Background: an optimization exercise with open tools, aiming at small area, a short achievable clock period and few clock cycles per item. Do not read the settings as production practice.
In this exercise RTL edits were held to simulation tests only and were not proved equivalent to the original.
Not every run is shown, and edits may drop behaviour that the tests do not exercise.

--- flow/design.v: outline only ---
// module sq_mod_p: 1065 lines
// module sq_mod_q: 1352 lines
// module crt_pq: 513 lines
// module decode_7seg: 26 lines
// module bbs_generator: 52 lines
module bbs_generator(
    input  wire CLOCK_50,
    input  wire res,
    input  wire [63:0] seed,
    output wire [9:0] LEDR,
    output reg  valid,
    output wire [63:0] x_out,
    output wire [6:0] HEX0,
    output wire [6:0] HEX1,
    output wire [6:0] HEX2,
    output wire [6:0] HEX3,
    output wire [6:0] HEX4,
    output wire [6:0] HEX5
);
  // ...
==> flow/run.sh <==
#!/bin/bash
# synth_recipe.tcl (not shown) runs the flow's synth.tcl, then flattens the netlist and writes it again
# the make line also repeats each setting of config.mk as NAME=value (left out here)
make -C /OpenROAD-flow-scripts/flow DESIGN_CONFIG=/design/flow/config.mk WORK_HOME=/design/flow/orfs CLKGATE_MAP_FILE= SYNTH_SCRIPT=/design/flow/synth_recipe.tcl finish
==> flow/config.mk <==
export PLATFORM = sky130hd
export DESIGN_NAME = bbs_generator
export DESIGN_NICKNAME = bbs_generator
export VERILOG_FILES = /design/flow/design.v
export SDC_FILE = /design/flow/constraint.sdc
export NUM_CORES = 4
export LEC_CHECK = 0
export CAP_MARGIN = 20
export CORE_MARGIN = 2
export CORE_UTILIZATION = 40
export SETUP_SLACK_MARGIN = 0.5
export SLEW_MARGIN = 20
==> flow/constraint.sdc <==
create_clock -name core_clock -period 12.0 [get_ports {CLOCK_50}]
set_input_delay 2.4000 -clock core_clock [delete_from_list [all_inputs] [get_ports {CLOCK_50}]]
set_output_delay 2.4000 -clock core_clock [all_outputs]
set_load 0.01 [all_outputs]
Figure 1. Signal wires on met3 (run 1).
The bar under the picture is 100 um long. Cells faint in the background.
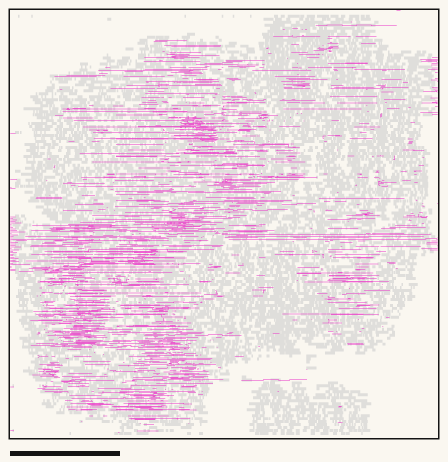
longest straight run = 180 um
wire length on this layer = 22.7 mm
share of all routed wire = 9.6%
nets with wire on the layer = 824
via count: 54690
global routing usage on met3: 7.164%
post-detailed-routing wire length: 237400 um

Figure 2. Sequential cells grouped by signal name (run 1).
The bar under the picture is 100 um long. Other sequential cells in the stronger gray, the rest of the logic in the fainter gray.
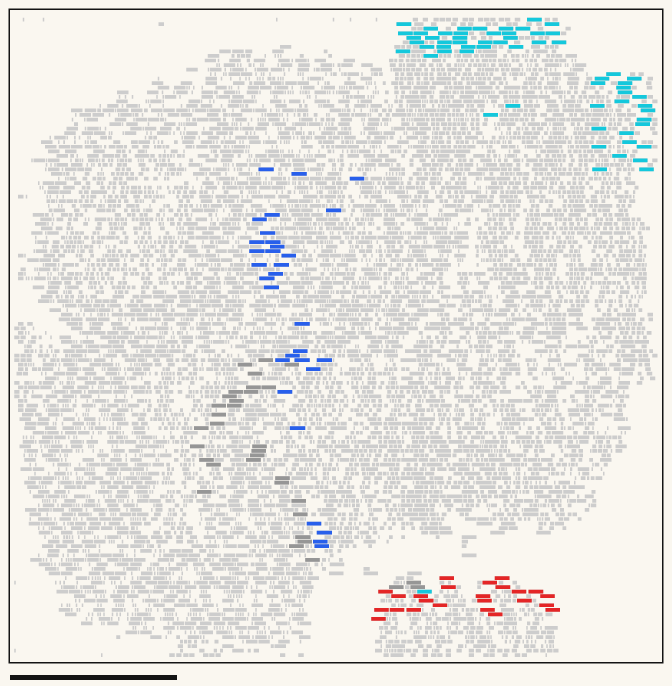
x_reg -> cyan  # sequential cells 62, where north-east
b_reg -> blue  # sequential cells 31
counter -> red  # sequential cells 24, where south-east
not colored = 34
Seq area share: 4.713%

Figure 3. Met1 routing (run 1).
Supply wires on this layer in gray. Cells faint in the background.
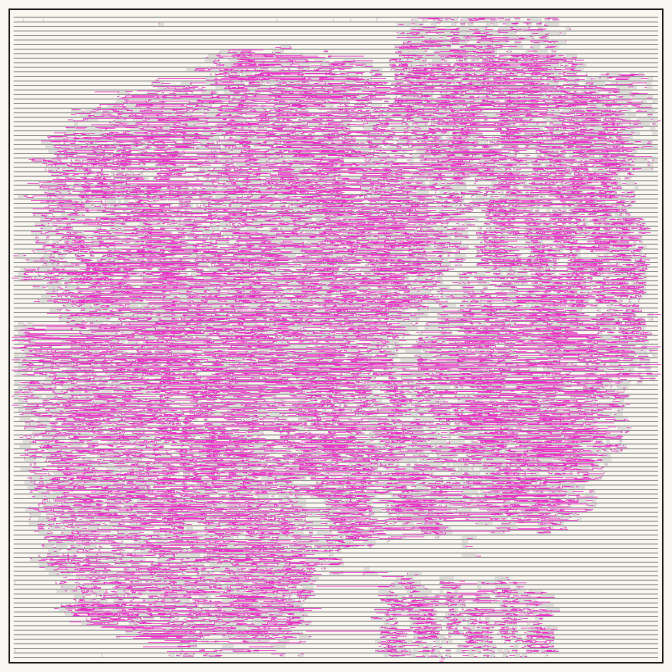
nets with wire on the layer = 9344
share of all routed wire = 39%
main direction = horizontal
global-route met1 utilization: 40.77%

Figure 4. CTS result over the die (run 1).
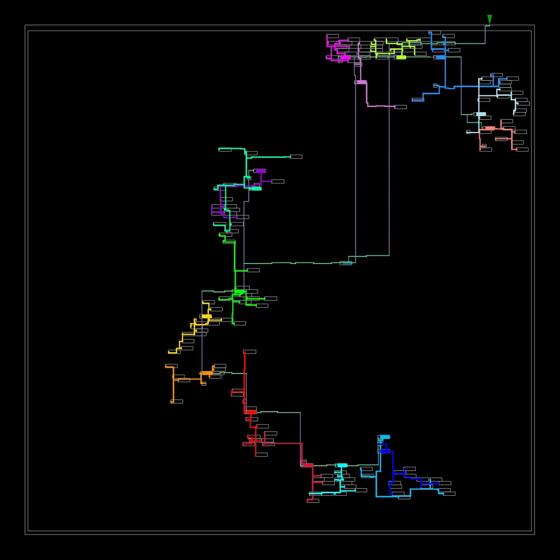
Root Buffer Master: clkbuf_16
num sequential: 151
H-Tree Level Count: 4
number of buffers inserted during clock tree synthesis: 17
clk sink count: 151

==> impl_summary.log, run 1 <==
[metrics] setup repair after global routing missed its margin: true
[metrics] Non-clock buffer share: 18.58%
[metrics] flip-flop count of the largest register after layout: 62
[metrics] setup TNS: -115.14 ns
[metrics] count of buffers inserted at the top-level ports: around 170
[metrics] FF+latch area: ~0.0038 sq mm
[metrics] Routed WL per cell: about 23 um
[metrics] worst setup margin: -1.788 ns
[metrics] multi-input gate count: between 4000 and 5000
[metrics] Routed Antenna Nets: 0
[metrics] Post-Synthesis Cell Area: around 0.06 sq mm
[metrics] fraction of final layout cells with drive strength greater than 1: a little under 30%
[metrics] number of search-and-repair iterations in the first detailed-routing pass: 6
[metrics] total cell area at the placement stage: 0.07524 sq mm
[metrics] setup slack at placement: -2.176 ns
[metrics] post-route design area: just over 0.08 sq mm
[metrics] status: finished with violations
[metrics] Most common cell on crit path: buf_4
[metrics] end-of-flow core utilization: a little over half
[metrics] post-detail-place hpwl: 195600 um
[metrics] top post-synthesis cells by area: fa_1 (42%), inv_1 (9.0%), ha_1 (6.9%), dfrtp_1 (6.3%), xnor2_1 (4.6%)
[metrics] worst-case clock skew: between 0.015 and 0.02 ns
[metrics] DIE HEIGHT: just under 400 um
[metrics] share of synthesized area spent on multiplexers: between 1 and 1.5%
[metrics] sequential element share of the synthesized area: around 6.3%
[metrics] slowest CP cell: or4b_4
[metrics] total of flip-flops plus latches after synthesis: 151
[metrics] maximum clock insertion buffer count: 2
[metrics] Finished Layout Cells: 10330
[metrics] final number of setup-violating endpoints: 89
[metrics] total routing usage reported by global routing: approximately a third
[metrics] cell depth of the worst hold path: 1
[metrics] fraction of synthesized cell area taken by the top area cell type: 42.11%
[metrics] drt first-iter violations: approximately 4600
[metrics] effective utilization at floorplan: slightly above 40%
[metrics] growth of design area from synthesis to finish: 34.91%
[metrics] Post-synth EDFFs: 0
[metrics] fraction of the cycle the final worst path needs: 114.9%
[metrics] FMAX: ~0.073 GHz
[metrics] buffer count excluding the clock tree in the final layout: roughly 1800
[metrics] highest-count cells in the layout ignoring fill and taps: buf_4 (1531), inv_1 (1367), fa_1 (1224)
[metrics] cell types with the highest counts after synthesis: inv_1 (1428), fa_1 (1258), nor2_1 (725)
[metrics] GRT Residual Overflow: 0
[metrics] Min Clock Period, post-route: about 14 ns
[metrics] count leader, synth: inv_1
[metrics] final weighted congestion of routability-driven global placement: 1.027
[metrics] Simple-Gate Fraction of Synth Area: about 16%
[metrics] largest cell class by area: multi-input combinational cells
[metrics] adder-cell share of the synthesized area: around half
[metrics] Die X: a little under 400 um
[metrics] sort of element at the start of the critical path: flip-flop
[metrics] core area: between 0.1 and 0.15 sq mm
[metrics] diode insertion count for antenna repair: 2
[metrics] top_reg_cell synth: dfrtp_1
[metrics] kind of capture point of the worst setup path: flip-flop
[metrics] CP arrival: roughly 14 ns
[metrics] number of nets in the layout: between 10000 and 15000
[metrics] Blocking Checks: setup timing
[metrics] delay of the slowest cell on the worst path: 0.59 ns
[metrics] worst slew pin tran: approximately 1.0 ns
[metrics] setup slack on the worst flop-to-flop path: -1.79 ns
[metrics] max_cap viols: 0
[metrics] synthesized area divided by synthesized cell count: approximately 9 sq um
[metrics] die area: between 0.15 and 0.2 sq mm
[metrics] clock network latency to the later pin of the worst-skew pair: approximately 0.53 ns
[metrics] number of clock buffer instances in the layout: 17
[metrics] initial antenna violation count: 6
[metrics] Taps Inserted: 1930
[metrics] CTS tree: done
[metrics] row count: roughly 140
[metrics] proportion of cell area occupied by multi-input gates: roughly two thirds
[metrics] number of ordinary inverters in the final layout: approximately 1500
[metrics] worst-path fanout max: 6
[metrics] global-route wire length before repair: 360200 um
[metrics] gate count after technology mapping: 6780
[metrics] cell total after placement: between 10000 and 15000
[metrics] via count of the first global-routing pass: approximately 59000
[metrics] Reg clk slew, reported paths: ~0.07 ns
[metrics] maximum number of pins on one net before global-route repair: between 80 and 90
[metrics] worst reg2reg path depth: between 60 and 70
Testbench counts for the RTL of run 1, summed over its fixed seeds: cycles 216, numbers 192.
==> run 1: per-layer routing <==
layer / vias to the layer above / track usage [%] / part of all wire (%) / routed length [um]
li1: 23970 / - / - / -
met1: 27340 / 40.77 / 39 / 92020
met2: 2627 / 50.41 / 45 / 107000
met3: 755 / 7.164 / 9.6 / 22700
met4: 6 / 16.33 / 6.6 / 15620
met5: - / 0 / 0.014 / 33
==> run 1: worst max-delay path: cells and delay by family, from the launching register on <==
family          cells  cell delay [ns]
simple gates       16             3.73
mux                 1             0.08
xor+xnor            7             1.22
compound gates      9             1.65
flops               1             0.43
buf+inv            22             2.56
fa+ha+maj          11             3.98
==> run 1: what timing repair did <==
item	4_1_cts	5_1_grt
gates resized for setup	375	241
pin swaps	211	135
setup endpoints to repair	110	143
gates cloned	1	0
buffers inserted	171	52
Figure 5. Wires at chosen ports, followed through buffers (run 1).
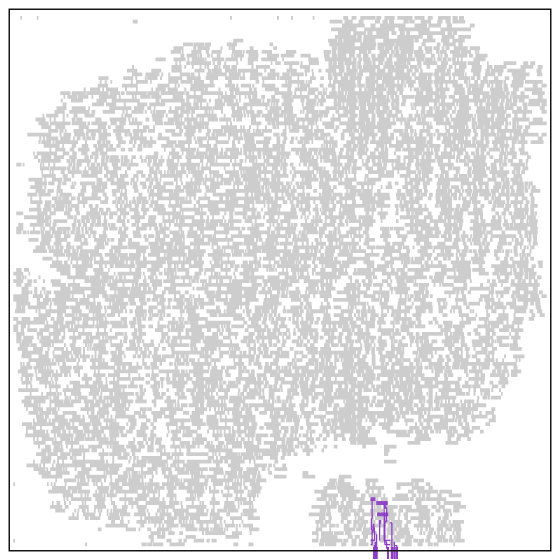

--- run 2: outline of the changes from run 1 ---
flow/design.v: 3008 -> 2950 lines; modules unchanged: 3
  sq_mod_p: edited, 1065 -> 941 lines
  sq_mod_q: edited, 1352 -> 1418 lines
Figure 6. Wires at chosen ports, followed through buffers (run 2).
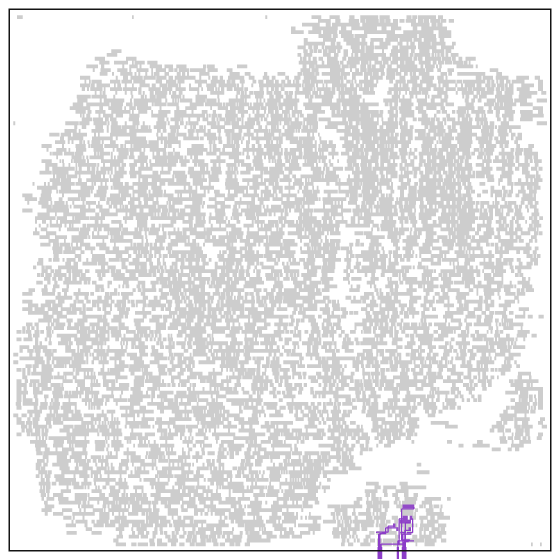
HEX2 -> purple  # bits 7, direction output, edge south, end cells 7, wire 234 um
count of buffers inserted at the top-level ports: 172
I/O pin count: 183

Figure 7. Signal wires on met3 (run 2).
The bar under the picture is 100 um long. Cells faint in the background.
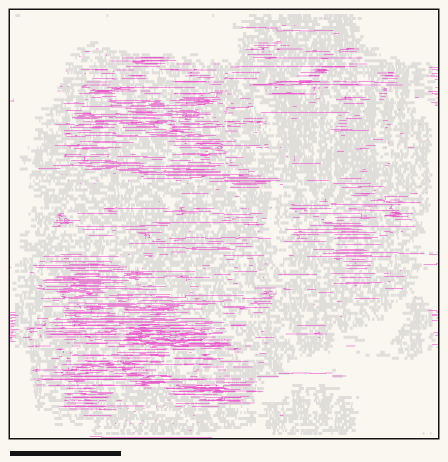
main direction = horizontal
share of all routed wire = 8.9%
wire length on this layer = 20000 um
via count: 53260
post-detailed-routing wire length: 225400 um

Figure 8. Met1 routing (run 2).
Supply wires on this layer in gray. Cells faint in the background.
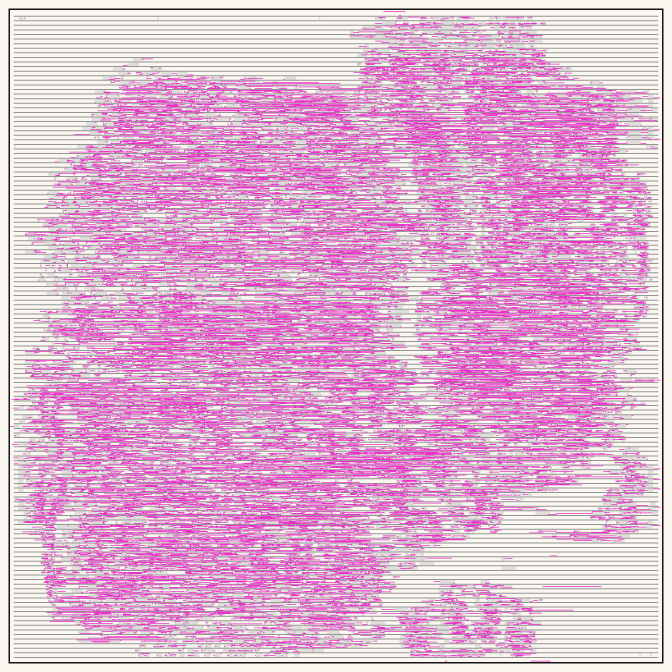
wire length on this layer = 89.0 mm
longest straight run = 70.8 um
global-route met1 utilization: 39.22%

==> impl_summary.log, run 2 <==
[metrics] status: finished with violations
[metrics] Blocking Checks: setup timing
[metrics] cell types with the highest counts after synthesis: inv_1 (1251), fa_1 (1236), nor2_1 (741)
[metrics] sort of element at the start of the critical path: flip-flop
[metrics] H-Tree Level Count: 4 (unchanged)
[metrics] setup TNS: -100.58 ns (+14.56 ns)
[metrics] fraction of the cycle the final worst path needs: 116.4% (+1.4 points)
[metrics] drt first-iter violations: 4304 (-6.7%)
[metrics] DIE HEIGHT: 387.2 um (-0.88%)
[metrics] share of synthesized area spent on multiplexers: 1.191% (+0.027 points)
[metrics] CTS tree: done
[metrics] Post-Synthesis Cell Area: 0.05874 sq mm (-1.8%)
[metrics] setup slack on the worst flop-to-flop path: -1.96 ns (-0.17 ns)
[metrics] slowest CP cell: fa_1
[metrics] flip-flop count of the largest register after layout: 62 (unchanged)
[metrics] FMAX: 0.07162 GHz (-1.2%)
[metrics] maximum clock insertion buffer count: 2 (unchanged)
[metrics] effective utilization at floorplan: 40.30% (-0.098 points)
[metrics] synthesized area divided by synthesized cell count: 8.800 sq um (-0.23%)
[metrics] Simple-Gate Fraction of Synth Area: 16.71% (+0.79 points)
[metrics] worst reg2reg path depth: 61 (-7.6%)
[metrics] clock network latency to the later pin of the worst-skew pair: 0.54 ns (about the same)
[metrics] total routing usage reported by global routing: 30.09% (-1.7 points)
[metrics] via count of the first global-routing pass: 55680 (-5.0%)
[metrics] worst setup margin: -1.962 ns (-0.1736 ns)
[metrics] post-detail-place hpwl: 181900 um (-7.0%)
[metrics] worst-case clock skew: 0.02798 ns (+0.009535 ns)
[metrics] Post-synth EDFFs: 0 (unchanged)
[metrics] clk sink count: 151 (unchanged)
[metrics] total cell area at the placement stage: 0.07197 sq mm (-4.3%)
[metrics] Root Buffer Master: clkbuf_16
[metrics] worst-path fanout max: 8 (+2)
[metrics] layer with the highest usage: met2
[metrics] row count: 140 (-0.71%)
[metrics] adder-cell share of the synthesized area: 49.82% (+0.069 points)
[metrics] global routing usage on met3: 6.230% (-0.93 points)
[metrics] maximum number of pins on one net before global-route repair: 72 (-19%)
[metrics] final number of setup-violating endpoints: 102 (+15%)
[metrics] Reg clk slew, reported paths: 0.08 ns (about the same)
[metrics] top post-synthesis cells by area: fa_1 (42%), inv_1 (8.0%), ha_1 (7.2%), dfrtp_1 (6.4%), nor2_1 (4.7%)
[metrics] end-of-flow core utilization: 53.32% (-1.2 points)
[metrics] die area: 0.1499 sq mm (-1.8%)
[metrics] top_reg_cell synth: dfrtp_1
[metrics] total of flip-flops plus latches after synthesis: 151 (unchanged)
[metrics] Routed Antenna Nets: 0 (unchanged)
[metrics] setup slack at placement: -2.277 ns (-0.1002 ns)
[metrics] count leader, synth: inv_1
[metrics] area share of xor/xnor cells in the synthesized design: under 10%
[metrics] final weighted congestion of routability-driven global placement: 1.020 (-0.68%)
[metrics] worst slew pin tran: 0.9559 ns (-0.07583 ns)
[metrics] number of search-and-repair iterations in the first detailed-routing pass: 8 (+2)
[metrics] fraction of final layout cells with drive strength greater than 1: 27.98% (-1.4 points)
[metrics] Min Clock Period, post-route: 13.96 ns (+0.1736 ns)
[metrics] met2 Resource Use GR: 47.89% (-2.5 points)
[metrics] initial antenna violation count: 5 (-1)
[metrics] # resized after CTS: 286 (-24%)
[metrics] fraction of synthesized cell area taken by the top area cell type: 42.12% (about the same)
[metrics] growth of design area from synthesis to finish: 32.30%
[metrics] delay of the slowest cell on the worst path: 0.51 ns (-0.08 ns)
[metrics] cell depth of the worst hold path: 1 (unchanged)
[metrics] number of buffers inserted during clock tree synthesis: 17 (unchanged)
[metrics] Routed WL per cell: 22.65 um (-1.4%)
[metrics] highest-count cells in the layout ignoring fill and taps: buf_4 (1283), fa_1 (1204), inv_1 (1196)
[metrics] post-CTS setup buffer count: 85 (-50%)
[metrics] setup repair after global routing missed its margin: true
[metrics] core area: 0.1457 sq mm (-1.5%)
[metrics] Finished Layout Cells: 9950 (-3.7%)
[metrics] cell total after placement: 9713 (-3.6%)
Testbench counts for the RTL of run 2, summed over its fixed seeds: cycles 216, numbers 192.
-- run 2: cell types whose count changed after synthesis, moves of 15 or more --
cell	change
inv_1	-177
or2_2	+100
nand2_1	-47
and2_1	+46
nor3_1	-27
fa_1	-22
nand3_1	+19
a211oi_1	+18
clkbuf_1	+16
nand2b_1	+16
nand4_1	-16
nor2_1	+16
xnor2_1	-16
maj3_1	-15
-- run 2: critical path: cells and delay by family, from the launching register on --
family	cells	cell delay, ns
fa+ha+maj	9	3.64
flops	1	0.47
compound gates	23	4.52
xor+xnor	6	1.08
buf+inv	11	1.38
simple gates	12	2.72
-- run 2: area by class of cell --
type,instances,area [sq um]
Fill cell,13260,68030
Multi-Input combinational cell,4991,53010
Timing Repair Buffer,1579,13050
Inverter,1275,4860
Sequential cell,151,3800
Tap cell,1917,2399
Clock buffer,20,446.7
Clock inverter,12,141.4
Antenna cell,5,12.51
-- run 2: routing by layer --
layer / up-vias / wire length [um] / share of wire, %
li1: 23340 / - / -
met2: 2472 / 103100 / 46
met5: - / 140 / 0.062
met3: 548 / 19970 / 8.9
met4: 6 / 13140 / 5.8
met1: 26890 / 89020 / 39
Figure 9. Sequential cells grouped by signal name (run 2).
The bar under the picture is 100 um long. Other sequential cells in the stronger gray, the rest of the logic in the fainter gray.
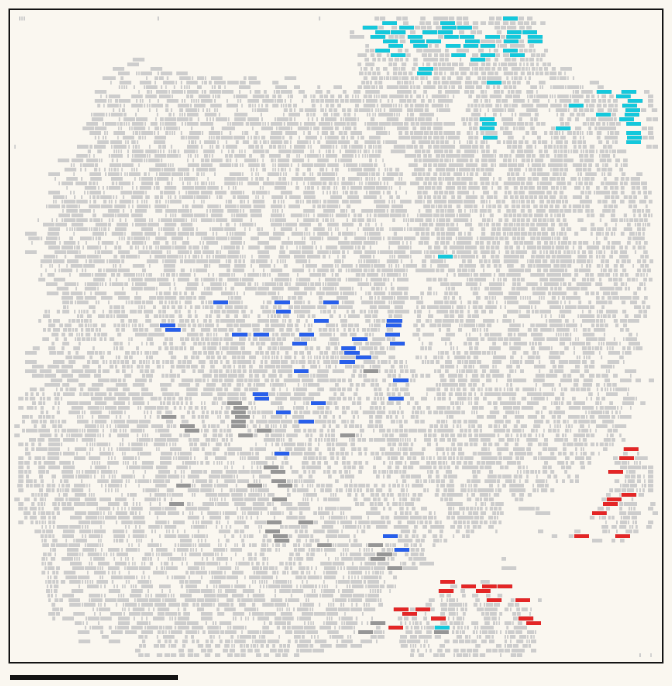

==> inputs of run 3 (changes only) <==
--- a/flow/config.mk
+++ b/flow/config.mk
@@ -7,2 +7,3 @@
 export LEC_CHECK = 0
+export ABC_CLOCK_PERIOD_IN_PS = 4000
 export CAP_MARGIN = 20
@@ -10,3 +11,3 @@
 export CORE_UTILIZATION = 40
-export SETUP_SLACK_MARGIN = 0.5
+export SETUP_SLACK_MARGIN = 3
 export SLEW_MARGIN = 20
Figure 10. Sequential cells grouped by signal name (run 3).
The bar under the picture is 100 um long. Other sequential cells in the stronger gray, the rest of the logic in the fainter gray.
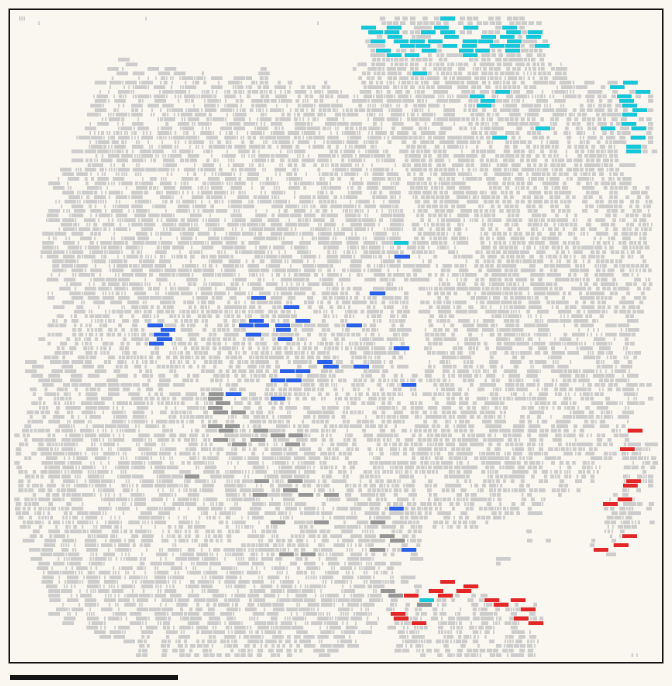
counter -> red  # sequential cells 24, where south-east
x_reg -> cyan  # sequential cells 62
b_reg -> blue  # sequential cells 31
not colored = 34
end-of-flow core utilization: 52.85%
FF+latch area: 0.003797 sq mm

Figure 11. CTS result over the die (run 3).
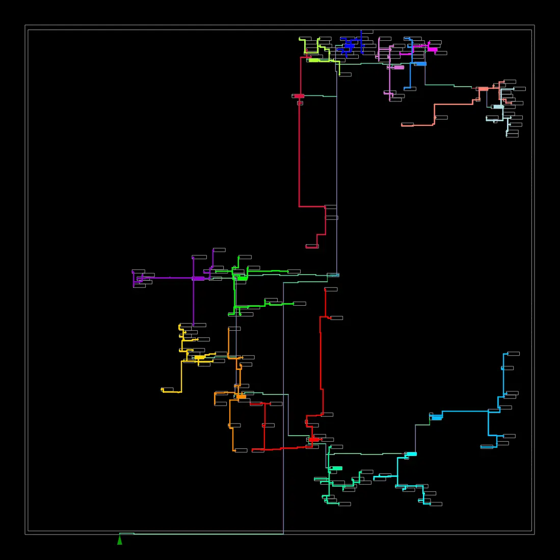

Figure 12. Signal wires on met3 (run 3).
The bar under the picture is 100 um long. Cells faint in the background.
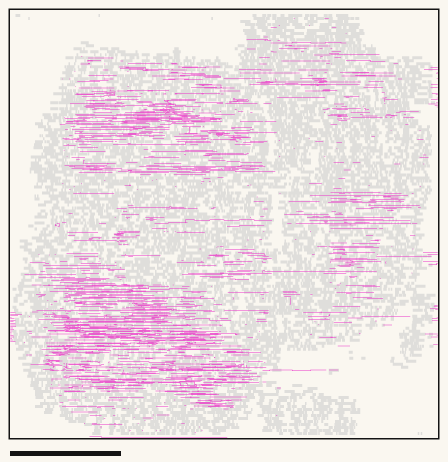
global routing usage on met3: 5.883%
post-detailed-routing wire length: 221700 um
via count: 52680

==> impl_summary.log, run 3 <==
[metrics] status: finished with violations
[metrics] Blocking Checks: setup timing
[metrics] Seq area share: 4.930% (+0.041 points)
[metrics] Taps Inserted: 1917 (unchanged)
[metrics] logic depth of the worst path, buffers included: 61 (unchanged)
[metrics] num sequential: 151 (unchanged)
[metrics] area occupied by multi-input gates: 0.05275 sq mm (-0.48%)
[metrics] multi-input gate count: 4991 (unchanged)
[metrics] WS Path Type: flip-flop to flip-flop
[metrics] flip-flop count of the largest register after layout: 62 (unchanged)
[metrics] final number of setup-violating endpoints: 98 (-3.9%)
[metrics] cell depth of the worst hold path: 1 (unchanged)
[metrics] total cell area at the placement stage: 0.07207 sq mm (+0.14%)
[metrics] Root Buffer Master: clkbuf_16
[metrics] clock network latency to the later pin of the worst-skew pair: 0.53 ns (about the same)
[metrics] setup repair after global routing missed its margin: true
[metrics] row count: 140 (unchanged)
[metrics] highest-count cells in the layout ignoring fill and taps: buf_4 (1255), fa_1 (1211), inv_1 (1195)
[metrics] diode insertion count for antenna repair: 0 (-5)
[metrics] number of ordinary inverters in the final layout: 1275 (unchanged)
[metrics] Post-Synthesis Cell Area: 0.05874 sq mm (unchanged)
[metrics] delay-heaviest family, CP: adder cells
[metrics] number of clock buffer instances in the layout: 19 (-5.0%)
[metrics] number of buffers inserted during clock tree synthesis: 17 (unchanged)
[metrics] worst slew pin tran: 0.9327 ns (-0.02324 ns)
[metrics] maximum clock insertion buffer count: 2 (unchanged)
[metrics] proportion of cell area occupied by multi-input gates: 68.49% (+0.29 points)
[metrics] synthesized area divided by synthesized cell count: 8.800 sq um (unchanged)
[metrics] area share of xor/xnor cells in the synthesized design: 6.872% (unchanged)
[metrics] die area: 0.1499 sq mm (unchanged)
[metrics] Filler cells: 13480 (+1.6%)
[metrics] Finished Layout Cells: 9892 (-0.58%)
[metrics] drt first-iter violations: 4173 (-3.0%)
[metrics] worst reg2reg path depth: 61 (unchanged)
[metrics] total of flip-flops plus latches after synthesis: 151 (unchanged)
[metrics] Simple-Gate Fraction of Synth Area: 16.71% (unchanged)
[metrics] count leader, synth: inv_1
[metrics] maximum number of pins on one net before global-route repair: 60 (-17%)
[metrics] setup TNS: -89.65 ns (+10.92 ns)
[metrics] largest cell class by area: multi-input combinational cells
[metrics] Post-synth EDFFs: 0 (unchanged)
[metrics] worst-case clock skew: 0.03280 ns (+0.004827 ns)
[metrics] clk sink count: 151 (unchanged)
[metrics] buffer count excluding the clock tree in the final layout: 1526 (-3.4%)
[metrics] Die X: around 390 um
[metrics] worst-path fanout max: 8 (unchanged)
[metrics] cell types with the highest counts after synthesis: inv_1 (1251), fa_1 (1236), nor2_1 (741)
[metrics] top post-synthesis cells by area: fa_1 (42%), inv_1 (8.0%), ha_1 (7.2%), dfrtp_1 (6.4%), nor2_1 (4.7%)
[metrics] slowest CP cell: fa_1
[metrics] delay of the slowest cell on the worst path: 0.55 ns (+0.04 ns)
[metrics] worst setup margin: -1.749 ns (+0.2134 ns)
[metrics] fraction of the cycle the final worst path needs: 114.6% (-1.8 points)
[metrics] Non-clock buffer share: 16.32% (-0.46 points)
[metrics] setup slack on the worst flop-to-flop path: -1.75 ns (+0.21 ns)
[metrics] H-Tree Level Count: 4 (unchanged)
[metrics] count of buffers inserted at the top-level ports: 172 (unchanged)
[metrics] number of search-and-repair iterations in the first detailed-routing pass: 7 (-1)
[metrics] Routed Antenna Nets: 0 (unchanged)
[metrics] I/O pin count: 183 (unchanged)
[metrics] Min Clock Period, post-route: 13.75 ns (-0.2134 ns)
[metrics] share of synthesized area spent on multiplexers: 1.191% (unchanged)
[metrics] total buffers and inverters traversed by the critical path: 13 (+2)
[metrics] effective utilization at floorplan: 40.30% (unchanged)
[metrics] CTS tree: done
[metrics] top_reg_cell synth: dfrtp_1
[metrics] Routed WL per cell: 22.42 um (-1.1%)
[metrics] DIE HEIGHT: 387.2 um (unchanged)
[metrics] post-detail-place hpwl: 181200 um (-0.34%)
[metrics] final weighted congestion of routability-driven global placement: 1.018 (-0.24%)
[metrics] core area: 0.1457 sq mm (unchanged)
[metrics] sort of element at the start of the critical path: flip-flop
[metrics] cell total after placement: 9725 (+0.12%)
[metrics] adder-cell share of the synthesized area: 49.82% (unchanged)
[metrics] total routing usage reported by global routing: 29.85% (-0.23 points)
[metrics] clock buffer and inverter area fraction after layout: 0.8269% (+0.070 points)
[metrics] fraction of synthesized cell area taken by the top area cell type: 42.12% (unchanged)
[metrics] FMAX: 0.07273 GHz (+1.6%)
[metrics] growth of design area from synthesis to finish: 31.12%
[metrics] Reg clk slew, reported paths: 0.08 ns (about the same)
[metrics] initial antenna violation count: 2 (-3)
[metrics] fraction of final layout cells with drive strength greater than 1: 27.26% (-0.72 points)
[metrics] via count of the first global-routing pass: 55650 (-0.068%)
-- run 3: cell count changes in the layout (fill, tap and decap cells not counted), sizes merged --
cell / previous run / this run
clkbuf: 23 / 19
buf: 1403 / 1353
bufinv: 2 / 4
diode: 5 / 0
inv: 1258 / 1254
clkinvlp: 10 / 13
-- run 3: stage by stage --
stage,hold WS [ns],utilization (%)
after floorplan,0.4465,-
after CTS,0.4852,51.34
final,0.4791,52.85
after detailed placement,0.4719,49.45
after global routing,0.5262,52.85
after global placement,0.4611,49.45
-- run 3: timing repair --
action / in CTS / in global routing
gates resized for setup: 296 / 381
pin swaps: 122 / 166
buffers inserted: 73 / 62
setup endpoints to repair: 148 / 148
-- run 3: metal layers --
layer  vias to the layer above  GRT usage, %  part of all wire, %
li1                      23230             -                    -
met4                         2         15.50                  6.5
met3                       617         5.883                  8.8
met2                      2534         46.94                   45
met5                         -             0               0.0054
met1                     26290         39.08                   40
Figure 13. Met1 routing (run 3).
Supply wires on this layer in gray. Cells faint in the background.
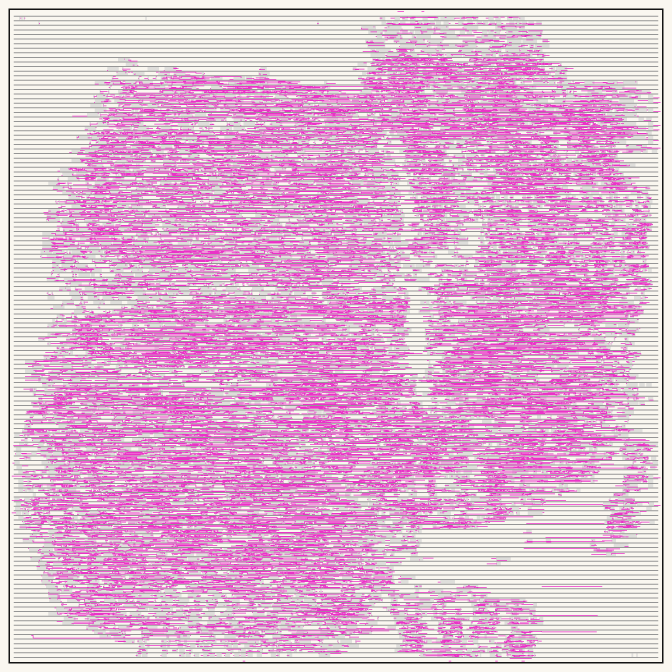

--- run 4: outline of the changes from run 3 ---
flow/design.v: 2950 -> 3370 lines; modules unchanged: 2
  fa: new, 4 lines
  ha: new, 4 lines
  sq_mod_p: edited, 941 -> 959 lines
  sq_mod_q: edited, 1418 -> 1504 lines
  crt_pq: edited, 513 -> 821 lines
==> module fa as of run 4 <==
module fa (input wire a, input wire b, input wire c, output wire s, output wire co);
    assign s  = a ^ b ^ c;
    assign co = (a & b) | (a & c) | (b & c);
endmodule
==> module ha as of run 4 <==
module ha (input wire a, input wire b, output wire s, output wire co);
    assign s  = a ^ b;
    assign co = a & b;
endmodule
--- a/flow/config.mk
+++ b/flow/config.mk
@@ -6,8 +6,9 @@
 export NUM_CORES = 4
 export LEC_CHECK = 0
-export ABC_CLOCK_PERIOD_IN_PS = 4000
 export CAP_MARGIN = 20
 export CORE_MARGIN = 2
 export CORE_UTILIZATION = 40
-export SETUP_SLACK_MARGIN = 3
+export SETUP_SLACK_MARGIN = 0.5
 export SLEW_MARGIN = 20
+export SYNTH_HIERARCHICAL = 1
+export SYNTH_MINIMUM_KEEP_SIZE = 0
Figure 14. Met1 routing (run 4).
Supply wires on this layer in gray. Cells faint in the background.
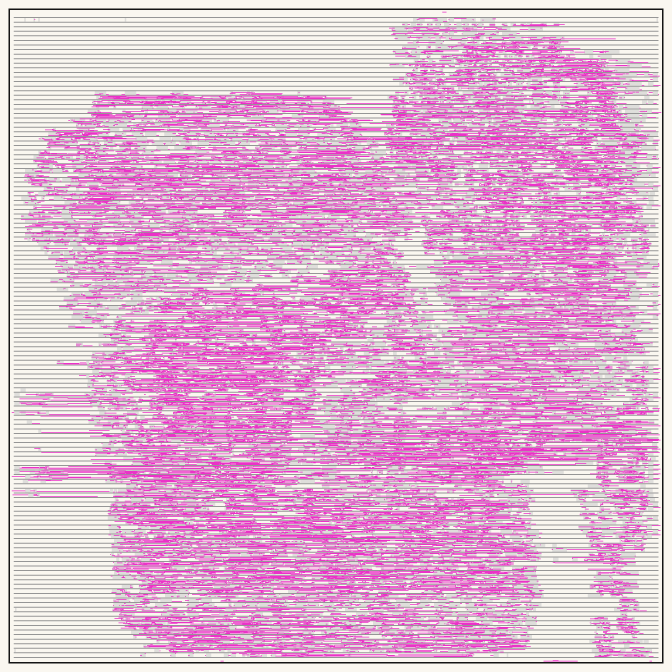
longest straight run = 94.3 um
nets with wire on the layer = 7226
via count: 45590
post-detailed-routing wire length: 207000 um
global-route met1 utilization: 38.63%

Figure 15. CTS result over the die (run 4).
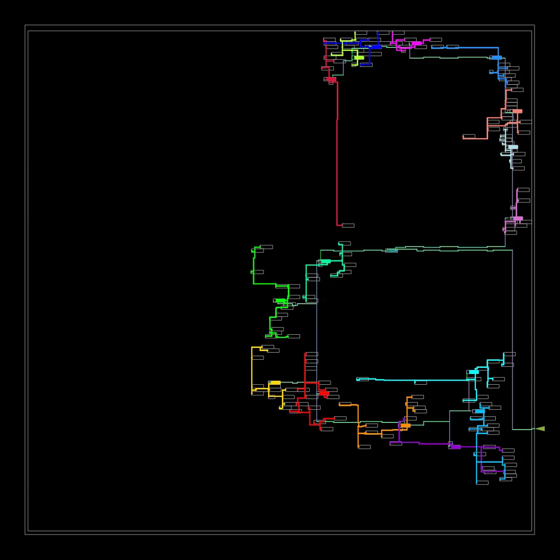

Figure 16. Wires at chosen ports, followed through buffers (run 4).
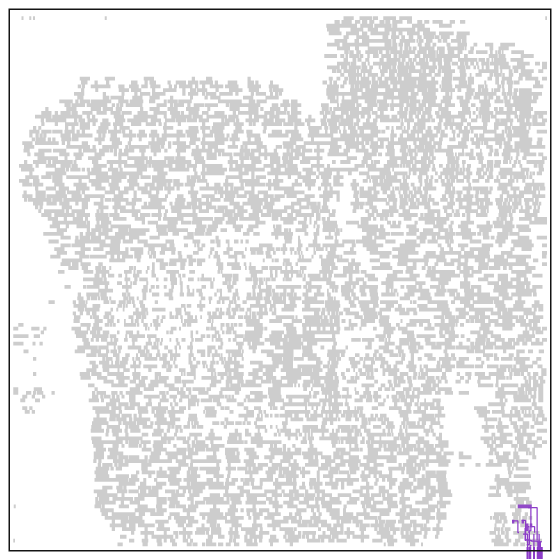
HEX2 -> purple  # bits 7, direction output, edge south, end cells 7, wire 182 um

==> impl_summary.log, run 4 <==
[metrics] total cell area at the placement stage: 0.06659 sq mm (-7.6%)
[metrics] Post-synth EDFFs: 0 (unchanged)
[metrics] Finished Layout Cells: 8083 (-18%)
[metrics] logic depth of the worst path, buffers included: 47 (-23%)
[metrics] area share of xor/xnor cells in the synthesized design: 3.417% (-3.5 points)
[metrics] Routed Antenna Nets: 0 (unchanged)
[metrics] worst-case clock skew: 0.02295 ns (-0.009859 ns)
[metrics] worst min-delay path category: flip-flop to flip-flop
[metrics] synthesized area divided by synthesized cell count: 10.60 sq um (+20%)
[metrics] largest area contributor in the netlist: fa_1
[metrics] WS Path Type: flip-flop to flip-flop
[metrics] leading cell type in the layout, fill and taps excluded: fa_1
[metrics] global-route wire length before repair: 315900 um
[metrics] initial antenna violation count: 11 (+9)
[metrics] flip-flop count of the largest register after layout: 62 (unchanged)
[metrics] row count: 140 (unchanged)
[metrics] Remaining DRCs: 0
[metrics] setup repair after global routing missed its margin: true
[metrics] worst slew pin tran: 1.125 ns (+0.1925 ns)
[metrics] total routing usage reported by global routing: 27.98% (-1.9 points)
[metrics] delay-heaviest family, CP: adder cells
[metrics] worst reg2reg path depth: 47 (-23%)
[metrics] maximum number of pins on one net before global-route repair: 63 (+5.0%)
[metrics] effective utilization at floorplan: 40.38% (+0.075 points)
[metrics] end-of-flow core utilization: 47.99% (-4.9 points)
[metrics] Most common cell on crit path: fa_1
[metrics] met2 Resource Use GR: 44.83% (-2.1 points)
[metrics] fraction of final layout cells with drive strength greater than 1: 19.93% (-7.3 points)
[metrics] CTS tree: done
[metrics] cell types with the highest counts after synthesis: fa_1 (1438), and2_1 (1024), ha_1 (392)
[metrics] Reg clk slew, reported paths: 0.07 ns (about the same)
[metrics] setup slack at placement: -0.5828 ns
[metrics] highest-count cells in the layout ignoring fill and taps: fa_1 (1403), and2_1 (1021), buf_4 (603)
[metrics] final number of setup-violating endpoints: 0 (-100%)
[metrics] core area: 0.1461 sq mm (+0.24%)
[metrics] Die X: 388.0 um (+0.21%)
[metrics] ys async rst share: 100.0%
[metrics] H-Tree Level Count: 4 (unchanged)
[metrics] FMAX: 0.08504 GHz (+17%)
[metrics] Root Buffer Master: clkbuf_16
[metrics] hold slack final: 0.4692 ns (-0.009909 ns)
[metrics] number of buffers inserted during clock tree synthesis: 17 (unchanged)
[metrics] clk sink count: 151 (unchanged)
[metrics] CP arrival: around 12 ns
[metrics] number of buffers added to fix hold violations after cts: 0
[metrics] via count of the first global-routing pass: 49960 (-10%)
[metrics] Worst Path Required: 12.39 ns
[metrics] cell depth of the worst hold path: 1 (unchanged)
[metrics] final weighted congestion of routability-driven global placement: 0.9780 (-3.9%)
[metrics] share of synthesized area spent on multiplexers: 0.5918% (-0.60 points)
[metrics] total buffers and inverters traversed by the critical path: 7 (-6)
[metrics] status: finished clean
[metrics] maximum clock insertion buffer count: 2 (unchanged)
[metrics] Min Clock Period, post-route: 11.76 ns (-1.990 ns)
[metrics] fraction of the cycle the final worst path needs: 97.99% (-17 points)
[metrics] worst setup margin: 0.2413 ns (+1.990 ns)
[metrics] top_reg_cell synth: dfrtp_1
[metrics] I/O pin count: 183 (unchanged)
[metrics] synth warn: 8
[metrics] total of flip-flops plus latches after synthesis: 151 (unchanged)
[metrics] GRT Residual Overflow: 0
[metrics] top post-synthesis cells by area: fa_1 (49%), and2_1 (11%), ha_1 (8.3%), dfrtp_1 (6.4%), a21oi_1 (2.3%)
[metrics] delay of the slowest cell on the worst path: 0.62 ns (+0.07 ns)
[metrics] setup slack on the worst flop-to-flop path: 0.24 ns (+1.99 ns)
[metrics] layer with the highest usage: met2
[metrics] setup TNS: 0 ns (+89.65 ns)
[metrics] number of different library cells in the post-synthesis netlist: 120
[metrics] growth of design area from synthesis to finish: 18.85%
[metrics] sort of element at the start of the critical path: flip-flop
[metrics] number of nets in the layout: 8043
[metrics] kind of capture point of the worst setup path: flip-flop
[metrics] complex-gate fraction of the synthesized area: about 9.9%
[metrics] post-detail-place hpwl: 161300 um (-11%)
[metrics] Hold Violations, Final: 0
[metrics] count of buffers inserted at the top-level ports: 172 (unchanged)
[metrics] fraction of synthesized cell area taken by the top area cell type: 48.80% (+6.7 points)
[metrics] dominant combinational cell family by area after synthesis: adder cells
[metrics] Simple-Gate Fraction of Synth Area: 19.03% (+2.3 points)
[metrics] number of search-and-repair iterations in the first detailed-routing pass: 5 (-2)
[metrics] slowest CP cell: fa_2
[metrics] Worst slew margin: 24.41%
[metrics] cell total after placement: 7957 (-18%)
[metrics] drt first-iter violations: 3770 (-9.7%)
[metrics] Post-Synthesis Cell Area: 0.05899 sq mm (+0.43%)
[metrics] count leader, synth: fa_1
[metrics] max_cap viols: 0
[metrics] per-cell via count in the routed design: 5.641
[metrics] clock network latency to the later pin of the worst-skew pair: 0.52 ns (about the same)
[metrics] Routed WL per cell: 25.61 um (+14%)
[metrics] worst-path fanout max: 7 (-1)
[metrics] post-route design area: ~0.07 sq mm
[metrics] number of pins exceeding their max-slew limit in the final report: 0
[metrics] die area: 0.1506 sq mm (+0.42%)
[metrics] gate count after technology mapping: between 5000 and 6000
[metrics] DIE HEIGHT: 388.0 um (+0.21%)
[metrics] sequential element share of the synthesized area: 6.405%
[metrics] global routing usage on met3: 5.517% (-0.37 points)
[metrics] adder-cell share of the synthesized area: 57.11% (+7.3 points)
Testbench counts for the RTL of run 4, summed over its fixed seeds: cycles 216, numbers 192.
==> run 4: changes by cell type in the layout (fill, tap and decap cells not counted), sizes merged, moves of 169 or more <==
cell   previous run  this run
and2            218      1027
buf            1353       658
nor2            741       166
fa             1236      1438
nand2           549       241
inv            1254       201
xnor2           314       145
==> run 4: repair_timing <==
| item | in CTS | in global routing |
|---|---|---|
| buffers inserted | 52 | 35 |
| cloned | 0 | 1 |
| pin swaps | 204 | 92 |
| gates resized for setup | 259 | 160 |
| endpoints found under the setup margin | 43 | 59 |
==> run 4: metal layers <==
metal | part of all wire, % | vias up
li1 | - | 19480
met1 | 43 | 23980
met4 | 3.1 | 2
met2 | 47 | 1825
met5 | 0.0092 | -
met3 | 7.5 | 304
==> run 4: layout make-up <==
| cell class | instances | area [sq um] |
|---|---|---|
| Inverter | 195 | 737.0 |
| Clock buffer | 19 | 452.9 |
| Antenna cell | 8 | 20.02 |
| Tap cell | 1917 | 2399 |
| Sequential cell | 151 | 3781 |
| Timing Repair Buffer | 830 | 7003 |
| Multi-Input combinational cell | 4952 | 55600 |
| Clock inverter | 11 | 113.9 |
| Fill cell | 13530 | 75980 |
Figure 17. Sequential cells grouped by signal name (run 4).
The bar under the picture is 100 um long. Other sequential cells in the stronger gray, the rest of the logic in the fainter gray.
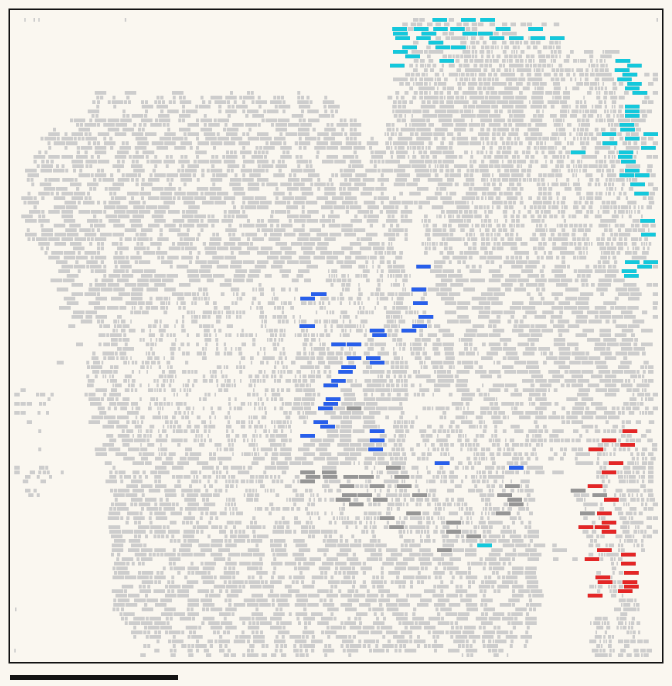

==> inputs of run 5 (changes only) <==
--- a/flow/config.mk
+++ b/flow/config.mk
@@ -10,3 +10,3 @@
 export CORE_UTILIZATION = 40
-export SETUP_SLACK_MARGIN = 0.5
+export SETUP_SLACK_MARGIN = 2.5
 export SLEW_MARGIN = 20
Figure 18. Sequential cells grouped by signal name (run 5).
The bar under the picture is 100 um long. Other sequential cells in the stronger gray, the rest of the logic in the fainter gray.
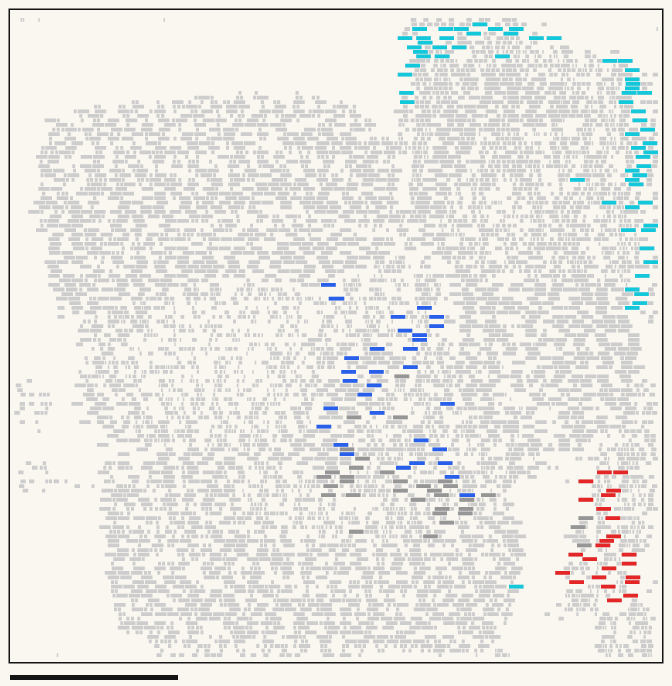
b_reg -> blue  # sequential cells 31, where center
counter -> red  # sequential cells 24, where south-east
x_reg -> cyan  # sequential cells 62
FF+latch area: 0.003782 sq mm
Seq area share: 5.446%
end-of-flow core utilization: 47.54%

Figure 19. CTS result over the die (run 5).
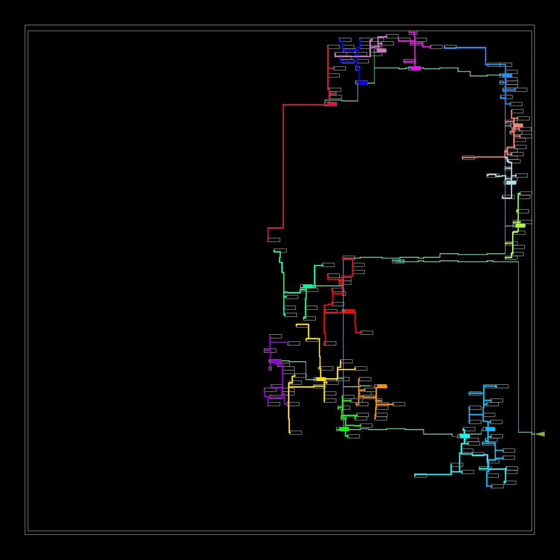

Figure 20. Signal wires on met3 (run 5).
The bar under the picture is 100 um long. Cells faint in the background.
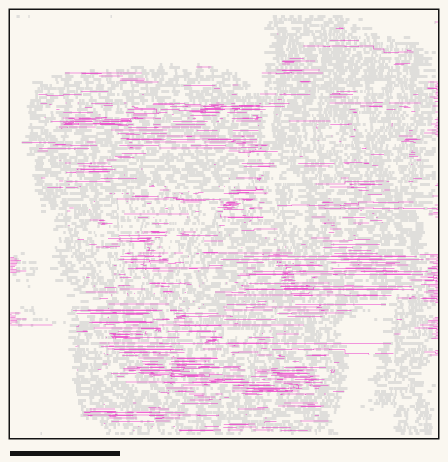
via count: 45490
post-detailed-routing wire length: 206600 um
global routing usage on met3: 4.949%

==> impl_summary.log, run 5 <==
[metrics] Routed Antenna Nets: 0 (unchanged)
[metrics] flip-flop count of the largest register after layout: 62 (unchanged)
[metrics] clock buffer and inverter area fraction after layout: 0.8846% (+0.076 points)
[metrics] drt first-iter violations: 3663 (-2.8%)
[metrics] count leader, synth: fa_1
[metrics] die area: 0.1506 sq mm (unchanged)
[metrics] total of flip-flops plus latches after synthesis: 151 (unchanged)
[metrics] fraction of the cycle the final worst path needs: 97.62% (-0.37 points)
[metrics] worst-case clock skew: 0.01951 ns (-0.003434 ns)
[metrics] cell types with the highest counts after synthesis: fa_1 (1438), and2_1 (1024), ha_1 (392)
[metrics] number of clock buffer instances in the layout: 17 (-2)
[metrics] number of buffers added to fix hold violations after cts: 0 (unchanged)
[metrics] synth warn: 8 (unchanged)
[metrics] Non-clock buffer share: 8.779% (-1.2 points)
[metrics] diode insertion count for antenna repair: 7 (-1)
[metrics] largest area contributor in the netlist: fa_1
[metrics] gate count after technology mapping: 5567 (unchanged)
[metrics] adder-cell share of the synthesized area: 57.11% (unchanged)
[metrics] DIE HEIGHT: 388.0 um (unchanged)
[metrics] clock network latency to the later pin of the worst-skew pair: 0.52 ns (about the same)
[metrics] Worst Path Required: 12.42 ns (+0.03 ns)
[metrics] cell depth of the worst hold path: 1 (unchanged)
[metrics] delay of the slowest cell on the worst path: 0.56 ns (-0.06 ns)
[metrics] maximum clock insertion buffer count: 2 (unchanged)
[metrics] GRT Residual Overflow: 0 (unchanged)
[metrics] proportion of cell area occupied by multi-input gates: 80.35% (+1.0 points)
[metrics] # resized after CTS: 157 (-39%)
[metrics] kind of capture point of the worst setup path: flip-flop
[metrics] final weighted congestion of routability-driven global placement: 0.9908 (+1.3%)
[metrics] CP arrival: 12.14 ns (about the same)
[metrics] number of nets in the layout: 7926 (-1.5%)
[metrics] number of ordinary inverters in the final layout: 195 (unchanged)
[metrics] post-CTS setup buffer count: 60 (+15%)
[metrics] setup slack on the worst flop-to-flop path: 0.29 ns (+0.04 ns)
[metrics] Hold Violations, Final: 0 (unchanged)
[metrics] I/O pin count: 183 (unchanged)
[metrics] Reg clk slew, reported paths: 0.08 ns (about the same)
[metrics] Remaining DRCs: 0 (unchanged)
[metrics] sort of element at the start of the critical path: flip-flop
[metrics] max_cap viols: 0 (unchanged)
[metrics] complex-gate fraction of the synthesized area: 9.869% (unchanged)
[metrics] total routing usage reported by global routing: 27.94% (-0.030 points)
[metrics] ys async rst share: 100.0% (unchanged)
[metrics] largest cell class by area: multi-input combinational cells
[metrics] worst slew pin tran: 0.9923 ns (-0.1328 ns)
[metrics] Die X: 388.0 um (unchanged)
[metrics] row count: 140 (unchanged)
[metrics] fraction of final layout cells with drive strength greater than 1: 18.73% (-1.2 points)
[metrics] Root Buffer Master: clkbuf_16
[metrics] count of buffers inserted at the top-level ports: 172 (unchanged)
[metrics] Routed WL per cell: 25.93 um (+1.3%)
[metrics] global-route wire length before repair: 316400 um (+0.15%)
[metrics] WS Path Type: flip-flop to flip-flop
[metrics] growth of design area from synthesis to finish: 17.73%
[metrics] Min Clock Period, post-route: 11.71 ns (-0.04410 ns)
[metrics] core area: 0.1461 sq mm (unchanged)
[metrics] dominant combinational cell family by area after synthesis: adder cells
[metrics] CTS tree: done
[metrics] clk sink count: 151 (unchanged)
[metrics] H-Tree Level Count: 4 (unchanged)
[metrics] via count of the first global-routing pass: 50080 (+0.24%)
[metrics] share of synthesized area spent on multiplexers: 0.5918% (unchanged)
[metrics] setup TNS: 0 ns (unchanged)
[metrics] top_reg_cell synth: dfrtp_1
[metrics] worst reg2reg path depth: 44 (-6.4%)
[metrics] multi-input gate count: 4951 (-0.020%)
[metrics] buffer count excluding the clock tree in the final layout: 714 (-14%)
[metrics] setup slack at placement: -0.2227 ns (+0.3601 ns)
[metrics] number of buffers inserted during clock tree synthesis: 17 (unchanged)
[metrics] Worst slew margin: 33.34% (+8.9 points)
[metrics] final number of setup-violating endpoints: 0 (unchanged)
[metrics] FMAX: 0.08536 GHz (+0.38%)
[metrics] setup repair after global routing missed its margin: true
[metrics] status: finished clean
[metrics] slowest CP cell: fa_1
[metrics] worst setup margin: 0.2854 ns (+0.04410 ns)
[metrics] maximum number of pins on one net before global-route repair: 95 (+51%)
[metrics] post-detail-place hpwl: 161400 um (about the same)
[metrics] Filler cells: 13550 (+0.18%)
[metrics] sequential element share of the synthesized area: 6.405% (unchanged)
[metrics] Simple-Gate Fraction of Synth Area: 19.03% (unchanged)
[metrics] number of different library cells in the post-synthesis netlist: 120 (unchanged)
[metrics] initial antenna violation count: 12 (+1)
[metrics] worst min-delay path category: flip-flop to flip-flop
[metrics] Post-synth EDFFs: 0 (unchanged)
[metrics] cell total after placement: 7836 (-1.5%)
[metrics] area share of xor/xnor cells in the synthesized design: 3.417% (unchanged)
[metrics] synthesized area divided by synthesized cell count: 10.60 sq um (unchanged)
[metrics] per-cell via count in the routed design: 5.710 (+1.2%)
[metrics] leading cell type in the layout, fill and taps excluded: fa_1
[metrics] number of pins exceeding their max-slew limit in the final report: 0 (unchanged)
==> run 5: cell counts after synthesis <==
No cell type changed its count.
==> run 5: layer usage <==
metal	routed length, um	GRT usage, %	vias up
met3	14880	4.949	318
li1	-	-	19250
met5	0	0	-
met1	87460	38.38	24110
met2	96510	44.87	1812
met4	7737	9.077	0
==> run 5: worst max-delay path: cells and delay by family (launching register included) <==
kind	cells	cell delay (ns)
AO/OA/AOI/OAI	18	4.01
XOR/XNOR	2	0.32
AND/OR/NAND/NOR	7	1.19
flip-flops	1	0.36
buffers and inverters	4	0.47
adder cells (fa/ha/maj)	13	5.27
==> run 5: cell families after synthesis <==
| logic type | Yosys count |
|---|---|
| adders and majority gates | 1830 |
| xor gates and xnor gates | 225 |
| and+or+nand+nor | 1939 |
| buffers and inverters | 505 |
| DFF | 151 |
| AOI/OAI and AO/OA | 888 |
| muxes | 27 |
| other | 2 |
Figure 21. Wires at chosen ports, followed through buffers (run 5).
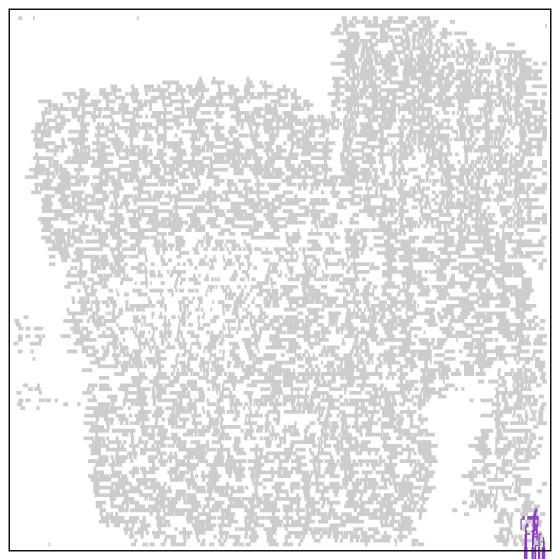

==> run 6: too many edits to list; what changed since run 5 <==
flow/design.v: 3370 -> 5583 lines; modules unchanged: 3
  bc: new, 4 lines
  gc: new, 3 lines
  sq_mod_p: edited, 959 -> 1189 lines
  sq_mod_q: edited, 1504 -> 2476 lines
  crt_s: new, 1008 lines
  crt_x: new, 812 lines
  bbs_generator: edited, 52 -> 57 lines
  removed: crt_pq
==> module bc as of run 6 <==
module bc (input wire gh, input wire ph, input wire gl, input wire pl, output wire g, output wire p);
    assign g = gh | (ph & gl);
    assign p = ph & pl;
endmodule
==> module bbs_generator as of run 6 <==
module bbs_generator(
    input  wire CLOCK_50,
    input  wire res,
    input  wire [63:0] seed,
    output wire [9:0] LEDR,
    output reg  valid,
    output wire [63:0] x_out,
    output wire [6:0] HEX0,
    output wire [6:0] HEX1,
    output wire [6:0] HEX2,
    output wire [6:0] HEX3,
    output wire [6:0] HEX4,
    output wire [6:0] HEX5
);
    reg  [1:0]  phase;       
    reg  [30:0] a_reg, b_reg;
    reg  [30:0] s_reg, bq_reg;
    reg  [23:0] counter;
    wire [63:0] sd = seed & {64{phase == 2'd0}};
    wire [30:0] a_next, b_next, s_next;
    wire [61:0] x;
    sq_mod_p sqp (.a(a_reg), .sd(sd), .r(a_next));
    sq_mod_q sqq (.b(b_reg), .sd(sd), .r(b_next));
    crt_s    crs (.a(a_reg), .b(b_reg), .s(s_next));
    crt_x    crx (.b(bq_reg), .s(s_reg), .x(x));
    wire even_next = ~(b_reg[0] ^ s_next[0]);
    wire x0 = bq_reg[0] ^ s_reg[0];
    always @(posedge CLOCK_50 or posedge res) begin
        if (res) begin
            phase   <= 2'd0;
            a_reg   <= 31'd0;
            b_reg   <= 31'd0;
            s_reg   <= 31'd0;
            bq_reg  <= 31'd0;
            counter <= 24'd0;
            valid   <= 1'b0;
        end else begin
            if (phase != 2'd2)
                phase <= phase + 2'd1;
            a_reg  <= a_next;
            b_reg  <= b_next;
            s_reg  <= s_next;
            bq_reg <= b_reg;
            valid  <= (phase == 2'd2);
            if (phase == 2'd2 && even_next)
                counter <= counter + 24'd1;
        end
    end
    assign x_out = {2'b00, x};
    assign LEDR  = {8'd0, ~x0, x0};
    decode_7seg d0 (.in(counter[3:0]),   .seg(HEX0));
    decode_7seg d1 (.in(counter[7:4]),   .seg(HEX1));
    decode_7seg d2 (.in(counter[11:8]),  .seg(HEX2));
    decode_7seg d3 (.in(counter[15:12]), .seg(HEX3));
    decode_7seg d4 (.in(counter[19:16]), .seg(HEX4));
    decode_7seg d5 (.in(counter[23:20]), .seg(HEX5));
endmodule
==> module gc as of run 6 <==
module gc (input wire gh, input wire ph, input wire gl, output wire g);
    assign g = gh | (ph & gl);
endmodule
--- a/flow/config.mk
+++ b/flow/config.mk
@@ -8,6 +8,6 @@
 export CAP_MARGIN = 20
 export CORE_MARGIN = 2
-export CORE_UTILIZATION = 40
-export SETUP_SLACK_MARGIN = 2.5
+export CORE_UTILIZATION = 60
+export SETUP_SLACK_MARGIN = 0.5
 export SLEW_MARGIN = 20
 export SYNTH_HIERARCHICAL = 1
Figure 22. Wires at chosen ports, followed through buffers (run 6).
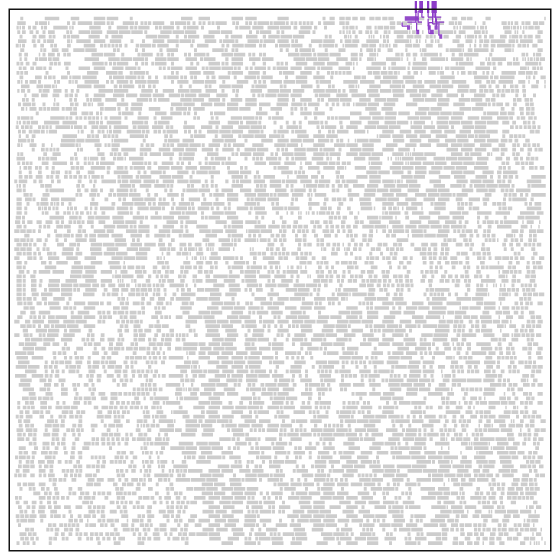

Figure 23. CTS result over the die (run 6).
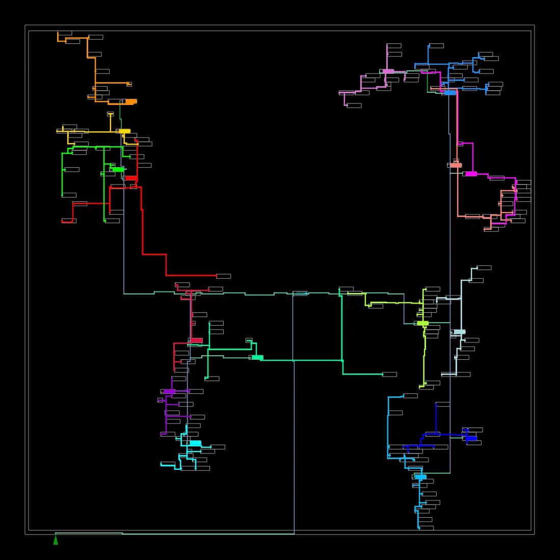

Figure 24. Sequential cells grouped by signal name (run 6).
The bar under the picture is 100 um long. Other sequential cells in the stronger gray, the rest of the logic in the fainter gray.
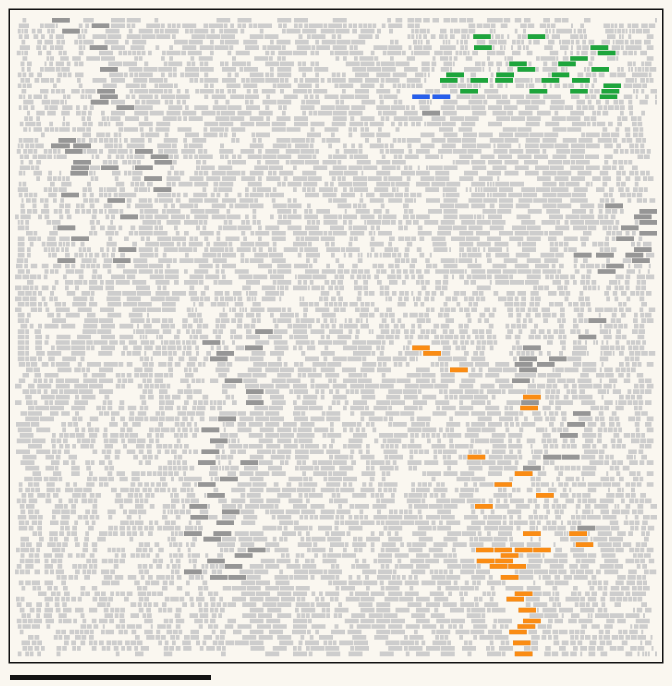
phase -> blue  # sequential cells 2
counter -> green  # sequential cells 24, where north-east
bq_reg -> orange  # sequential cells 31, where south-east
FF+latch area: 0.003780 sq mm
end-of-flow core utilization: 64.39%
Seq area share: 5.761%

==> impl_summary.log, run 6 <==
[metrics] cell types with the highest counts after synthesis: and2_1 (1613), fa_1 (1407), a21o_1 (713)
[metrics] worst reg2reg path depth: 28 (-36%)
[metrics] Hold Violations, Final: 0 (unchanged)
[metrics] number of nets in the layout: 7699 (-2.9%)
[metrics] setup slack on the worst flop-to-flop path: 1.24 ns (+0.96 ns)
[metrics] synth warn: 8 (unchanged)
[metrics] gate count after technology mapping: 5640 (+1.3%)
[metrics] CP arrival: 11.18 ns (-0.96 ns)
[metrics] maximum number of pins on one net before global-route repair: 65 (-32%)
[metrics] number of buffers added to fix hold violations after cts: 0 (unchanged)
[metrics] H-Tree Level Count: 4 (unchanged)
[metrics] number of buffers inserted during clock tree synthesis: 17 (unchanged)
[metrics] post-detail-place hpwl: 151600 um (-6.1%)
[metrics] status: finished clean
[metrics] cell total after placement: 7084 (-9.6%)
[metrics] fraction of the cycle the final worst path needs: 89.66% (-8.0 points)
[metrics] setup slack at placement: 1.455 ns (+1.678 ns)
[metrics] WS Path Type: flip-flop to flip-flop
[metrics] via count: 43440 (-4.5%)
[metrics] sort of element at the start of the critical path: flip-flop
[metrics] logic depth of the worst path, buffers included: 28 (-36%)
[metrics] delay of the slowest cell on the worst path: 0.99 ns (+0.43 ns)
[metrics] fraction of final layout cells with drive strength greater than 1: 7.029% (-12 points)
[metrics] setup TNS: 0 ns (unchanged)
[metrics] number of pins exceeding their max-slew limit in the final report: 0 (unchanged)
[metrics] global-route met1 utilization: 50.80% (+12 points)
[metrics] kind of capture point of the worst setup path: flip-flop
[metrics] layer with the highest usage: met2
[metrics] Die X: 324.7 um (-16%)
[metrics] wire length on met1: 77410 um (-11%)
[metrics] drt first-iter violations: 3309 (-9.7%)
[metrics] final weighted congestion of routability-driven global placement: 1.003 (+1.3%)
[metrics] total buffers and inverters traversed by the critical path: 4 (unchanged)
[metrics] largest area contributor in the netlist: fa_1
[metrics] Min Clock Period, post-route: 10.76 ns (-0.9560 ns)
[metrics] global routing usage on met3: 11.05% (+6.1 points)
[metrics] total routing usage reported by global routing: 37.43% (+9.5 points)
[metrics] leading cell type in the layout, fill and taps excluded: and2_1
[metrics] clock network latency to the later pin of the worst-skew pair: 0.53 ns (about the same)
[metrics] GRT Residual Overflow: 0 (unchanged)
[metrics] worst min-delay path category: flip-flop to flip-flop
[metrics] Reg clk slew, reported paths: 0.07 ns (about the same)
[metrics] worst-case clock skew: 0.02237 ns (+0.002860 ns)
[metrics] via count of the first global-routing pass: 47480 (-5.2%)
[metrics] count of buffers inserted at the top-level ports: 172 (unchanged)
[metrics] per-cell via count in the routed design: 6.103 (+6.9%)
[metrics] post-CTS setup buffer count: 0 (-100%)
[metrics] global-route wire length before repair: 295300 um (-6.6%)
[metrics] Routed WL per cell: 26.71 um (+3.0%)
[metrics] top_reg_cell synth: dfrtp_1
[metrics] Routed Antenna Nets: 0 (unchanged)
[metrics] row count: 117 (-16%)
[metrics] CTS tree: done
[metrics] Worst slew margin: 25.59% (-7.7 points)
[metrics] DIE HEIGHT: 324.7 um (-16%)
[metrics] Remaining DRCs: 0 (unchanged)
[metrics] cell depth of the worst hold path: 1 (unchanged)
[metrics] sequential element share of the synthesized area: 6.123% (-0.28 points)
[metrics] count leader, synth: and2_1
[metrics] worst setup margin: 1.241 ns (+0.9560 ns)
[metrics] initial antenna violation count: 14 (+2)
[metrics] top routing layer in use: met5
[metrics] Worst Path Required: 12.43 ns (about the same)
[metrics] total met2 wirelength after detailed routing: 86680 um (-10%)
[metrics] clk sink count: 151 (unchanged)
[metrics] Post-synth EDFFs: 0 (unchanged)
[metrics] maximum clock insertion buffer count: 2 (unchanged)
[metrics] met3 routed WL: 18560 um (+25%)
[metrics] max_cap viols: 0 (unchanged)
[metrics] met2 Resource Use GR: 57.40% (+13 points)
[metrics] synthesized area divided by synthesized cell count: 10.94 sq um (+3.3%)
[metrics] Filler cells: 8383 (-38%)
Testbench counts for the RTL of run 6, summed over its fixed seeds: cycles 216, numbers 192.
-- run 6: worst register-to-register path, delay by kind of cell (launching register included) --
| kind | cells | cell delay (ns) |
|---|---|---|
| flops | 1 | 0.99 |
| compound gates | 6 | 1.75 |
| xor+xnor | 1 | 0.14 |
| fa+ha+maj | 13 | 6.18 |
| buf+inv | 4 | 1.00 |
| simple gates | 4 | 0.62 |
-- run 6: cell families (layout without fill, tap and decap cells) --
logic type      Yosys count  count (layout)  synth area share [%]
xor+xnor                272             272                 3.860
buf+inv                 392             453                 2.727
simple gates           1894            1894                 19.00
compound gates         1015            1015                 12.32
mux                      14              14                0.3528
fa+ha+maj              1898            1898                 55.60
other cells               4              52               0.02432
flops                   151             151                 6.123
-- run 6: area by class of cell --
type                       count  area share, %
multi-input combinational   5144          86.02
sequential                   151          5.761
timing repair buffer         287          3.940
tap                         1368          2.609
inverter                     134         0.7743
clock buffer                  17         0.6484
clock inverter                15         0.2403
antenna                        1       0.003814
Figure 25. Met1 routing (run 6).
Supply wires on this layer in gray. Cells faint in the background.
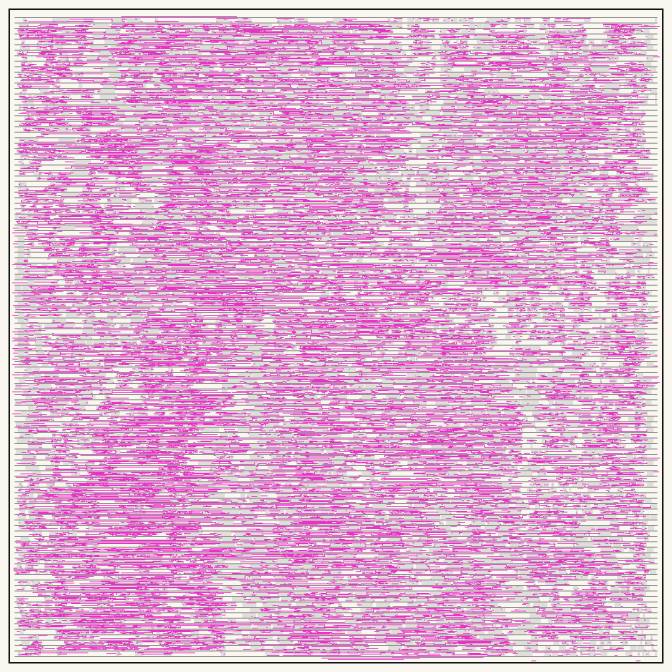

==> inputs of run 7 (changes only) <==
--- a/flow/config.mk
+++ b/flow/config.mk
@@ -10,3 +10,3 @@
 export CORE_UTILIZATION = 60
-export SETUP_SLACK_MARGIN = 0.5
+export SETUP_SLACK_MARGIN = 3
 export SLEW_MARGIN = 20
Figure 26. Met1 routing (run 7).
Supply wires on this layer in gray. Cells faint in the background.
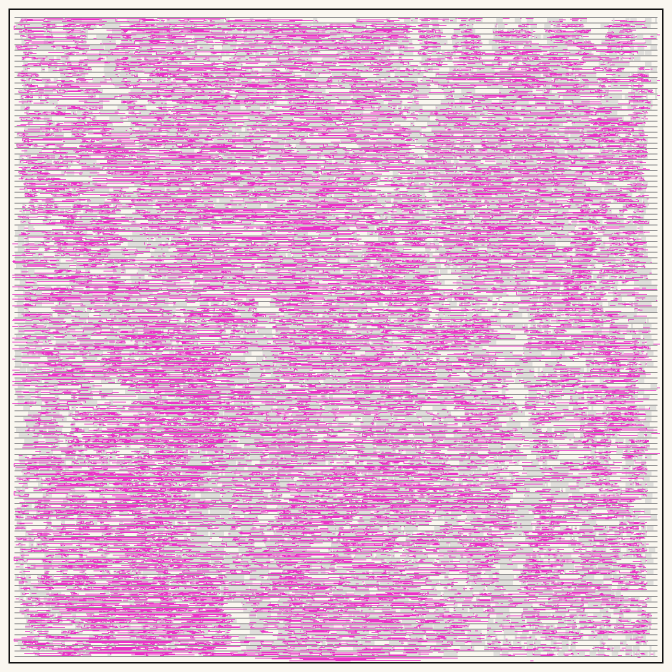
share of all routed wire = 40%
main direction = horizontal
global-route met1 utilization: 52.43%
post-detailed-routing wire length: 200600 um
via count: 45360

Figure 27. CTS result over the die (run 7).
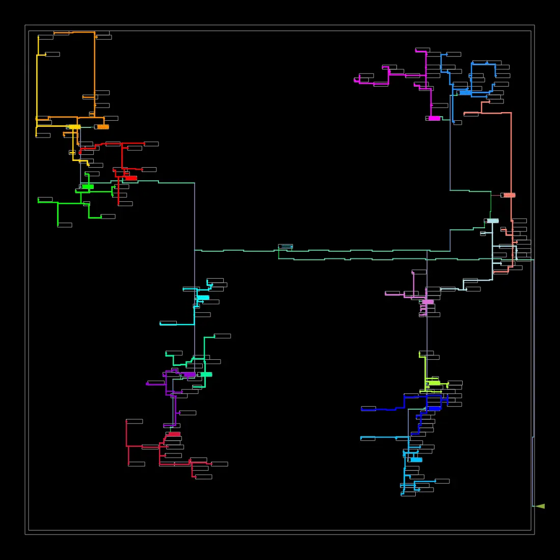

==> impl_summary.log, run 7 <==
[metrics] largest area contributor in the netlist: fa_1
[metrics] number of buffers added to fix hold violations after cts: 0 (unchanged)
[metrics] worst-case clock skew: 0.01509 ns (-0.007280 ns)
[metrics] hold slack final: ~0.48 ns
[metrics] top post-synthesis cells by area: fa_1 (46%), and2_1 (16%), ha_1 (10%), a21o_1 (8.7%), dfrtp_1 (6.1%)
[metrics] per-cell via count in the routed design: 6.142 (+0.62%)
[metrics] cell types with the highest counts after synthesis: and2_1 (1613), fa_1 (1407), a21o_1 (713)
[metrics] GRT Residual Overflow: 0 (unchanged)
[metrics] clock buffer and inverter area fraction after layout: 0.9181% (+0.029 points)
[metrics] CP arrival: 9.93 ns (-1.25 ns)
[metrics] effective utilization at floorplan: approximately three fifths
[metrics] top_reg_cell synth: dfrtp_1
[metrics] Most common cell on crit path: fa_1
[metrics] Hold Violations, Final: 0 (unchanged)
[metrics] count of buffers inserted at the top-level ports: 172 (unchanged)
[metrics] final number of setup-violating endpoints: 0
[metrics] status: finished clean
[metrics] core area: just over 0.1 sq mm
[metrics] sequential element share of the synthesized area: 6.123% (unchanged)
[metrics] num sequential: 151 (unchanged)
[metrics] buffer count excluding the clock tree in the final layout: 548 (+91%)
[metrics] Die X: 324.7 um (unchanged)
[metrics] multi-input gate count: 5148 (+0.078%)
[metrics] H-Tree Level Count: 4 (unchanged)
[metrics] synth warn: 8 (unchanged)
[metrics] proportion of cell area occupied by multi-input gates: 82.66% (-3.4 points)
[metrics] via count of the first global-routing pass: 48330 (+1.8%)
[metrics] setup TNS: 0 ns (unchanged)
[metrics] Filler cells: 7720 (-7.9%)
[metrics] kind of capture point of the worst setup path: flip-flop
[metrics] Post-synth EDFFs: 0 (unchanged)
[metrics] fraction of synthesized cell area taken by the top area cell type: between 40% and 50%
[metrics] Seq area share: 5.535% (-0.23 points)
[metrics] end-of-flow core utilization: 69.02% (+4.6 points)
[metrics] I/O pin count: roughly 180
[metrics] Post-Synthesis Cell Area: roughly 0.062 sq mm
[metrics] maximum number of pins on one net before global-route repair: 94 (+45%)
[metrics] growth of design area from synthesis to finish: 13.96%
[metrics] worst reg2reg path depth: 30 (+7.1%)
[metrics] initial antenna violation count: 15 (+1)
[metrics] fraction of final layout cells with drive strength greater than 1: 16.13% (+9.1 points)
[metrics] number of ordinary inverters in the final layout: 134 (unchanged)
[metrics] Reg clk slew, reported paths: 0.07 ns (about the same)
[metrics] area occupied by multi-input gates: about 0.058 sq mm
[metrics] setup repair after global routing missed its margin: true
[metrics] total of flip-flops plus latches after synthesis: between 150 and 200
[metrics] diode insertion count for antenna repair: 4 (+3)
[metrics] clk sink count: 151 (unchanged)
[metrics] row count: 117 (unchanged)
[metrics] number of clock buffer instances in the layout: 18 (+1)
[metrics] worst-path fanout max: 8
[metrics] total buffers and inverters traversed by the critical path: 6 (+2)
[metrics] ys async rst share: 100.0%
[metrics] setup slack on the worst flop-to-flop path: 2.48 ns (+1.24 ns)
[metrics] Root Buffer Master: clkbuf_16
[metrics] Worst Path Required: 12.41 ns (-0.02 ns)
[metrics] maximum clock insertion buffer count: 2 (unchanged)
[metrics] worst setup margin: 2.483 ns (+1.242 ns)
[metrics] worst min-delay path category: flip-flop to flip-flop
[metrics] number of search-and-repair iterations in the first detailed-routing pass: 5
[metrics] Routed Antenna Nets: 0 (unchanged)
[metrics] number of pins exceeding their max-slew limit in the final report: 0 (unchanged)
[metrics] Remaining DRCs: 0 (unchanged)
[metrics] fraction of the cycle the final worst path needs: 79.31% (-10 points)
[metrics] clock network latency to the later pin of the worst-skew pair: 0.52 ns (about the same)
[metrics] die area: about 0.11 sq mm
[metrics] count leader, synth: and2_1
[metrics] WS Path Type: flip-flop to flip-flop
[metrics] worst slew pin tran: 0.8699 ns
[metrics] final weighted congestion of routability-driven global placement: 0.9933 (-1.0%)
[metrics] sort of element at the start of the critical path: flip-flop
[metrics] delay of the slowest cell on the worst path: 0.63 ns (-0.36 ns)
[metrics] cell depth of the worst hold path: 1 (unchanged)
[metrics] largest cell class by area: multi-input combinational cells
[metrics] DIE HEIGHT: 324.7 um (unchanged)
[metrics] number of buffers inserted during clock tree synthesis: 17 (unchanged)
[metrics] Taps Inserted: 1368 (unchanged)
[metrics] CTS tree: done
[metrics] gate count after technology mapping: 5640 (unchanged)
[metrics] leading cell type in the layout, fill and taps excluded: and2_1
[metrics] Routed WL per cell: 27.16 um (+1.7%)
[metrics] number of nets in the layout: 7964 (+3.4%)
[metrics] delay-heaviest family, CP: adder cells
[metrics] setup slack at placement: 1.479 ns (+0.02431 ns)
[metrics] total routing usage reported by global routing: 38.64% (+1.2 points)
[metrics] max_cap viols: 0 (unchanged)
[metrics] FMAX: 0.1051 GHz
[metrics] global-route wire length before repair: 304600 um (+3.1%)
[metrics] synthesized area divided by synthesized cell count: 10.94 sq um (unchanged)
[metrics] Min Clock Period, post-route: 9.517 ns (-1.242 ns)
[metrics] Non-clock buffer share: 7.633% (+3.7 points)
[metrics] Worst slew margin: 42.00% (+16 points)
[metrics] FF+latch area: 0.003892 sq mm (+3.0%)
[metrics] slowest CP cell: fa_2
[metrics] drt first-iter violations: 3866 (+17%)
[metrics] highest-count cells in the layout ignoring fill and taps: and2_1 (1587), fa_1 (1336), a21o_1 (692)
[metrics] post-detail-place hpwl: 150900 um (-0.43%)
[metrics] number of different library cells in the post-synthesis netlist: between 50 and 60
[metrics] logic depth of the worst path, buffers included: 30 (+7.1%)
Figure 28. Signal wires on met3 (run 7).
The bar under the picture is 100 um long. Cells faint in the background.
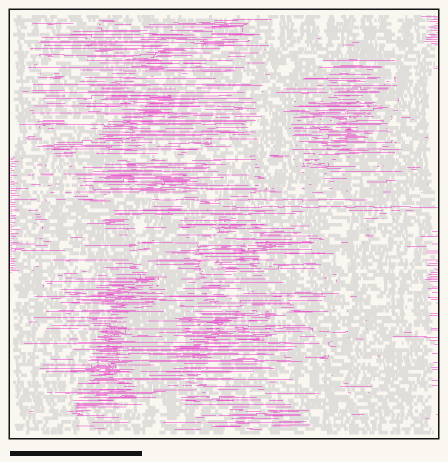
global routing usage on met3: 11.66%

[run 7: cell counts after synthesis]
No cell type changed its count.
[run 7: stage by stage]
stage,instance area [sq um],std cells
floorplan,61960,5687
global placement,65050,7081
detailed placement,65080,7082
CTS,68450,7282
global route,70320,7382
finish,70320,7385
[run 7: repair_timing]
item                       4_1_cts  5_1_grt
gates cloned                    14        4
gates resized for setup        269      183
pin swaps                       88      136
setup buffers                  154       94
setup endpoints to repair       86       62
[run 7: layer usage]
metal / wire length [um] / global-route usage [%]
met4: 8992 / 15.52
met2: 90030 / 58.36
met5: 31 / 0
met1: 79300 / 52.43
met3: 22240 / 11.66
[run 7: kinds of logic after synthesis]
| group | share of synthesized area (%) |
|---|---|
| flops | 6.123 |
| other cells | 0.02432 |
| buf+inv | 2.727 |
| simple gates | 19.00 |
| mux | 0.3528 |
| xor+xnor | 3.860 |
| compound gates | 12.32 |
| fa+ha+maj | 55.60 |
Figure 29. Wires at chosen ports, followed through buffers (run 7).
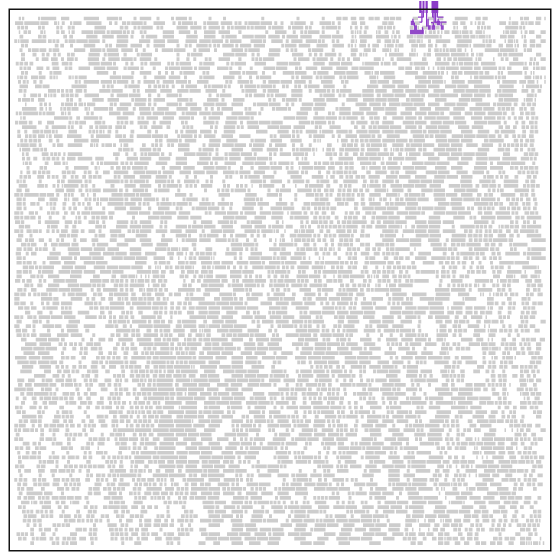

==> inputs of run 8 (changes only) <==
--- a/flow/config.mk
+++ b/flow/config.mk
@@ -10,3 +10,3 @@
 export CORE_UTILIZATION = 60
-export SETUP_SLACK_MARGIN = 3
+export SETUP_SLACK_MARGIN = 4.5
 export SLEW_MARGIN = 20
Figure 30. Wires at chosen ports, followed through buffers (run 8).
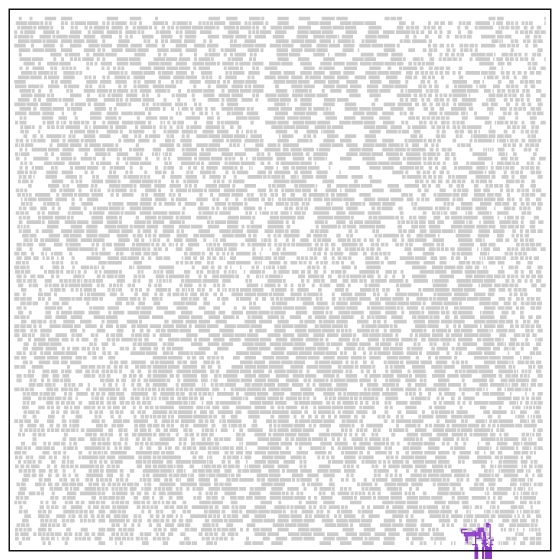

Figure 31. Signal wires on met3 (run 8).
The bar under the picture is 100 um long. Cells faint in the background.
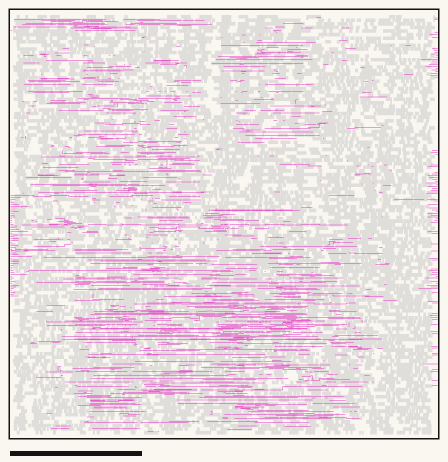
wire length on this layer = 18000 um
longest straight run = 228 um
nets with wire on the layer = 798
share of all routed wire = 9.3%
global routing usage on met3: 9.673%
post-detailed-routing wire length: 193300 um

Figure 32. Sequential cells grouped by signal name (run 8).
The bar under the picture is 100 um long. Other sequential cells in the stronger gray, the rest of the logic in the fainter gray.
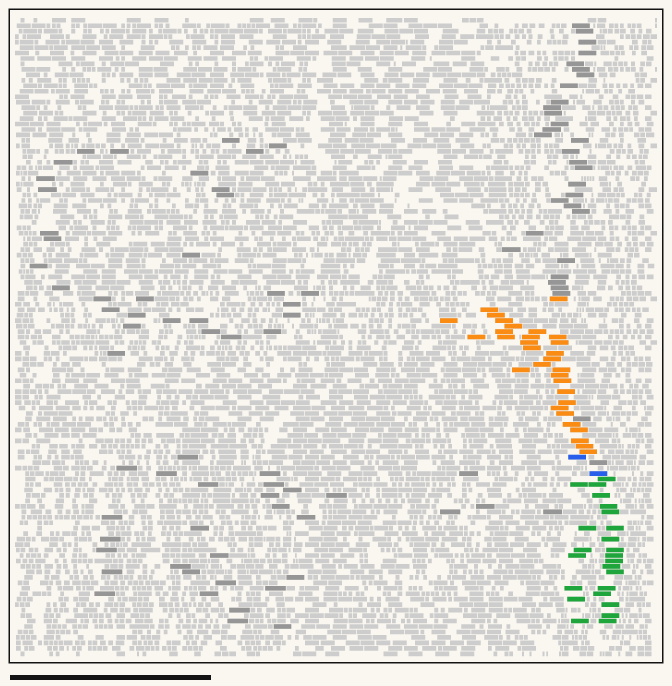
counter -> green  # sequential cells 24, where south-east
phase -> blue  # sequential cells 2
bq_reg -> orange  # sequential cells 31, where east
FF+latch area: 0.003872 sq mm

==> impl_summary.log, run 8 <==
[metrics] status: finished clean
[metrics] Post-synth EDFFs: 0 (unchanged)
[metrics] H-Tree Level Count: 4 (unchanged)
[metrics] fraction of the cycle the final worst path needs: 81.45% (+2.1 points)
[metrics] total routing usage reported by global routing: 37.68% (-0.96 points)
[metrics] worst-case clock skew: 0.03229 ns (+0.01720 ns)
[metrics] largest area contributor in the netlist: fa_1
[metrics] top_reg_cell synth: dfrtp_1
[metrics] total buffers and inverters traversed by the critical path: 2 (-4)
[metrics] kind of capture point of the worst setup path: flip-flop
[metrics] CTS tree: done
[metrics] leading cell type in the layout, fill and taps excluded: and2_1
[metrics] Die X: 324.7 um (unchanged)
[metrics] post-route design area: 0.06987 sq mm (-0.65%)
[metrics] setup TNS: 0 ns (unchanged)
[metrics] setup slack at placement: 1.084 ns (-0.3951 ns)
[metrics] end-of-flow core utilization: 68.58% (-0.45 points)
[metrics] CP arrival: 10.13 ns (+0.20 ns)
[metrics] top post-synthesis cells by area: fa_1 (46%), and2_1 (16%), ha_1 (10%), a21o_1 (8.7%), dfrtp_1 (6.1%)
[metrics] total of flip-flops plus latches after synthesis: 151 (unchanged)
[metrics] Post-Synthesis Cell Area: 0.06171 sq mm (unchanged)
[metrics] Hold Violations, Final: 0 (unchanged)
[metrics] synth warn: 8 (unchanged)
[metrics] via count: 44380 (-2.2%)
[metrics] delay-heaviest family, CP: adder cells
[metrics] delay of the slowest cell on the worst path: 0.62 ns (about the same)
[metrics] post-detail-place hpwl: 146500 um (-3.0%)
[metrics] FMAX: 0.1023 GHz (-2.6%)
[metrics] worst-path fanout max: 7 (-1)
[metrics] Worst Path Required: 12.36 ns (-0.05 ns)
[metrics] number of pins exceeding their max-slew limit in the final report: 0 (unchanged)
[metrics] Routed WL per cell: 26.50 um (-2.4%)
[metrics] per-cell via count in the routed design: 6.083 (-0.95%)
[metrics] number of buffers added to fix hold violations after cts: 0 (unchanged)
[metrics] worst reg2reg path depth: 26 (-13%)
[metrics] complex-gate fraction of the synthesized area: 12.31% (unchanged)
[metrics] Most common cell on crit path: fa_1
[metrics] worst setup margin: 2.226 ns (-0.2573 ns)
[metrics] count of buffers inserted at the top-level ports: 172 (unchanged)
[metrics] Worst slew margin: 38.68% (-3.3 points)
[metrics] worst slew pin tran: 0.9198 ns (+0.04984 ns)
[metrics] synthesized area divided by synthesized cell count: 10.94 sq um (unchanged)
[metrics] DIE HEIGHT: 324.7 um (unchanged)
[metrics] core area: 0.1019 sq mm (unchanged)
[metrics] highest-count cells in the layout ignoring fill and taps: and2_1 (1591), fa_1 (1336), a21o_1 (689)
[metrics] Finished Layout Cells: 7295 (-1.2%)
[metrics] GRT Residual Overflow: 0 (unchanged)
[metrics] Reg clk slew, reported paths: 0.09 ns (+0.02 ns)
[metrics] cell depth of the worst hold path: 1 (unchanged)
[metrics] Root Buffer Master: clkbuf_16
[metrics] final number of setup-violating endpoints: 0 (unchanged)
[metrics] drt first-iter violations: 3447 (-11%)
[metrics] sort of element at the start of the critical path: flip-flop
[metrics] number of buffers inserted during clock tree synthesis: 17 (unchanged)
[metrics] Simple-Gate Fraction of Synth Area: 19.00% (unchanged)
[metrics] fraction of synthesized cell area taken by the top area cell type: 45.64% (unchanged)
[metrics] Min Clock Period, post-route: 9.774 ns (+0.2573 ns)
[metrics] share of synthesized area spent on multiplexers: 0.3528% (unchanged)
[metrics] final weighted congestion of routability-driven global placement: 0.9860 (-0.73%)
[metrics] count leader, synth: and2_1
[metrics] slowest CP cell: fa_2
[metrics] global-route wire length before repair: 296700 um (-2.6%)
[metrics] cell total after placement: 7068 (-0.20%)
[metrics] total cell area at the placement stage: 0.06593 sq mm (+1.3%)
[metrics] area share of xor/xnor cells in the synthesized design: 3.860% (unchanged)
[metrics] worst min-delay path category: flip-flop to flip-flop
[metrics] growth of design area from synthesis to finish: 13.22%
[metrics] number of nets in the layout: 7874 (-1.1%)
[metrics] setup repair after global routing missed its margin: true
[metrics] gate count after technology mapping: 5640 (unchanged)
[metrics] ys async rst share: 100.0% (unchanged)
[metrics] initial antenna violation count: 9 (-6)
[metrics] die area: 0.1054 sq mm (unchanged)
[metrics] logic depth of the worst path, buffers included: 26 (-13%)
[metrics] I/O pin count: 183 (unchanged)
[metrics] cell types with the highest counts after synthesis: and2_1 (1613), fa_1 (1407), a21o_1 (713)
[metrics] maximum clock insertion buffer count: 2 (unchanged)
[metrics] setup slack on the worst flop-to-flop path: 2.23 ns (-0.26 ns)
[metrics] hold slack final: 0.4976 ns (+0.01739 ns)
[metrics] clk sink count: 151 (unchanged)
[metrics] row count: 117 (unchanged)
[metrics] via count of the first global-routing pass: 47950 (-0.79%)
[metrics] Routed Antenna Nets: 0 (unchanged)
[metrics] WS Path Type: flip-flop to flip-flop
[metrics] maximum number of pins on one net before global-route repair: 73 (-22%)
[metrics] fraction of final layout cells with drive strength greater than 1: 15.21% (-0.92 points)
[metrics] max_cap viols: 0 (unchanged)
[metrics] clock network latency to the later pin of the worst-skew pair: 0.53 ns (about the same)
[metrics] dominant combinational cell family by area after synthesis: adder cells
[metrics] Remaining DRCs: 0 (unchanged)
[metrics] effective utilization at floorplan: 60.57% (unchanged)
[metrics] number of different library cells in the post-synthesis netlist: 52 (unchanged)
[metrics] sequential element share of the synthesized area: 6.123% (unchanged)
[metrics] number of search-and-repair iterations in the first detailed-routing pass: 7 (+2)
[metrics] adder-cell share of the synthesized area: 55.60% (unchanged)
-- run 8: what timing repair did --
| item | 4_1_cts | 5_1_grt |
|---|---|---|
| resized for setup | 223 | 144 |
| endpoints found under the setup margin | 121 | 149 |
| setup buffers | 139 | 40 |
| pin swaps | 103 | 94 |
| cloned | 10 | 2 |
-- run 8: per-layer routing --
metal | track usage, % | routed length, um
met1 | 50.80 | 78000
met2 | 58.24 | 88590
met3 | 9.673 | 17960
met4 | 15.91 | 8742
met5 | 0 | 21
-- run 8: layout make-up --
type / instances / area (sq um)
inverter: 134 / 543.0
sequential: 151 / 3872
clock buffer: 18 / 429.2
multi-input combinational: 5150 / 58560
antenna: 4 / 10.01
clock inverter: 14 / 177.7
tap: 1368 / 1712
fill: 7829 / 32020
timing repair buffer: 456 / 4563
Figure 33. CTS result over the die (run 8).
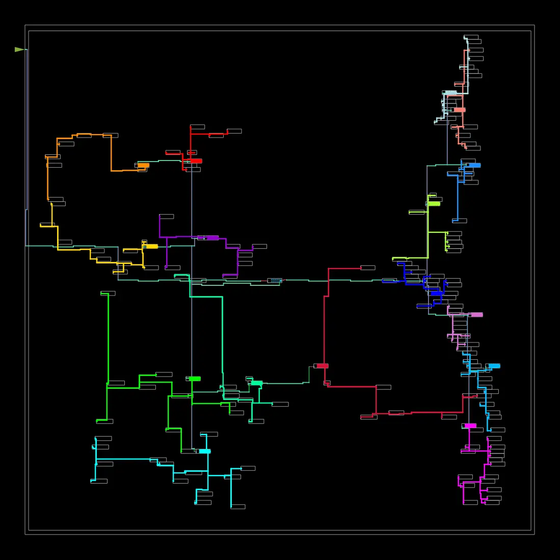

==> inputs of run 9 (changes only) <==
--- a/flow/config.mk
+++ b/flow/config.mk
@@ -9,4 +9,4 @@
 export CORE_MARGIN = 2
-export CORE_UTILIZATION = 60
-export SETUP_SLACK_MARGIN = 4.5
+export CORE_UTILIZATION = 70
+export SETUP_SLACK_MARGIN = 3
 export SLEW_MARGIN = 20
Figure 34. CTS result over the die (run 9).
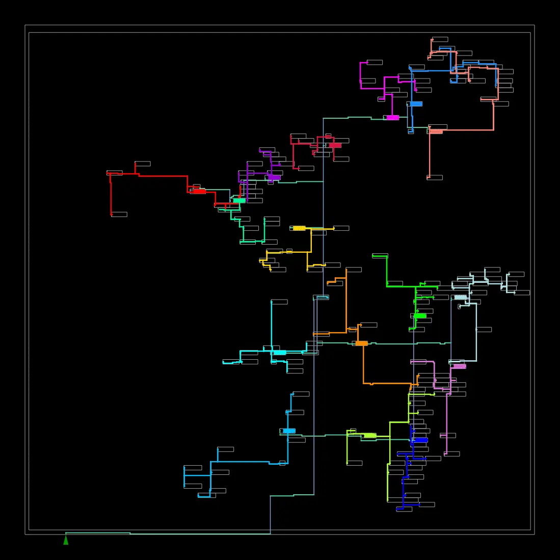

Figure 35. Sequential cells grouped by signal name (run 9).
The bar under the picture is 100 um long. Other sequential cells in the stronger gray, the rest of the logic in the fainter gray.
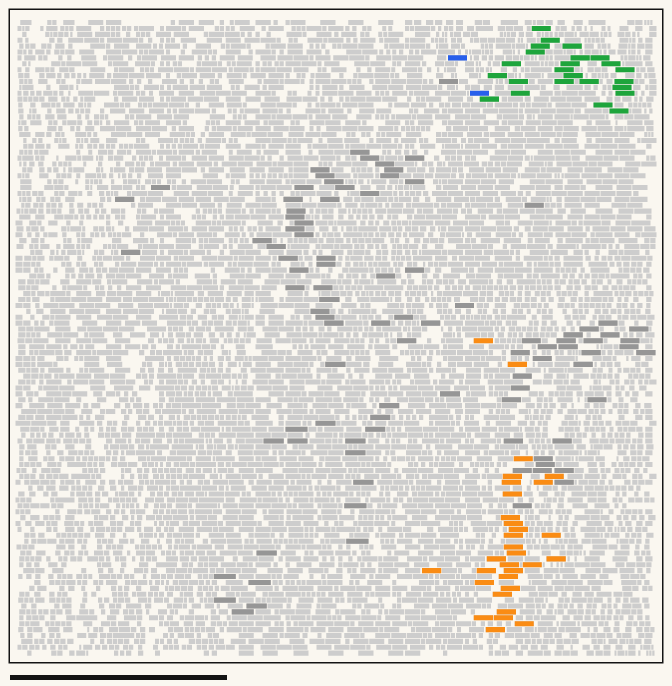
phase -> blue  # sequential cells 2
counter -> green  # sequential cells 24, where north-east
bq_reg -> orange  # sequential cells 31, where south-east
not colored = 94
Seq area share: 5.489%
FF+latch area: 0.003822 sq mm
end-of-flow core utilization: 80.02%

==> impl_summary.log, run 9 <==
[metrics] status: finished clean
[metrics] final number of setup-violating endpoints: 0 (unchanged)
[metrics] worst min-delay path category: flip-flop to flip-flop
[metrics] cell depth of the worst hold path: 1 (unchanged)
[metrics] leading cell type in the layout, fill and taps excluded: and2_1
[metrics] synthesized area divided by synthesized cell count: 10.94 sq um (unchanged)
[metrics] maximum clock insertion buffer count: 2 (unchanged)
[metrics] final weighted congestion of routability-driven global placement: 1.049 (+6.4%)
[metrics] Finished Layout Cells: 7132 (-2.2%)
[metrics] largest area contributor in the netlist: fa_1
[metrics] FMAX: 0.1018 GHz (-0.53%)
[metrics] effective utilization at floorplan: 70.91% (+10 points)
[metrics] Worst slew margin: 22.18% (-17 points)
[metrics] number of pins exceeding their max-slew limit in the final report: 0 (unchanged)
[metrics] number of clock buffer instances in the layout: 18 (unchanged)
[metrics] worst-path fanout max: 6 (-1)
[metrics] fraction of the cycle the final worst path needs: 81.89% (+0.43 points)
[metrics] total routing usage reported by global routing: 45.23% (+7.5 points)
[metrics] fraction of final layout cells with drive strength greater than 1: 15.35% (+0.14 points)
[metrics] worst setup margin: 2.174 ns (-0.05215 ns)
[metrics] Filler cells: 5417 (-31%)
[metrics] Most common cell on crit path: fa_1
[metrics] clock network latency to the later pin of the worst-skew pair: 0.51 ns (-0.02 ns)
[metrics] diode insertion count for antenna repair: 15 (+11)
[metrics] cell types with the highest counts after synthesis: and2_1 (1613), fa_1 (1407), a21o_1 (713)
[metrics] count of buffers inserted at the top-level ports: 172 (unchanged)
[metrics] total cell area at the placement stage: 0.06476 sq mm (-1.8%)
[metrics] drt first-iter violations: 4527 (+31%)
[metrics] kind of capture point of the worst setup path: flip-flop
[metrics] sort of element at the start of the critical path: flip-flop
[metrics] proportion of cell area occupied by multi-input gates: 83.90% (about the same)
[metrics] Root Buffer Master: clkbuf_16
[metrics] # resized after CTS: 290 (+30%)
[metrics] max_cap viols: 0 (unchanged)
[metrics] clk sink count: 151 (unchanged)
[metrics] hold slack final: 0.4824 ns (-0.01525 ns)
[metrics] Routed Antenna Nets: 0 (unchanged)
[metrics] per-cell via count in the routed design: 6.621 (+8.8%)
[metrics] area occupied by multi-input gates: 0.05843 sq mm (-0.23%)
[metrics] largest cell class by area: multi-input combinational cells
[metrics] worst slew pin tran: 1.167 ns (+0.2475 ns)
[metrics] Non-clock buffer share: 6.826% (+0.29 points)
[metrics] number of buffers added to fix hold violations after cts: 0 (unchanged)
[metrics] total of flip-flops plus latches after synthesis: 151 (unchanged)
[metrics] post-detailed-routing wire length: 201800 um (+4.4%)
[metrics] CTS tree: done
[metrics] number of ordinary inverters in the final layout: 134 (unchanged)
[metrics] buffer count excluding the clock tree in the final layout: 490 (+7.5%)
[metrics] post-route design area: 0.06964 sq mm (-0.33%)
[metrics] Hold Violations, Final: 0 (unchanged)
[metrics] slowest CP cell: fa_2
[metrics] Routed WL per cell: 28.30 um (+6.8%)
[metrics] row count: 108 (-7.7%)
[metrics] CP arrival: 10.16 ns (+0.03 ns)
[metrics] core area: 0.08702 sq mm (-15%)
[metrics] number of different library cells in the post-synthesis netlist: 52 (unchanged)
[metrics] Worst Path Required: 12.34 ns (-0.02 ns)
[metrics] initial antenna violation count: 24 (+15)
[metrics] WS Path Type: flip-flop to flip-flop
[metrics] fraction of synthesized cell area taken by the top area cell type: 45.64% (unchanged)
[metrics] Post-Synthesis Cell Area: 0.06171 sq mm (unchanged)
[metrics] setup slack on the worst flop-to-flop path: 2.17 ns (-0.05 ns)
[metrics] setup slack at placement: 0.4964 ns (-0.5876 ns)
[metrics] number of buffers inserted during clock tree synthesis: 17 (unchanged)
[metrics] global-route wire length before repair: 302500 um (+1.9%)
[metrics] die area: 0.09055 sq mm (-14%)
[metrics] delay-heaviest family, CP: adder cells
[metrics] Min Clock Period, post-route: 9.826 ns (+0.05215 ns)
[metrics] top post-synthesis cells by area: fa_1 (46%), and2_1 (16%), ha_1 (10%), a21o_1 (8.7%), dfrtp_1 (6.1%)
[metrics] synth warn: 8 (unchanged)
[metrics] post-detail-place hpwl: 148800 um (+1.6%)
[metrics] Taps Inserted: 1155 (-16%)
[metrics] growth of design area from synthesis to finish: 12.84%
[metrics] Reg clk slew, reported paths: 0.08 ns (about the same)
[metrics] via count of the first global-routing pass: 50170 (+4.6%)
[metrics] number of nets in the layout: 7913 (+0.50%)
[metrics] H-Tree Level Count: 4 (unchanged)
[metrics] clock buffer and inverter area fraction after layout: 0.8373% (-0.031 points)
[metrics] count leader, synth: and2_1
[metrics] via count: 47220 (+6.4%)
[metrics] worst-case clock skew: 0.02206 ns (-0.01023 ns)
[metrics] num sequential: 151 (unchanged)
[metrics] worst reg2reg path depth: 31 (+19%)
[metrics] I/O pin count: 183 (unchanged)
[metrics] DIE HEIGHT: 300.9 um (-7.3%)
[metrics] highest-count cells in the layout ignoring fill and taps: and2_1 (1582), fa_1 (1334), a21o_1 (692)
[metrics] delay of the slowest cell on the worst path: 0.64 ns (+0.02 ns)
[metrics] number of search-and-repair iterations in the first detailed-routing pass: 8 (+1)
[metrics] Die X: 300.9 um (-7.3%)
[metrics] Remaining DRCs: 0 (unchanged)
[metrics] setup repair after global routing missed its margin: true
[metrics] sequential element share of the synthesized area: 6.123% (unchanged)
[metrics] setup TNS: 0 ns (unchanged)
[metrics] Post-synth EDFFs: 0 (unchanged)
[metrics] total buffers and inverters traversed by the critical path: 7 (+5)
[metrics] ys async rst share: 100.0% (unchanged)
[metrics] maximum number of pins on one net before global-route repair: 91 (+25%)
[metrics] post-CTS setup buffer count: 126 (-9.4%)
[metrics] multi-input gate count: 5155 (+0.097%)
[metrics] logic depth of the worst path, buffers included: 31 (+19%)
[metrics] gate count after technology mapping: 5640 (unchanged)
[metrics] GRT Residual Overflow: 0 (unchanged)
[metrics] top_reg_cell synth: dfrtp_1
[metrics] cell total after placement: 6862 (-2.9%)
Figure 36. Wires at chosen ports, followed through buffers (run 9).
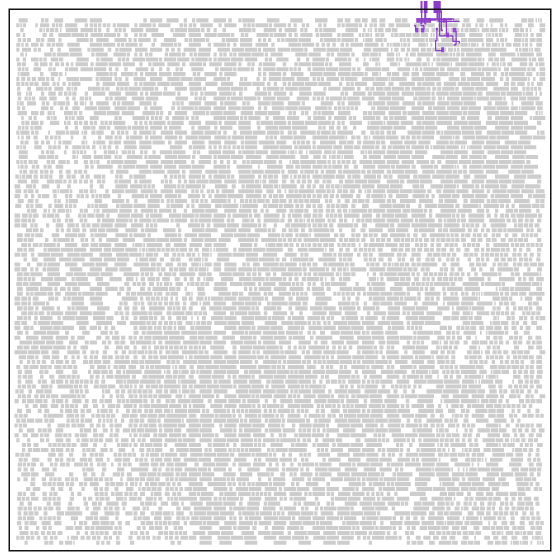
HEX2 -> purple  # bits 7, direction output, edge north, end cells 7, wire 161 um

-- run 9: cell counts after synthesis --
No cell type changed its count.
-- run 9: cell families (layout without fill, tap and decap cells) --
logic type,Yosys count,count (layout),share of synthesized area (%)
xor+xnor,272,272,3.860
other cells,4,66,0.02432
fa+ha+maj,1898,1898,55.60
compound gates,1015,1021,12.32
simple gates,1894,1899,19.00
buf+inv,392,656,2.727
flops,151,151,6.123
mux,14,14,0.3528
-- run 9: per-layer routing --
metal / GRT usage, % / up-vias / part of all wire (%)
met5: 0 / - / 0.060
met4: 21.88 / 18 / 6.1
met3: 17.03 / 861 / 13
met2: 67.78 / 3317 / 45
met1: 58.34 / 23980 / 36
li1: - / 19050 / -
Figure 37. Met1 routing (run 9).
Supply wires on this layer in gray. Cells faint in the background.
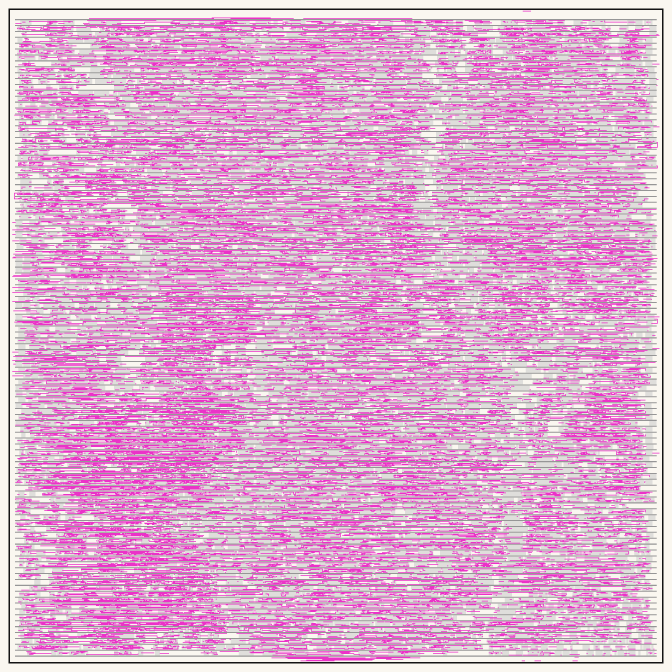

==> run 10: too many edits to list; what changed since run 9 <==
flow/design.v: 5583 -> 5276 lines; modules unchanged: 8
  qsel: new, 7 lines
  sq_mod_q: edited, 2476 -> 2488 lines
  crt_x: edited, 812 -> 486 lines
==> module qsel as of run 10 <==
module qsel (input wire co1, input wire t1, input wire co2, input wire t2,
             input wire co3, input wire t3, input wire e, output wire [3:0] o);
    wire s3 = co3 & (t3 | e);
    wire s2 = co2 | (t2 & e);
    wire s1 = co1 | t1 | e;
    assign o = {s3, ~s3 & s2, ~s3 & ~s2 & s1, ~s3 & ~s2 & ~s1};
endmodule
--- a/flow/config.mk
+++ b/flow/config.mk
@@ -8,5 +8,5 @@
 export CAP_MARGIN = 20
 export CORE_MARGIN = 2
-export CORE_UTILIZATION = 70
+export CORE_UTILIZATION = 60
 export SETUP_SLACK_MARGIN = 3
 export SLEW_MARGIN = 20
Figure 38. Met1 routing (run 10).
Supply wires on this layer in gray. Cells faint in the background.
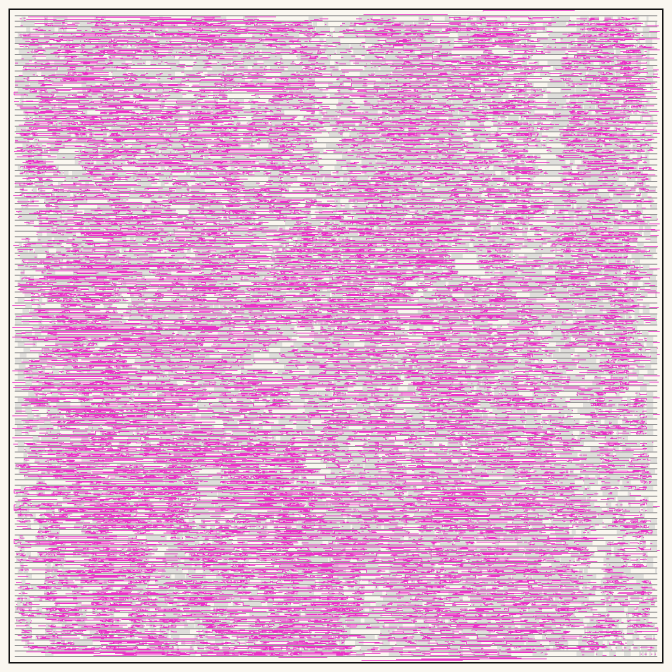
nets with wire on the layer = 7107
wire length on this layer = 79.6 mm
main direction = horizontal
post-detailed-routing wire length: 201000 um
global-route met1 utilization: 53.96%

Figure 39. Sequential cells grouped by signal name (run 10).
The bar under the picture is 100 um long. Other sequential cells in the stronger gray, the rest of the logic in the fainter gray.
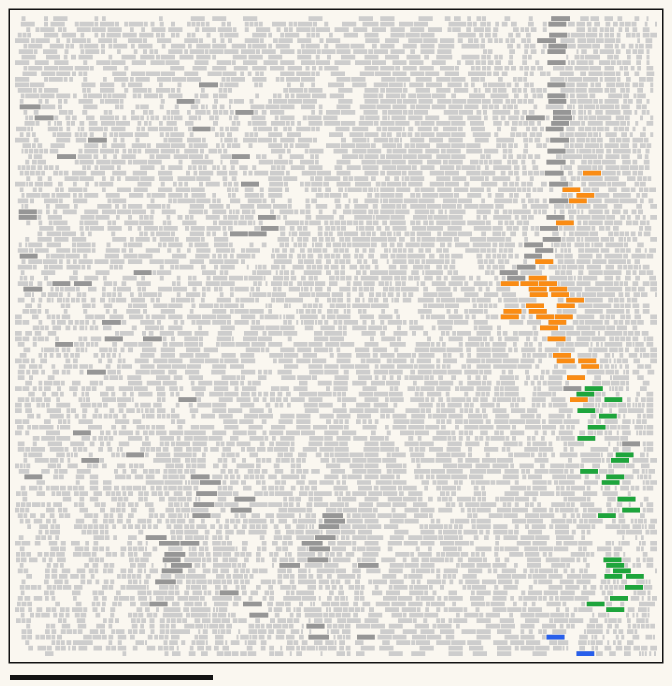
Seq area share: 5.599%
end-of-flow core utilization: 69.62%

Figure 40. CTS result over the die (run 10).
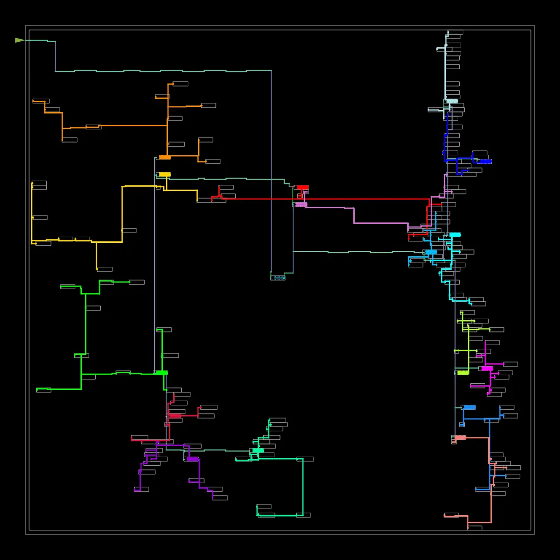

==> impl_summary.log, run 10 <==
[metrics] worst min-delay path category: flip-flop to flip-flop
[metrics] total of flip-flops plus latches after synthesis: 151 (unchanged)
[metrics] Taps Inserted: 1298 (+12%)
[metrics] clock network latency to the later pin of the worst-skew pair: 0.53 ns (+0.02 ns)
[metrics] per-cell via count in the routed design: 6.221 (-6.0%)
[metrics] buffer count excluding the clock tree in the final layout: 593 (+21%)
[metrics] fraction of the cycle the final worst path needs: 80.46% (-1.4 points)
[metrics] worst slew pin tran: 0.9759 ns (-0.1914 ns)
[metrics] Remaining DRCs: 0 (unchanged)
[metrics] gate count after technology mapping: 5479 (-2.9%)
[metrics] Post-Synthesis Cell Area: 0.06032 sq mm (-2.2%)
[metrics] share of synthesized area spent on multiplexers: 0.3609% (+0.0081 points)
[metrics] synthesized area divided by synthesized cell count: 11.01 sq um (+0.62%)
[metrics] cell depth of the worst hold path: 1 (unchanged)
[metrics] row count: 116 (+7.4%)
[metrics] setup repair after global routing missed its margin: true
[metrics] maximum number of pins on one net before global-route repair: 75 (-18%)
[metrics] final number of setup-violating endpoints: 0 (unchanged)
[metrics] count leader, synth: and2_1
[metrics] WS Path Type: flip-flop to flip-flop
[metrics] Worst Path Required: 12.45 ns (+0.11 ns)
[metrics] global-route wire length before repair: 298900 um (-1.2%)
[metrics] Worst slew margin: 34.94% (+13 points)
[metrics] number of pins exceeding their max-slew limit in the final report: 0 (unchanged)
[metrics] total buffers and inverters traversed by the critical path: 5 (-2)
[metrics] number of buffers inserted during clock tree synthesis: 17 (unchanged)
[metrics] Min Clock Period, post-route: 9.655 ns (-0.1709 ns)
[metrics] maximum clock insertion buffer count: 2 (unchanged)
[metrics] Non-clock buffer share: 7.825% (+1.0 points)
[metrics] fraction of synthesized cell area taken by the top area cell type: 46.59% (+0.95 points)
[metrics] clk sink count: 151 (unchanged)
[metrics] cell types with the highest counts after synthesis: and2_1 (1553), fa_1 (1404), a21o_1 (622)
[metrics] number of search-and-repair iterations in the first detailed-routing pass: 6 (-2)
[metrics] worst-path fanout max: 8 (+2)
[metrics] Root Buffer Master: clkbuf_16
[metrics] H-Tree Level Count: 4 (unchanged)
[metrics] delay-heaviest family, CP: adder cells
[metrics] setup TNS: 0 ns (unchanged)
[metrics] sort of element at the start of the critical path: flip-flop
[metrics] area occupied by multi-input gates: 0.05726 sq mm (-2.0%)
[metrics] fraction of final layout cells with drive strength greater than 1: 19.75% (+4.4 points)
[metrics] CP arrival: 10.11 ns (-0.05 ns)
[metrics] Die X: 321.1 um (+6.7%)
[metrics] Simple-Gate Fraction of Synth Area: 19.58% (+0.58 points)
[metrics] Reg clk slew, reported paths: 0.08 ns (about the same)
[metrics] area share of xor/xnor cells in the synthesized design: 3.964% (+0.10 points)
[metrics] adder-cell share of the synthesized area: 55.80% (+0.20 points)
[metrics] top post-synthesis cells by area: fa_1 (47%), and2_1 (16%), ha_1 (9.2%), a21o_1 (7.7%), dfrtp_1 (6.3%)
[metrics] leading cell type in the layout, fill and taps excluded: and2_1
[metrics] I/O pin count: 183 (unchanged)
[metrics] dominant combinational cell family by area after synthesis: adder cells
[metrics] drt first-iter violations: 3609 (-20%)
[metrics] count of buffers inserted at the top-level ports: 172 (unchanged)
[metrics] multi-input gate count: 4957 (-3.8%)
[metrics] total routing usage reported by global routing: 39.44% (-5.8 points)
[metrics] post-detail-place hpwl: 148400 um (-0.30%)
[metrics] clock buffer and inverter area fraction after layout: 0.9449% (+0.11 points)
[metrics] number of different library cells in the post-synthesis netlist: 57 (+9.6%)
[metrics] Filler cells: 7550 (+39%)
[metrics] number of ordinary inverters in the final layout: 140 (+4.5%)
[metrics] initial antenna violation count: 5 (-79%)
[metrics] GRT Residual Overflow: 0 (unchanged)
[metrics] kind of capture point of the worst setup path: flip-flop
[metrics] largest cell class by area: multi-input combinational cells
[metrics] via count of the first global-routing pass: 47550 (-5.2%)
[metrics] proportion of cell area occupied by multi-input gates: 82.36% (-1.5 points)
[metrics] core area: 0.09986 sq mm (+15%)
[metrics] sequential element share of the synthesized area: 6.264% (+0.14 points)
[metrics] largest area contributor in the netlist: fa_1
[metrics] synth warn: 8 (unchanged)
[metrics] FF+latch area: 0.003892 sq mm (+1.8%)
[metrics] top_reg_cell synth: dfrtp_1
[metrics] logic depth of the worst path, buffers included: 30 (-3.2%)
[metrics] worst reg2reg path depth: 30 (-3.2%)
[metrics] Routed WL per cell: 28.03 um (-0.96%)
[metrics] ys async rst share: 100.0% (unchanged)
[metrics] slowest CP cell: fa_2
[metrics] FMAX: 0.1036 GHz (+1.8%)
[metrics] post-CTS setup buffer count: 157 (+25%)
[metrics] setup slack on the worst flop-to-flop path: 2.34 ns (+0.17 ns)
[metrics] DIE HEIGHT: 321.1 um (+6.7%)
[metrics] Hold Violations, Final: 0 (unchanged)
[metrics] die area: 0.1031 sq mm (+14%)
[metrics] via count: 44610 (-5.5%)
[metrics] Routed Antenna Nets: 0 (unchanged)
[metrics] number of buffers added to fix hold violations after cts: 0 (unchanged)
[metrics] growth of design area from synthesis to finish: 15.24%
[metrics] worst-case clock skew: 0.03530 ns (+0.01323 ns)
[metrics] num sequential: 151 (unchanged)
[metrics] complex-gate fraction of the synthesized area: 11.06% (-1.3 points)
[metrics] highest-count cells in the layout ignoring fill and taps: and2_1 (1526), fa_1 (1332), a21o_1 (596)
[metrics] Post-synth EDFFs: 0 (unchanged)
[metrics] # resized after CTS: 426 (+47%)
[metrics] diode insertion count for antenna repair: 1 (-14)
[metrics] number of nets in the layout: 7773 (-1.8%)
[metrics] CTS tree: done
[metrics] number of clock buffer instances in the layout: 18 (unchanged)
[metrics] max_cap viols: 0 (unchanged)
[metrics] effective utilization at floorplan: 60.41% (-11 points)
[metrics] delay of the slowest cell on the worst path: 0.67 ns (+0.03 ns)
[metrics] status: finished clean
[metrics] final weighted congestion of routability-driven global placement: 0.9839 (-6.2%)
[metrics] Most common cell on crit path: fa_1
Testbench counts for the RTL of run 10, summed over its fixed seeds: cycles 216, numbers 192.
[run 10: layer usage]
layer  vias up  global-route usage (%)  share of wire (%)
met4         6                   17.57                5.6
met2      2275                   61.24                 46
met1     23250                   53.96                 40
met5         -                       0              0.020
met3       539                   8.122                9.2
li1      18540                       -                  -
[run 10: through the flow]
| step | instances | utilization [%] | cell area [sq um] | hold slack (ns) | setup slack, ns |
|---|---|---|---|---|---|
| 6_report | 7171 | 69.62 | 69520 | 0.4854 | 2.345 |
| 5_1_grt | 7170 | 69.62 | 69520 | 0.5115 | 2.249 |
| 4_1_cts | 7034 | 67.35 | 67250 | 0.4877 | 2.462 |
| 3_5_place_dp | 6845 | 63.84 | 63750 | 0.4695 | 1.259 |
| 3_3_place_gp | 6844 | 63.80 | 63710 | 0.4624 | 0.9337 |
| 2_1_floorplan | 5500 | - | 60650 | 0.4401 | 2.942 |

==> screenshots <==
Signal wires on met3.
The bar under the picture is 100 um long. Cells faint in the background.
(a)
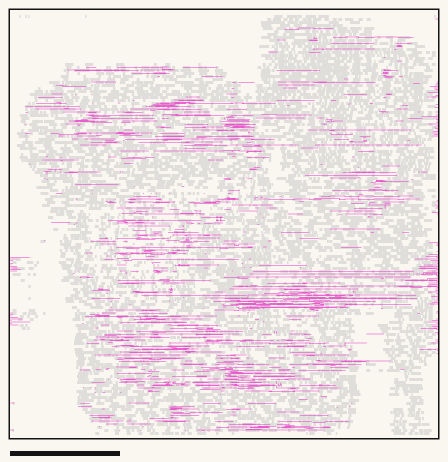
(b)
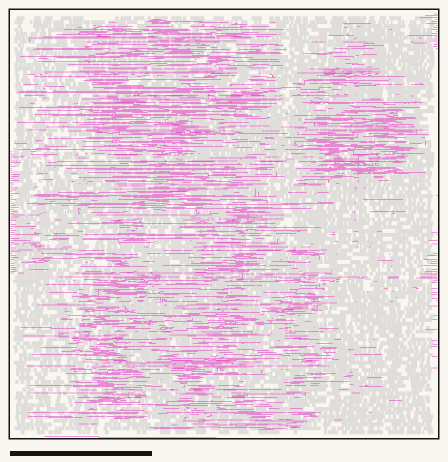
(c)
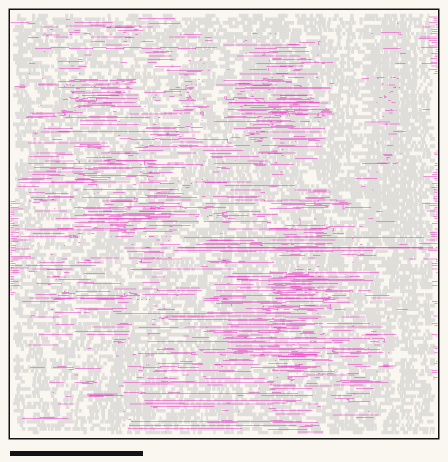
| picture | from |
|---|---|
| (a) | run 4 |
| (c) | run 10 |
| (b) | run 9 |

Key to (b):
share of all routed wire = 13%
main direction = horizontal
nets with wire on the layer = 1174
wire length on this layer = 26.7 mm

separate check: timing with driven ports:
The flow's constraints put no driver on any port. The routed layouts listed below were extracted and timed again, unchanged, in two steps.
Step 1, drivers: a clkbuf_16 drives CLOCK_50 and a buf_2 each remaining input, both assumed.
Step 2, shift: input delay + t, output delay - t, t = (earliest + latest rising clock arrival at the registers) / 2. This alone moves slack from input paths to output paths.
Slacks: no drivers / after step 1 / after step 2; pairs: no drivers / after step 1.
run	t, ns	setup slack, ns	worst setup path at the end	latest minus earliest clock arrival (ns)	slew at the worst register clock pin (ns)
run 1	0.589	-1.788 / -1.788 / -1.788	register to register	0.019 / 0.018	0.08 / 0.08
run 2	0.613	-1.962 / -1.962 / -1.962	register to register	0.035 / 0.036	0.09 / 0.09
run 3	0.597	-1.749 / -1.749 / -1.749	register to register	0.033 / 0.033	0.09 / 0.09
run 4	0.581	0.241 / 0.241 / 0.241	register to register	0.023 / 0.023	0.08 / 0.08
run 5	0.577	0.285 / 0.285 / 0.285	register to register	0.019 / 0.019	0.08 / 0.08
run 6	0.591	1.241 / 1.241 / 1.241	register to register	0.023 / 0.023	0.09 / 0.09
run 7	0.587	2.483 / 2.483 / 2.483	register to register	0.016 / 0.016	0.08 / 0.08
run 8	0.590	2.226 / 2.226 / 2.226	register to register	0.034 / 0.034	0.10 / 0.10
run 9	0.566	2.174 / 2.174 / 2.174	register to register	0.022 / 0.022	0.09 / 0.09
run 10	0.591	2.345 / 2.345 / 2.345	register to register	0.036 / 0.036	0.09 / 0.09
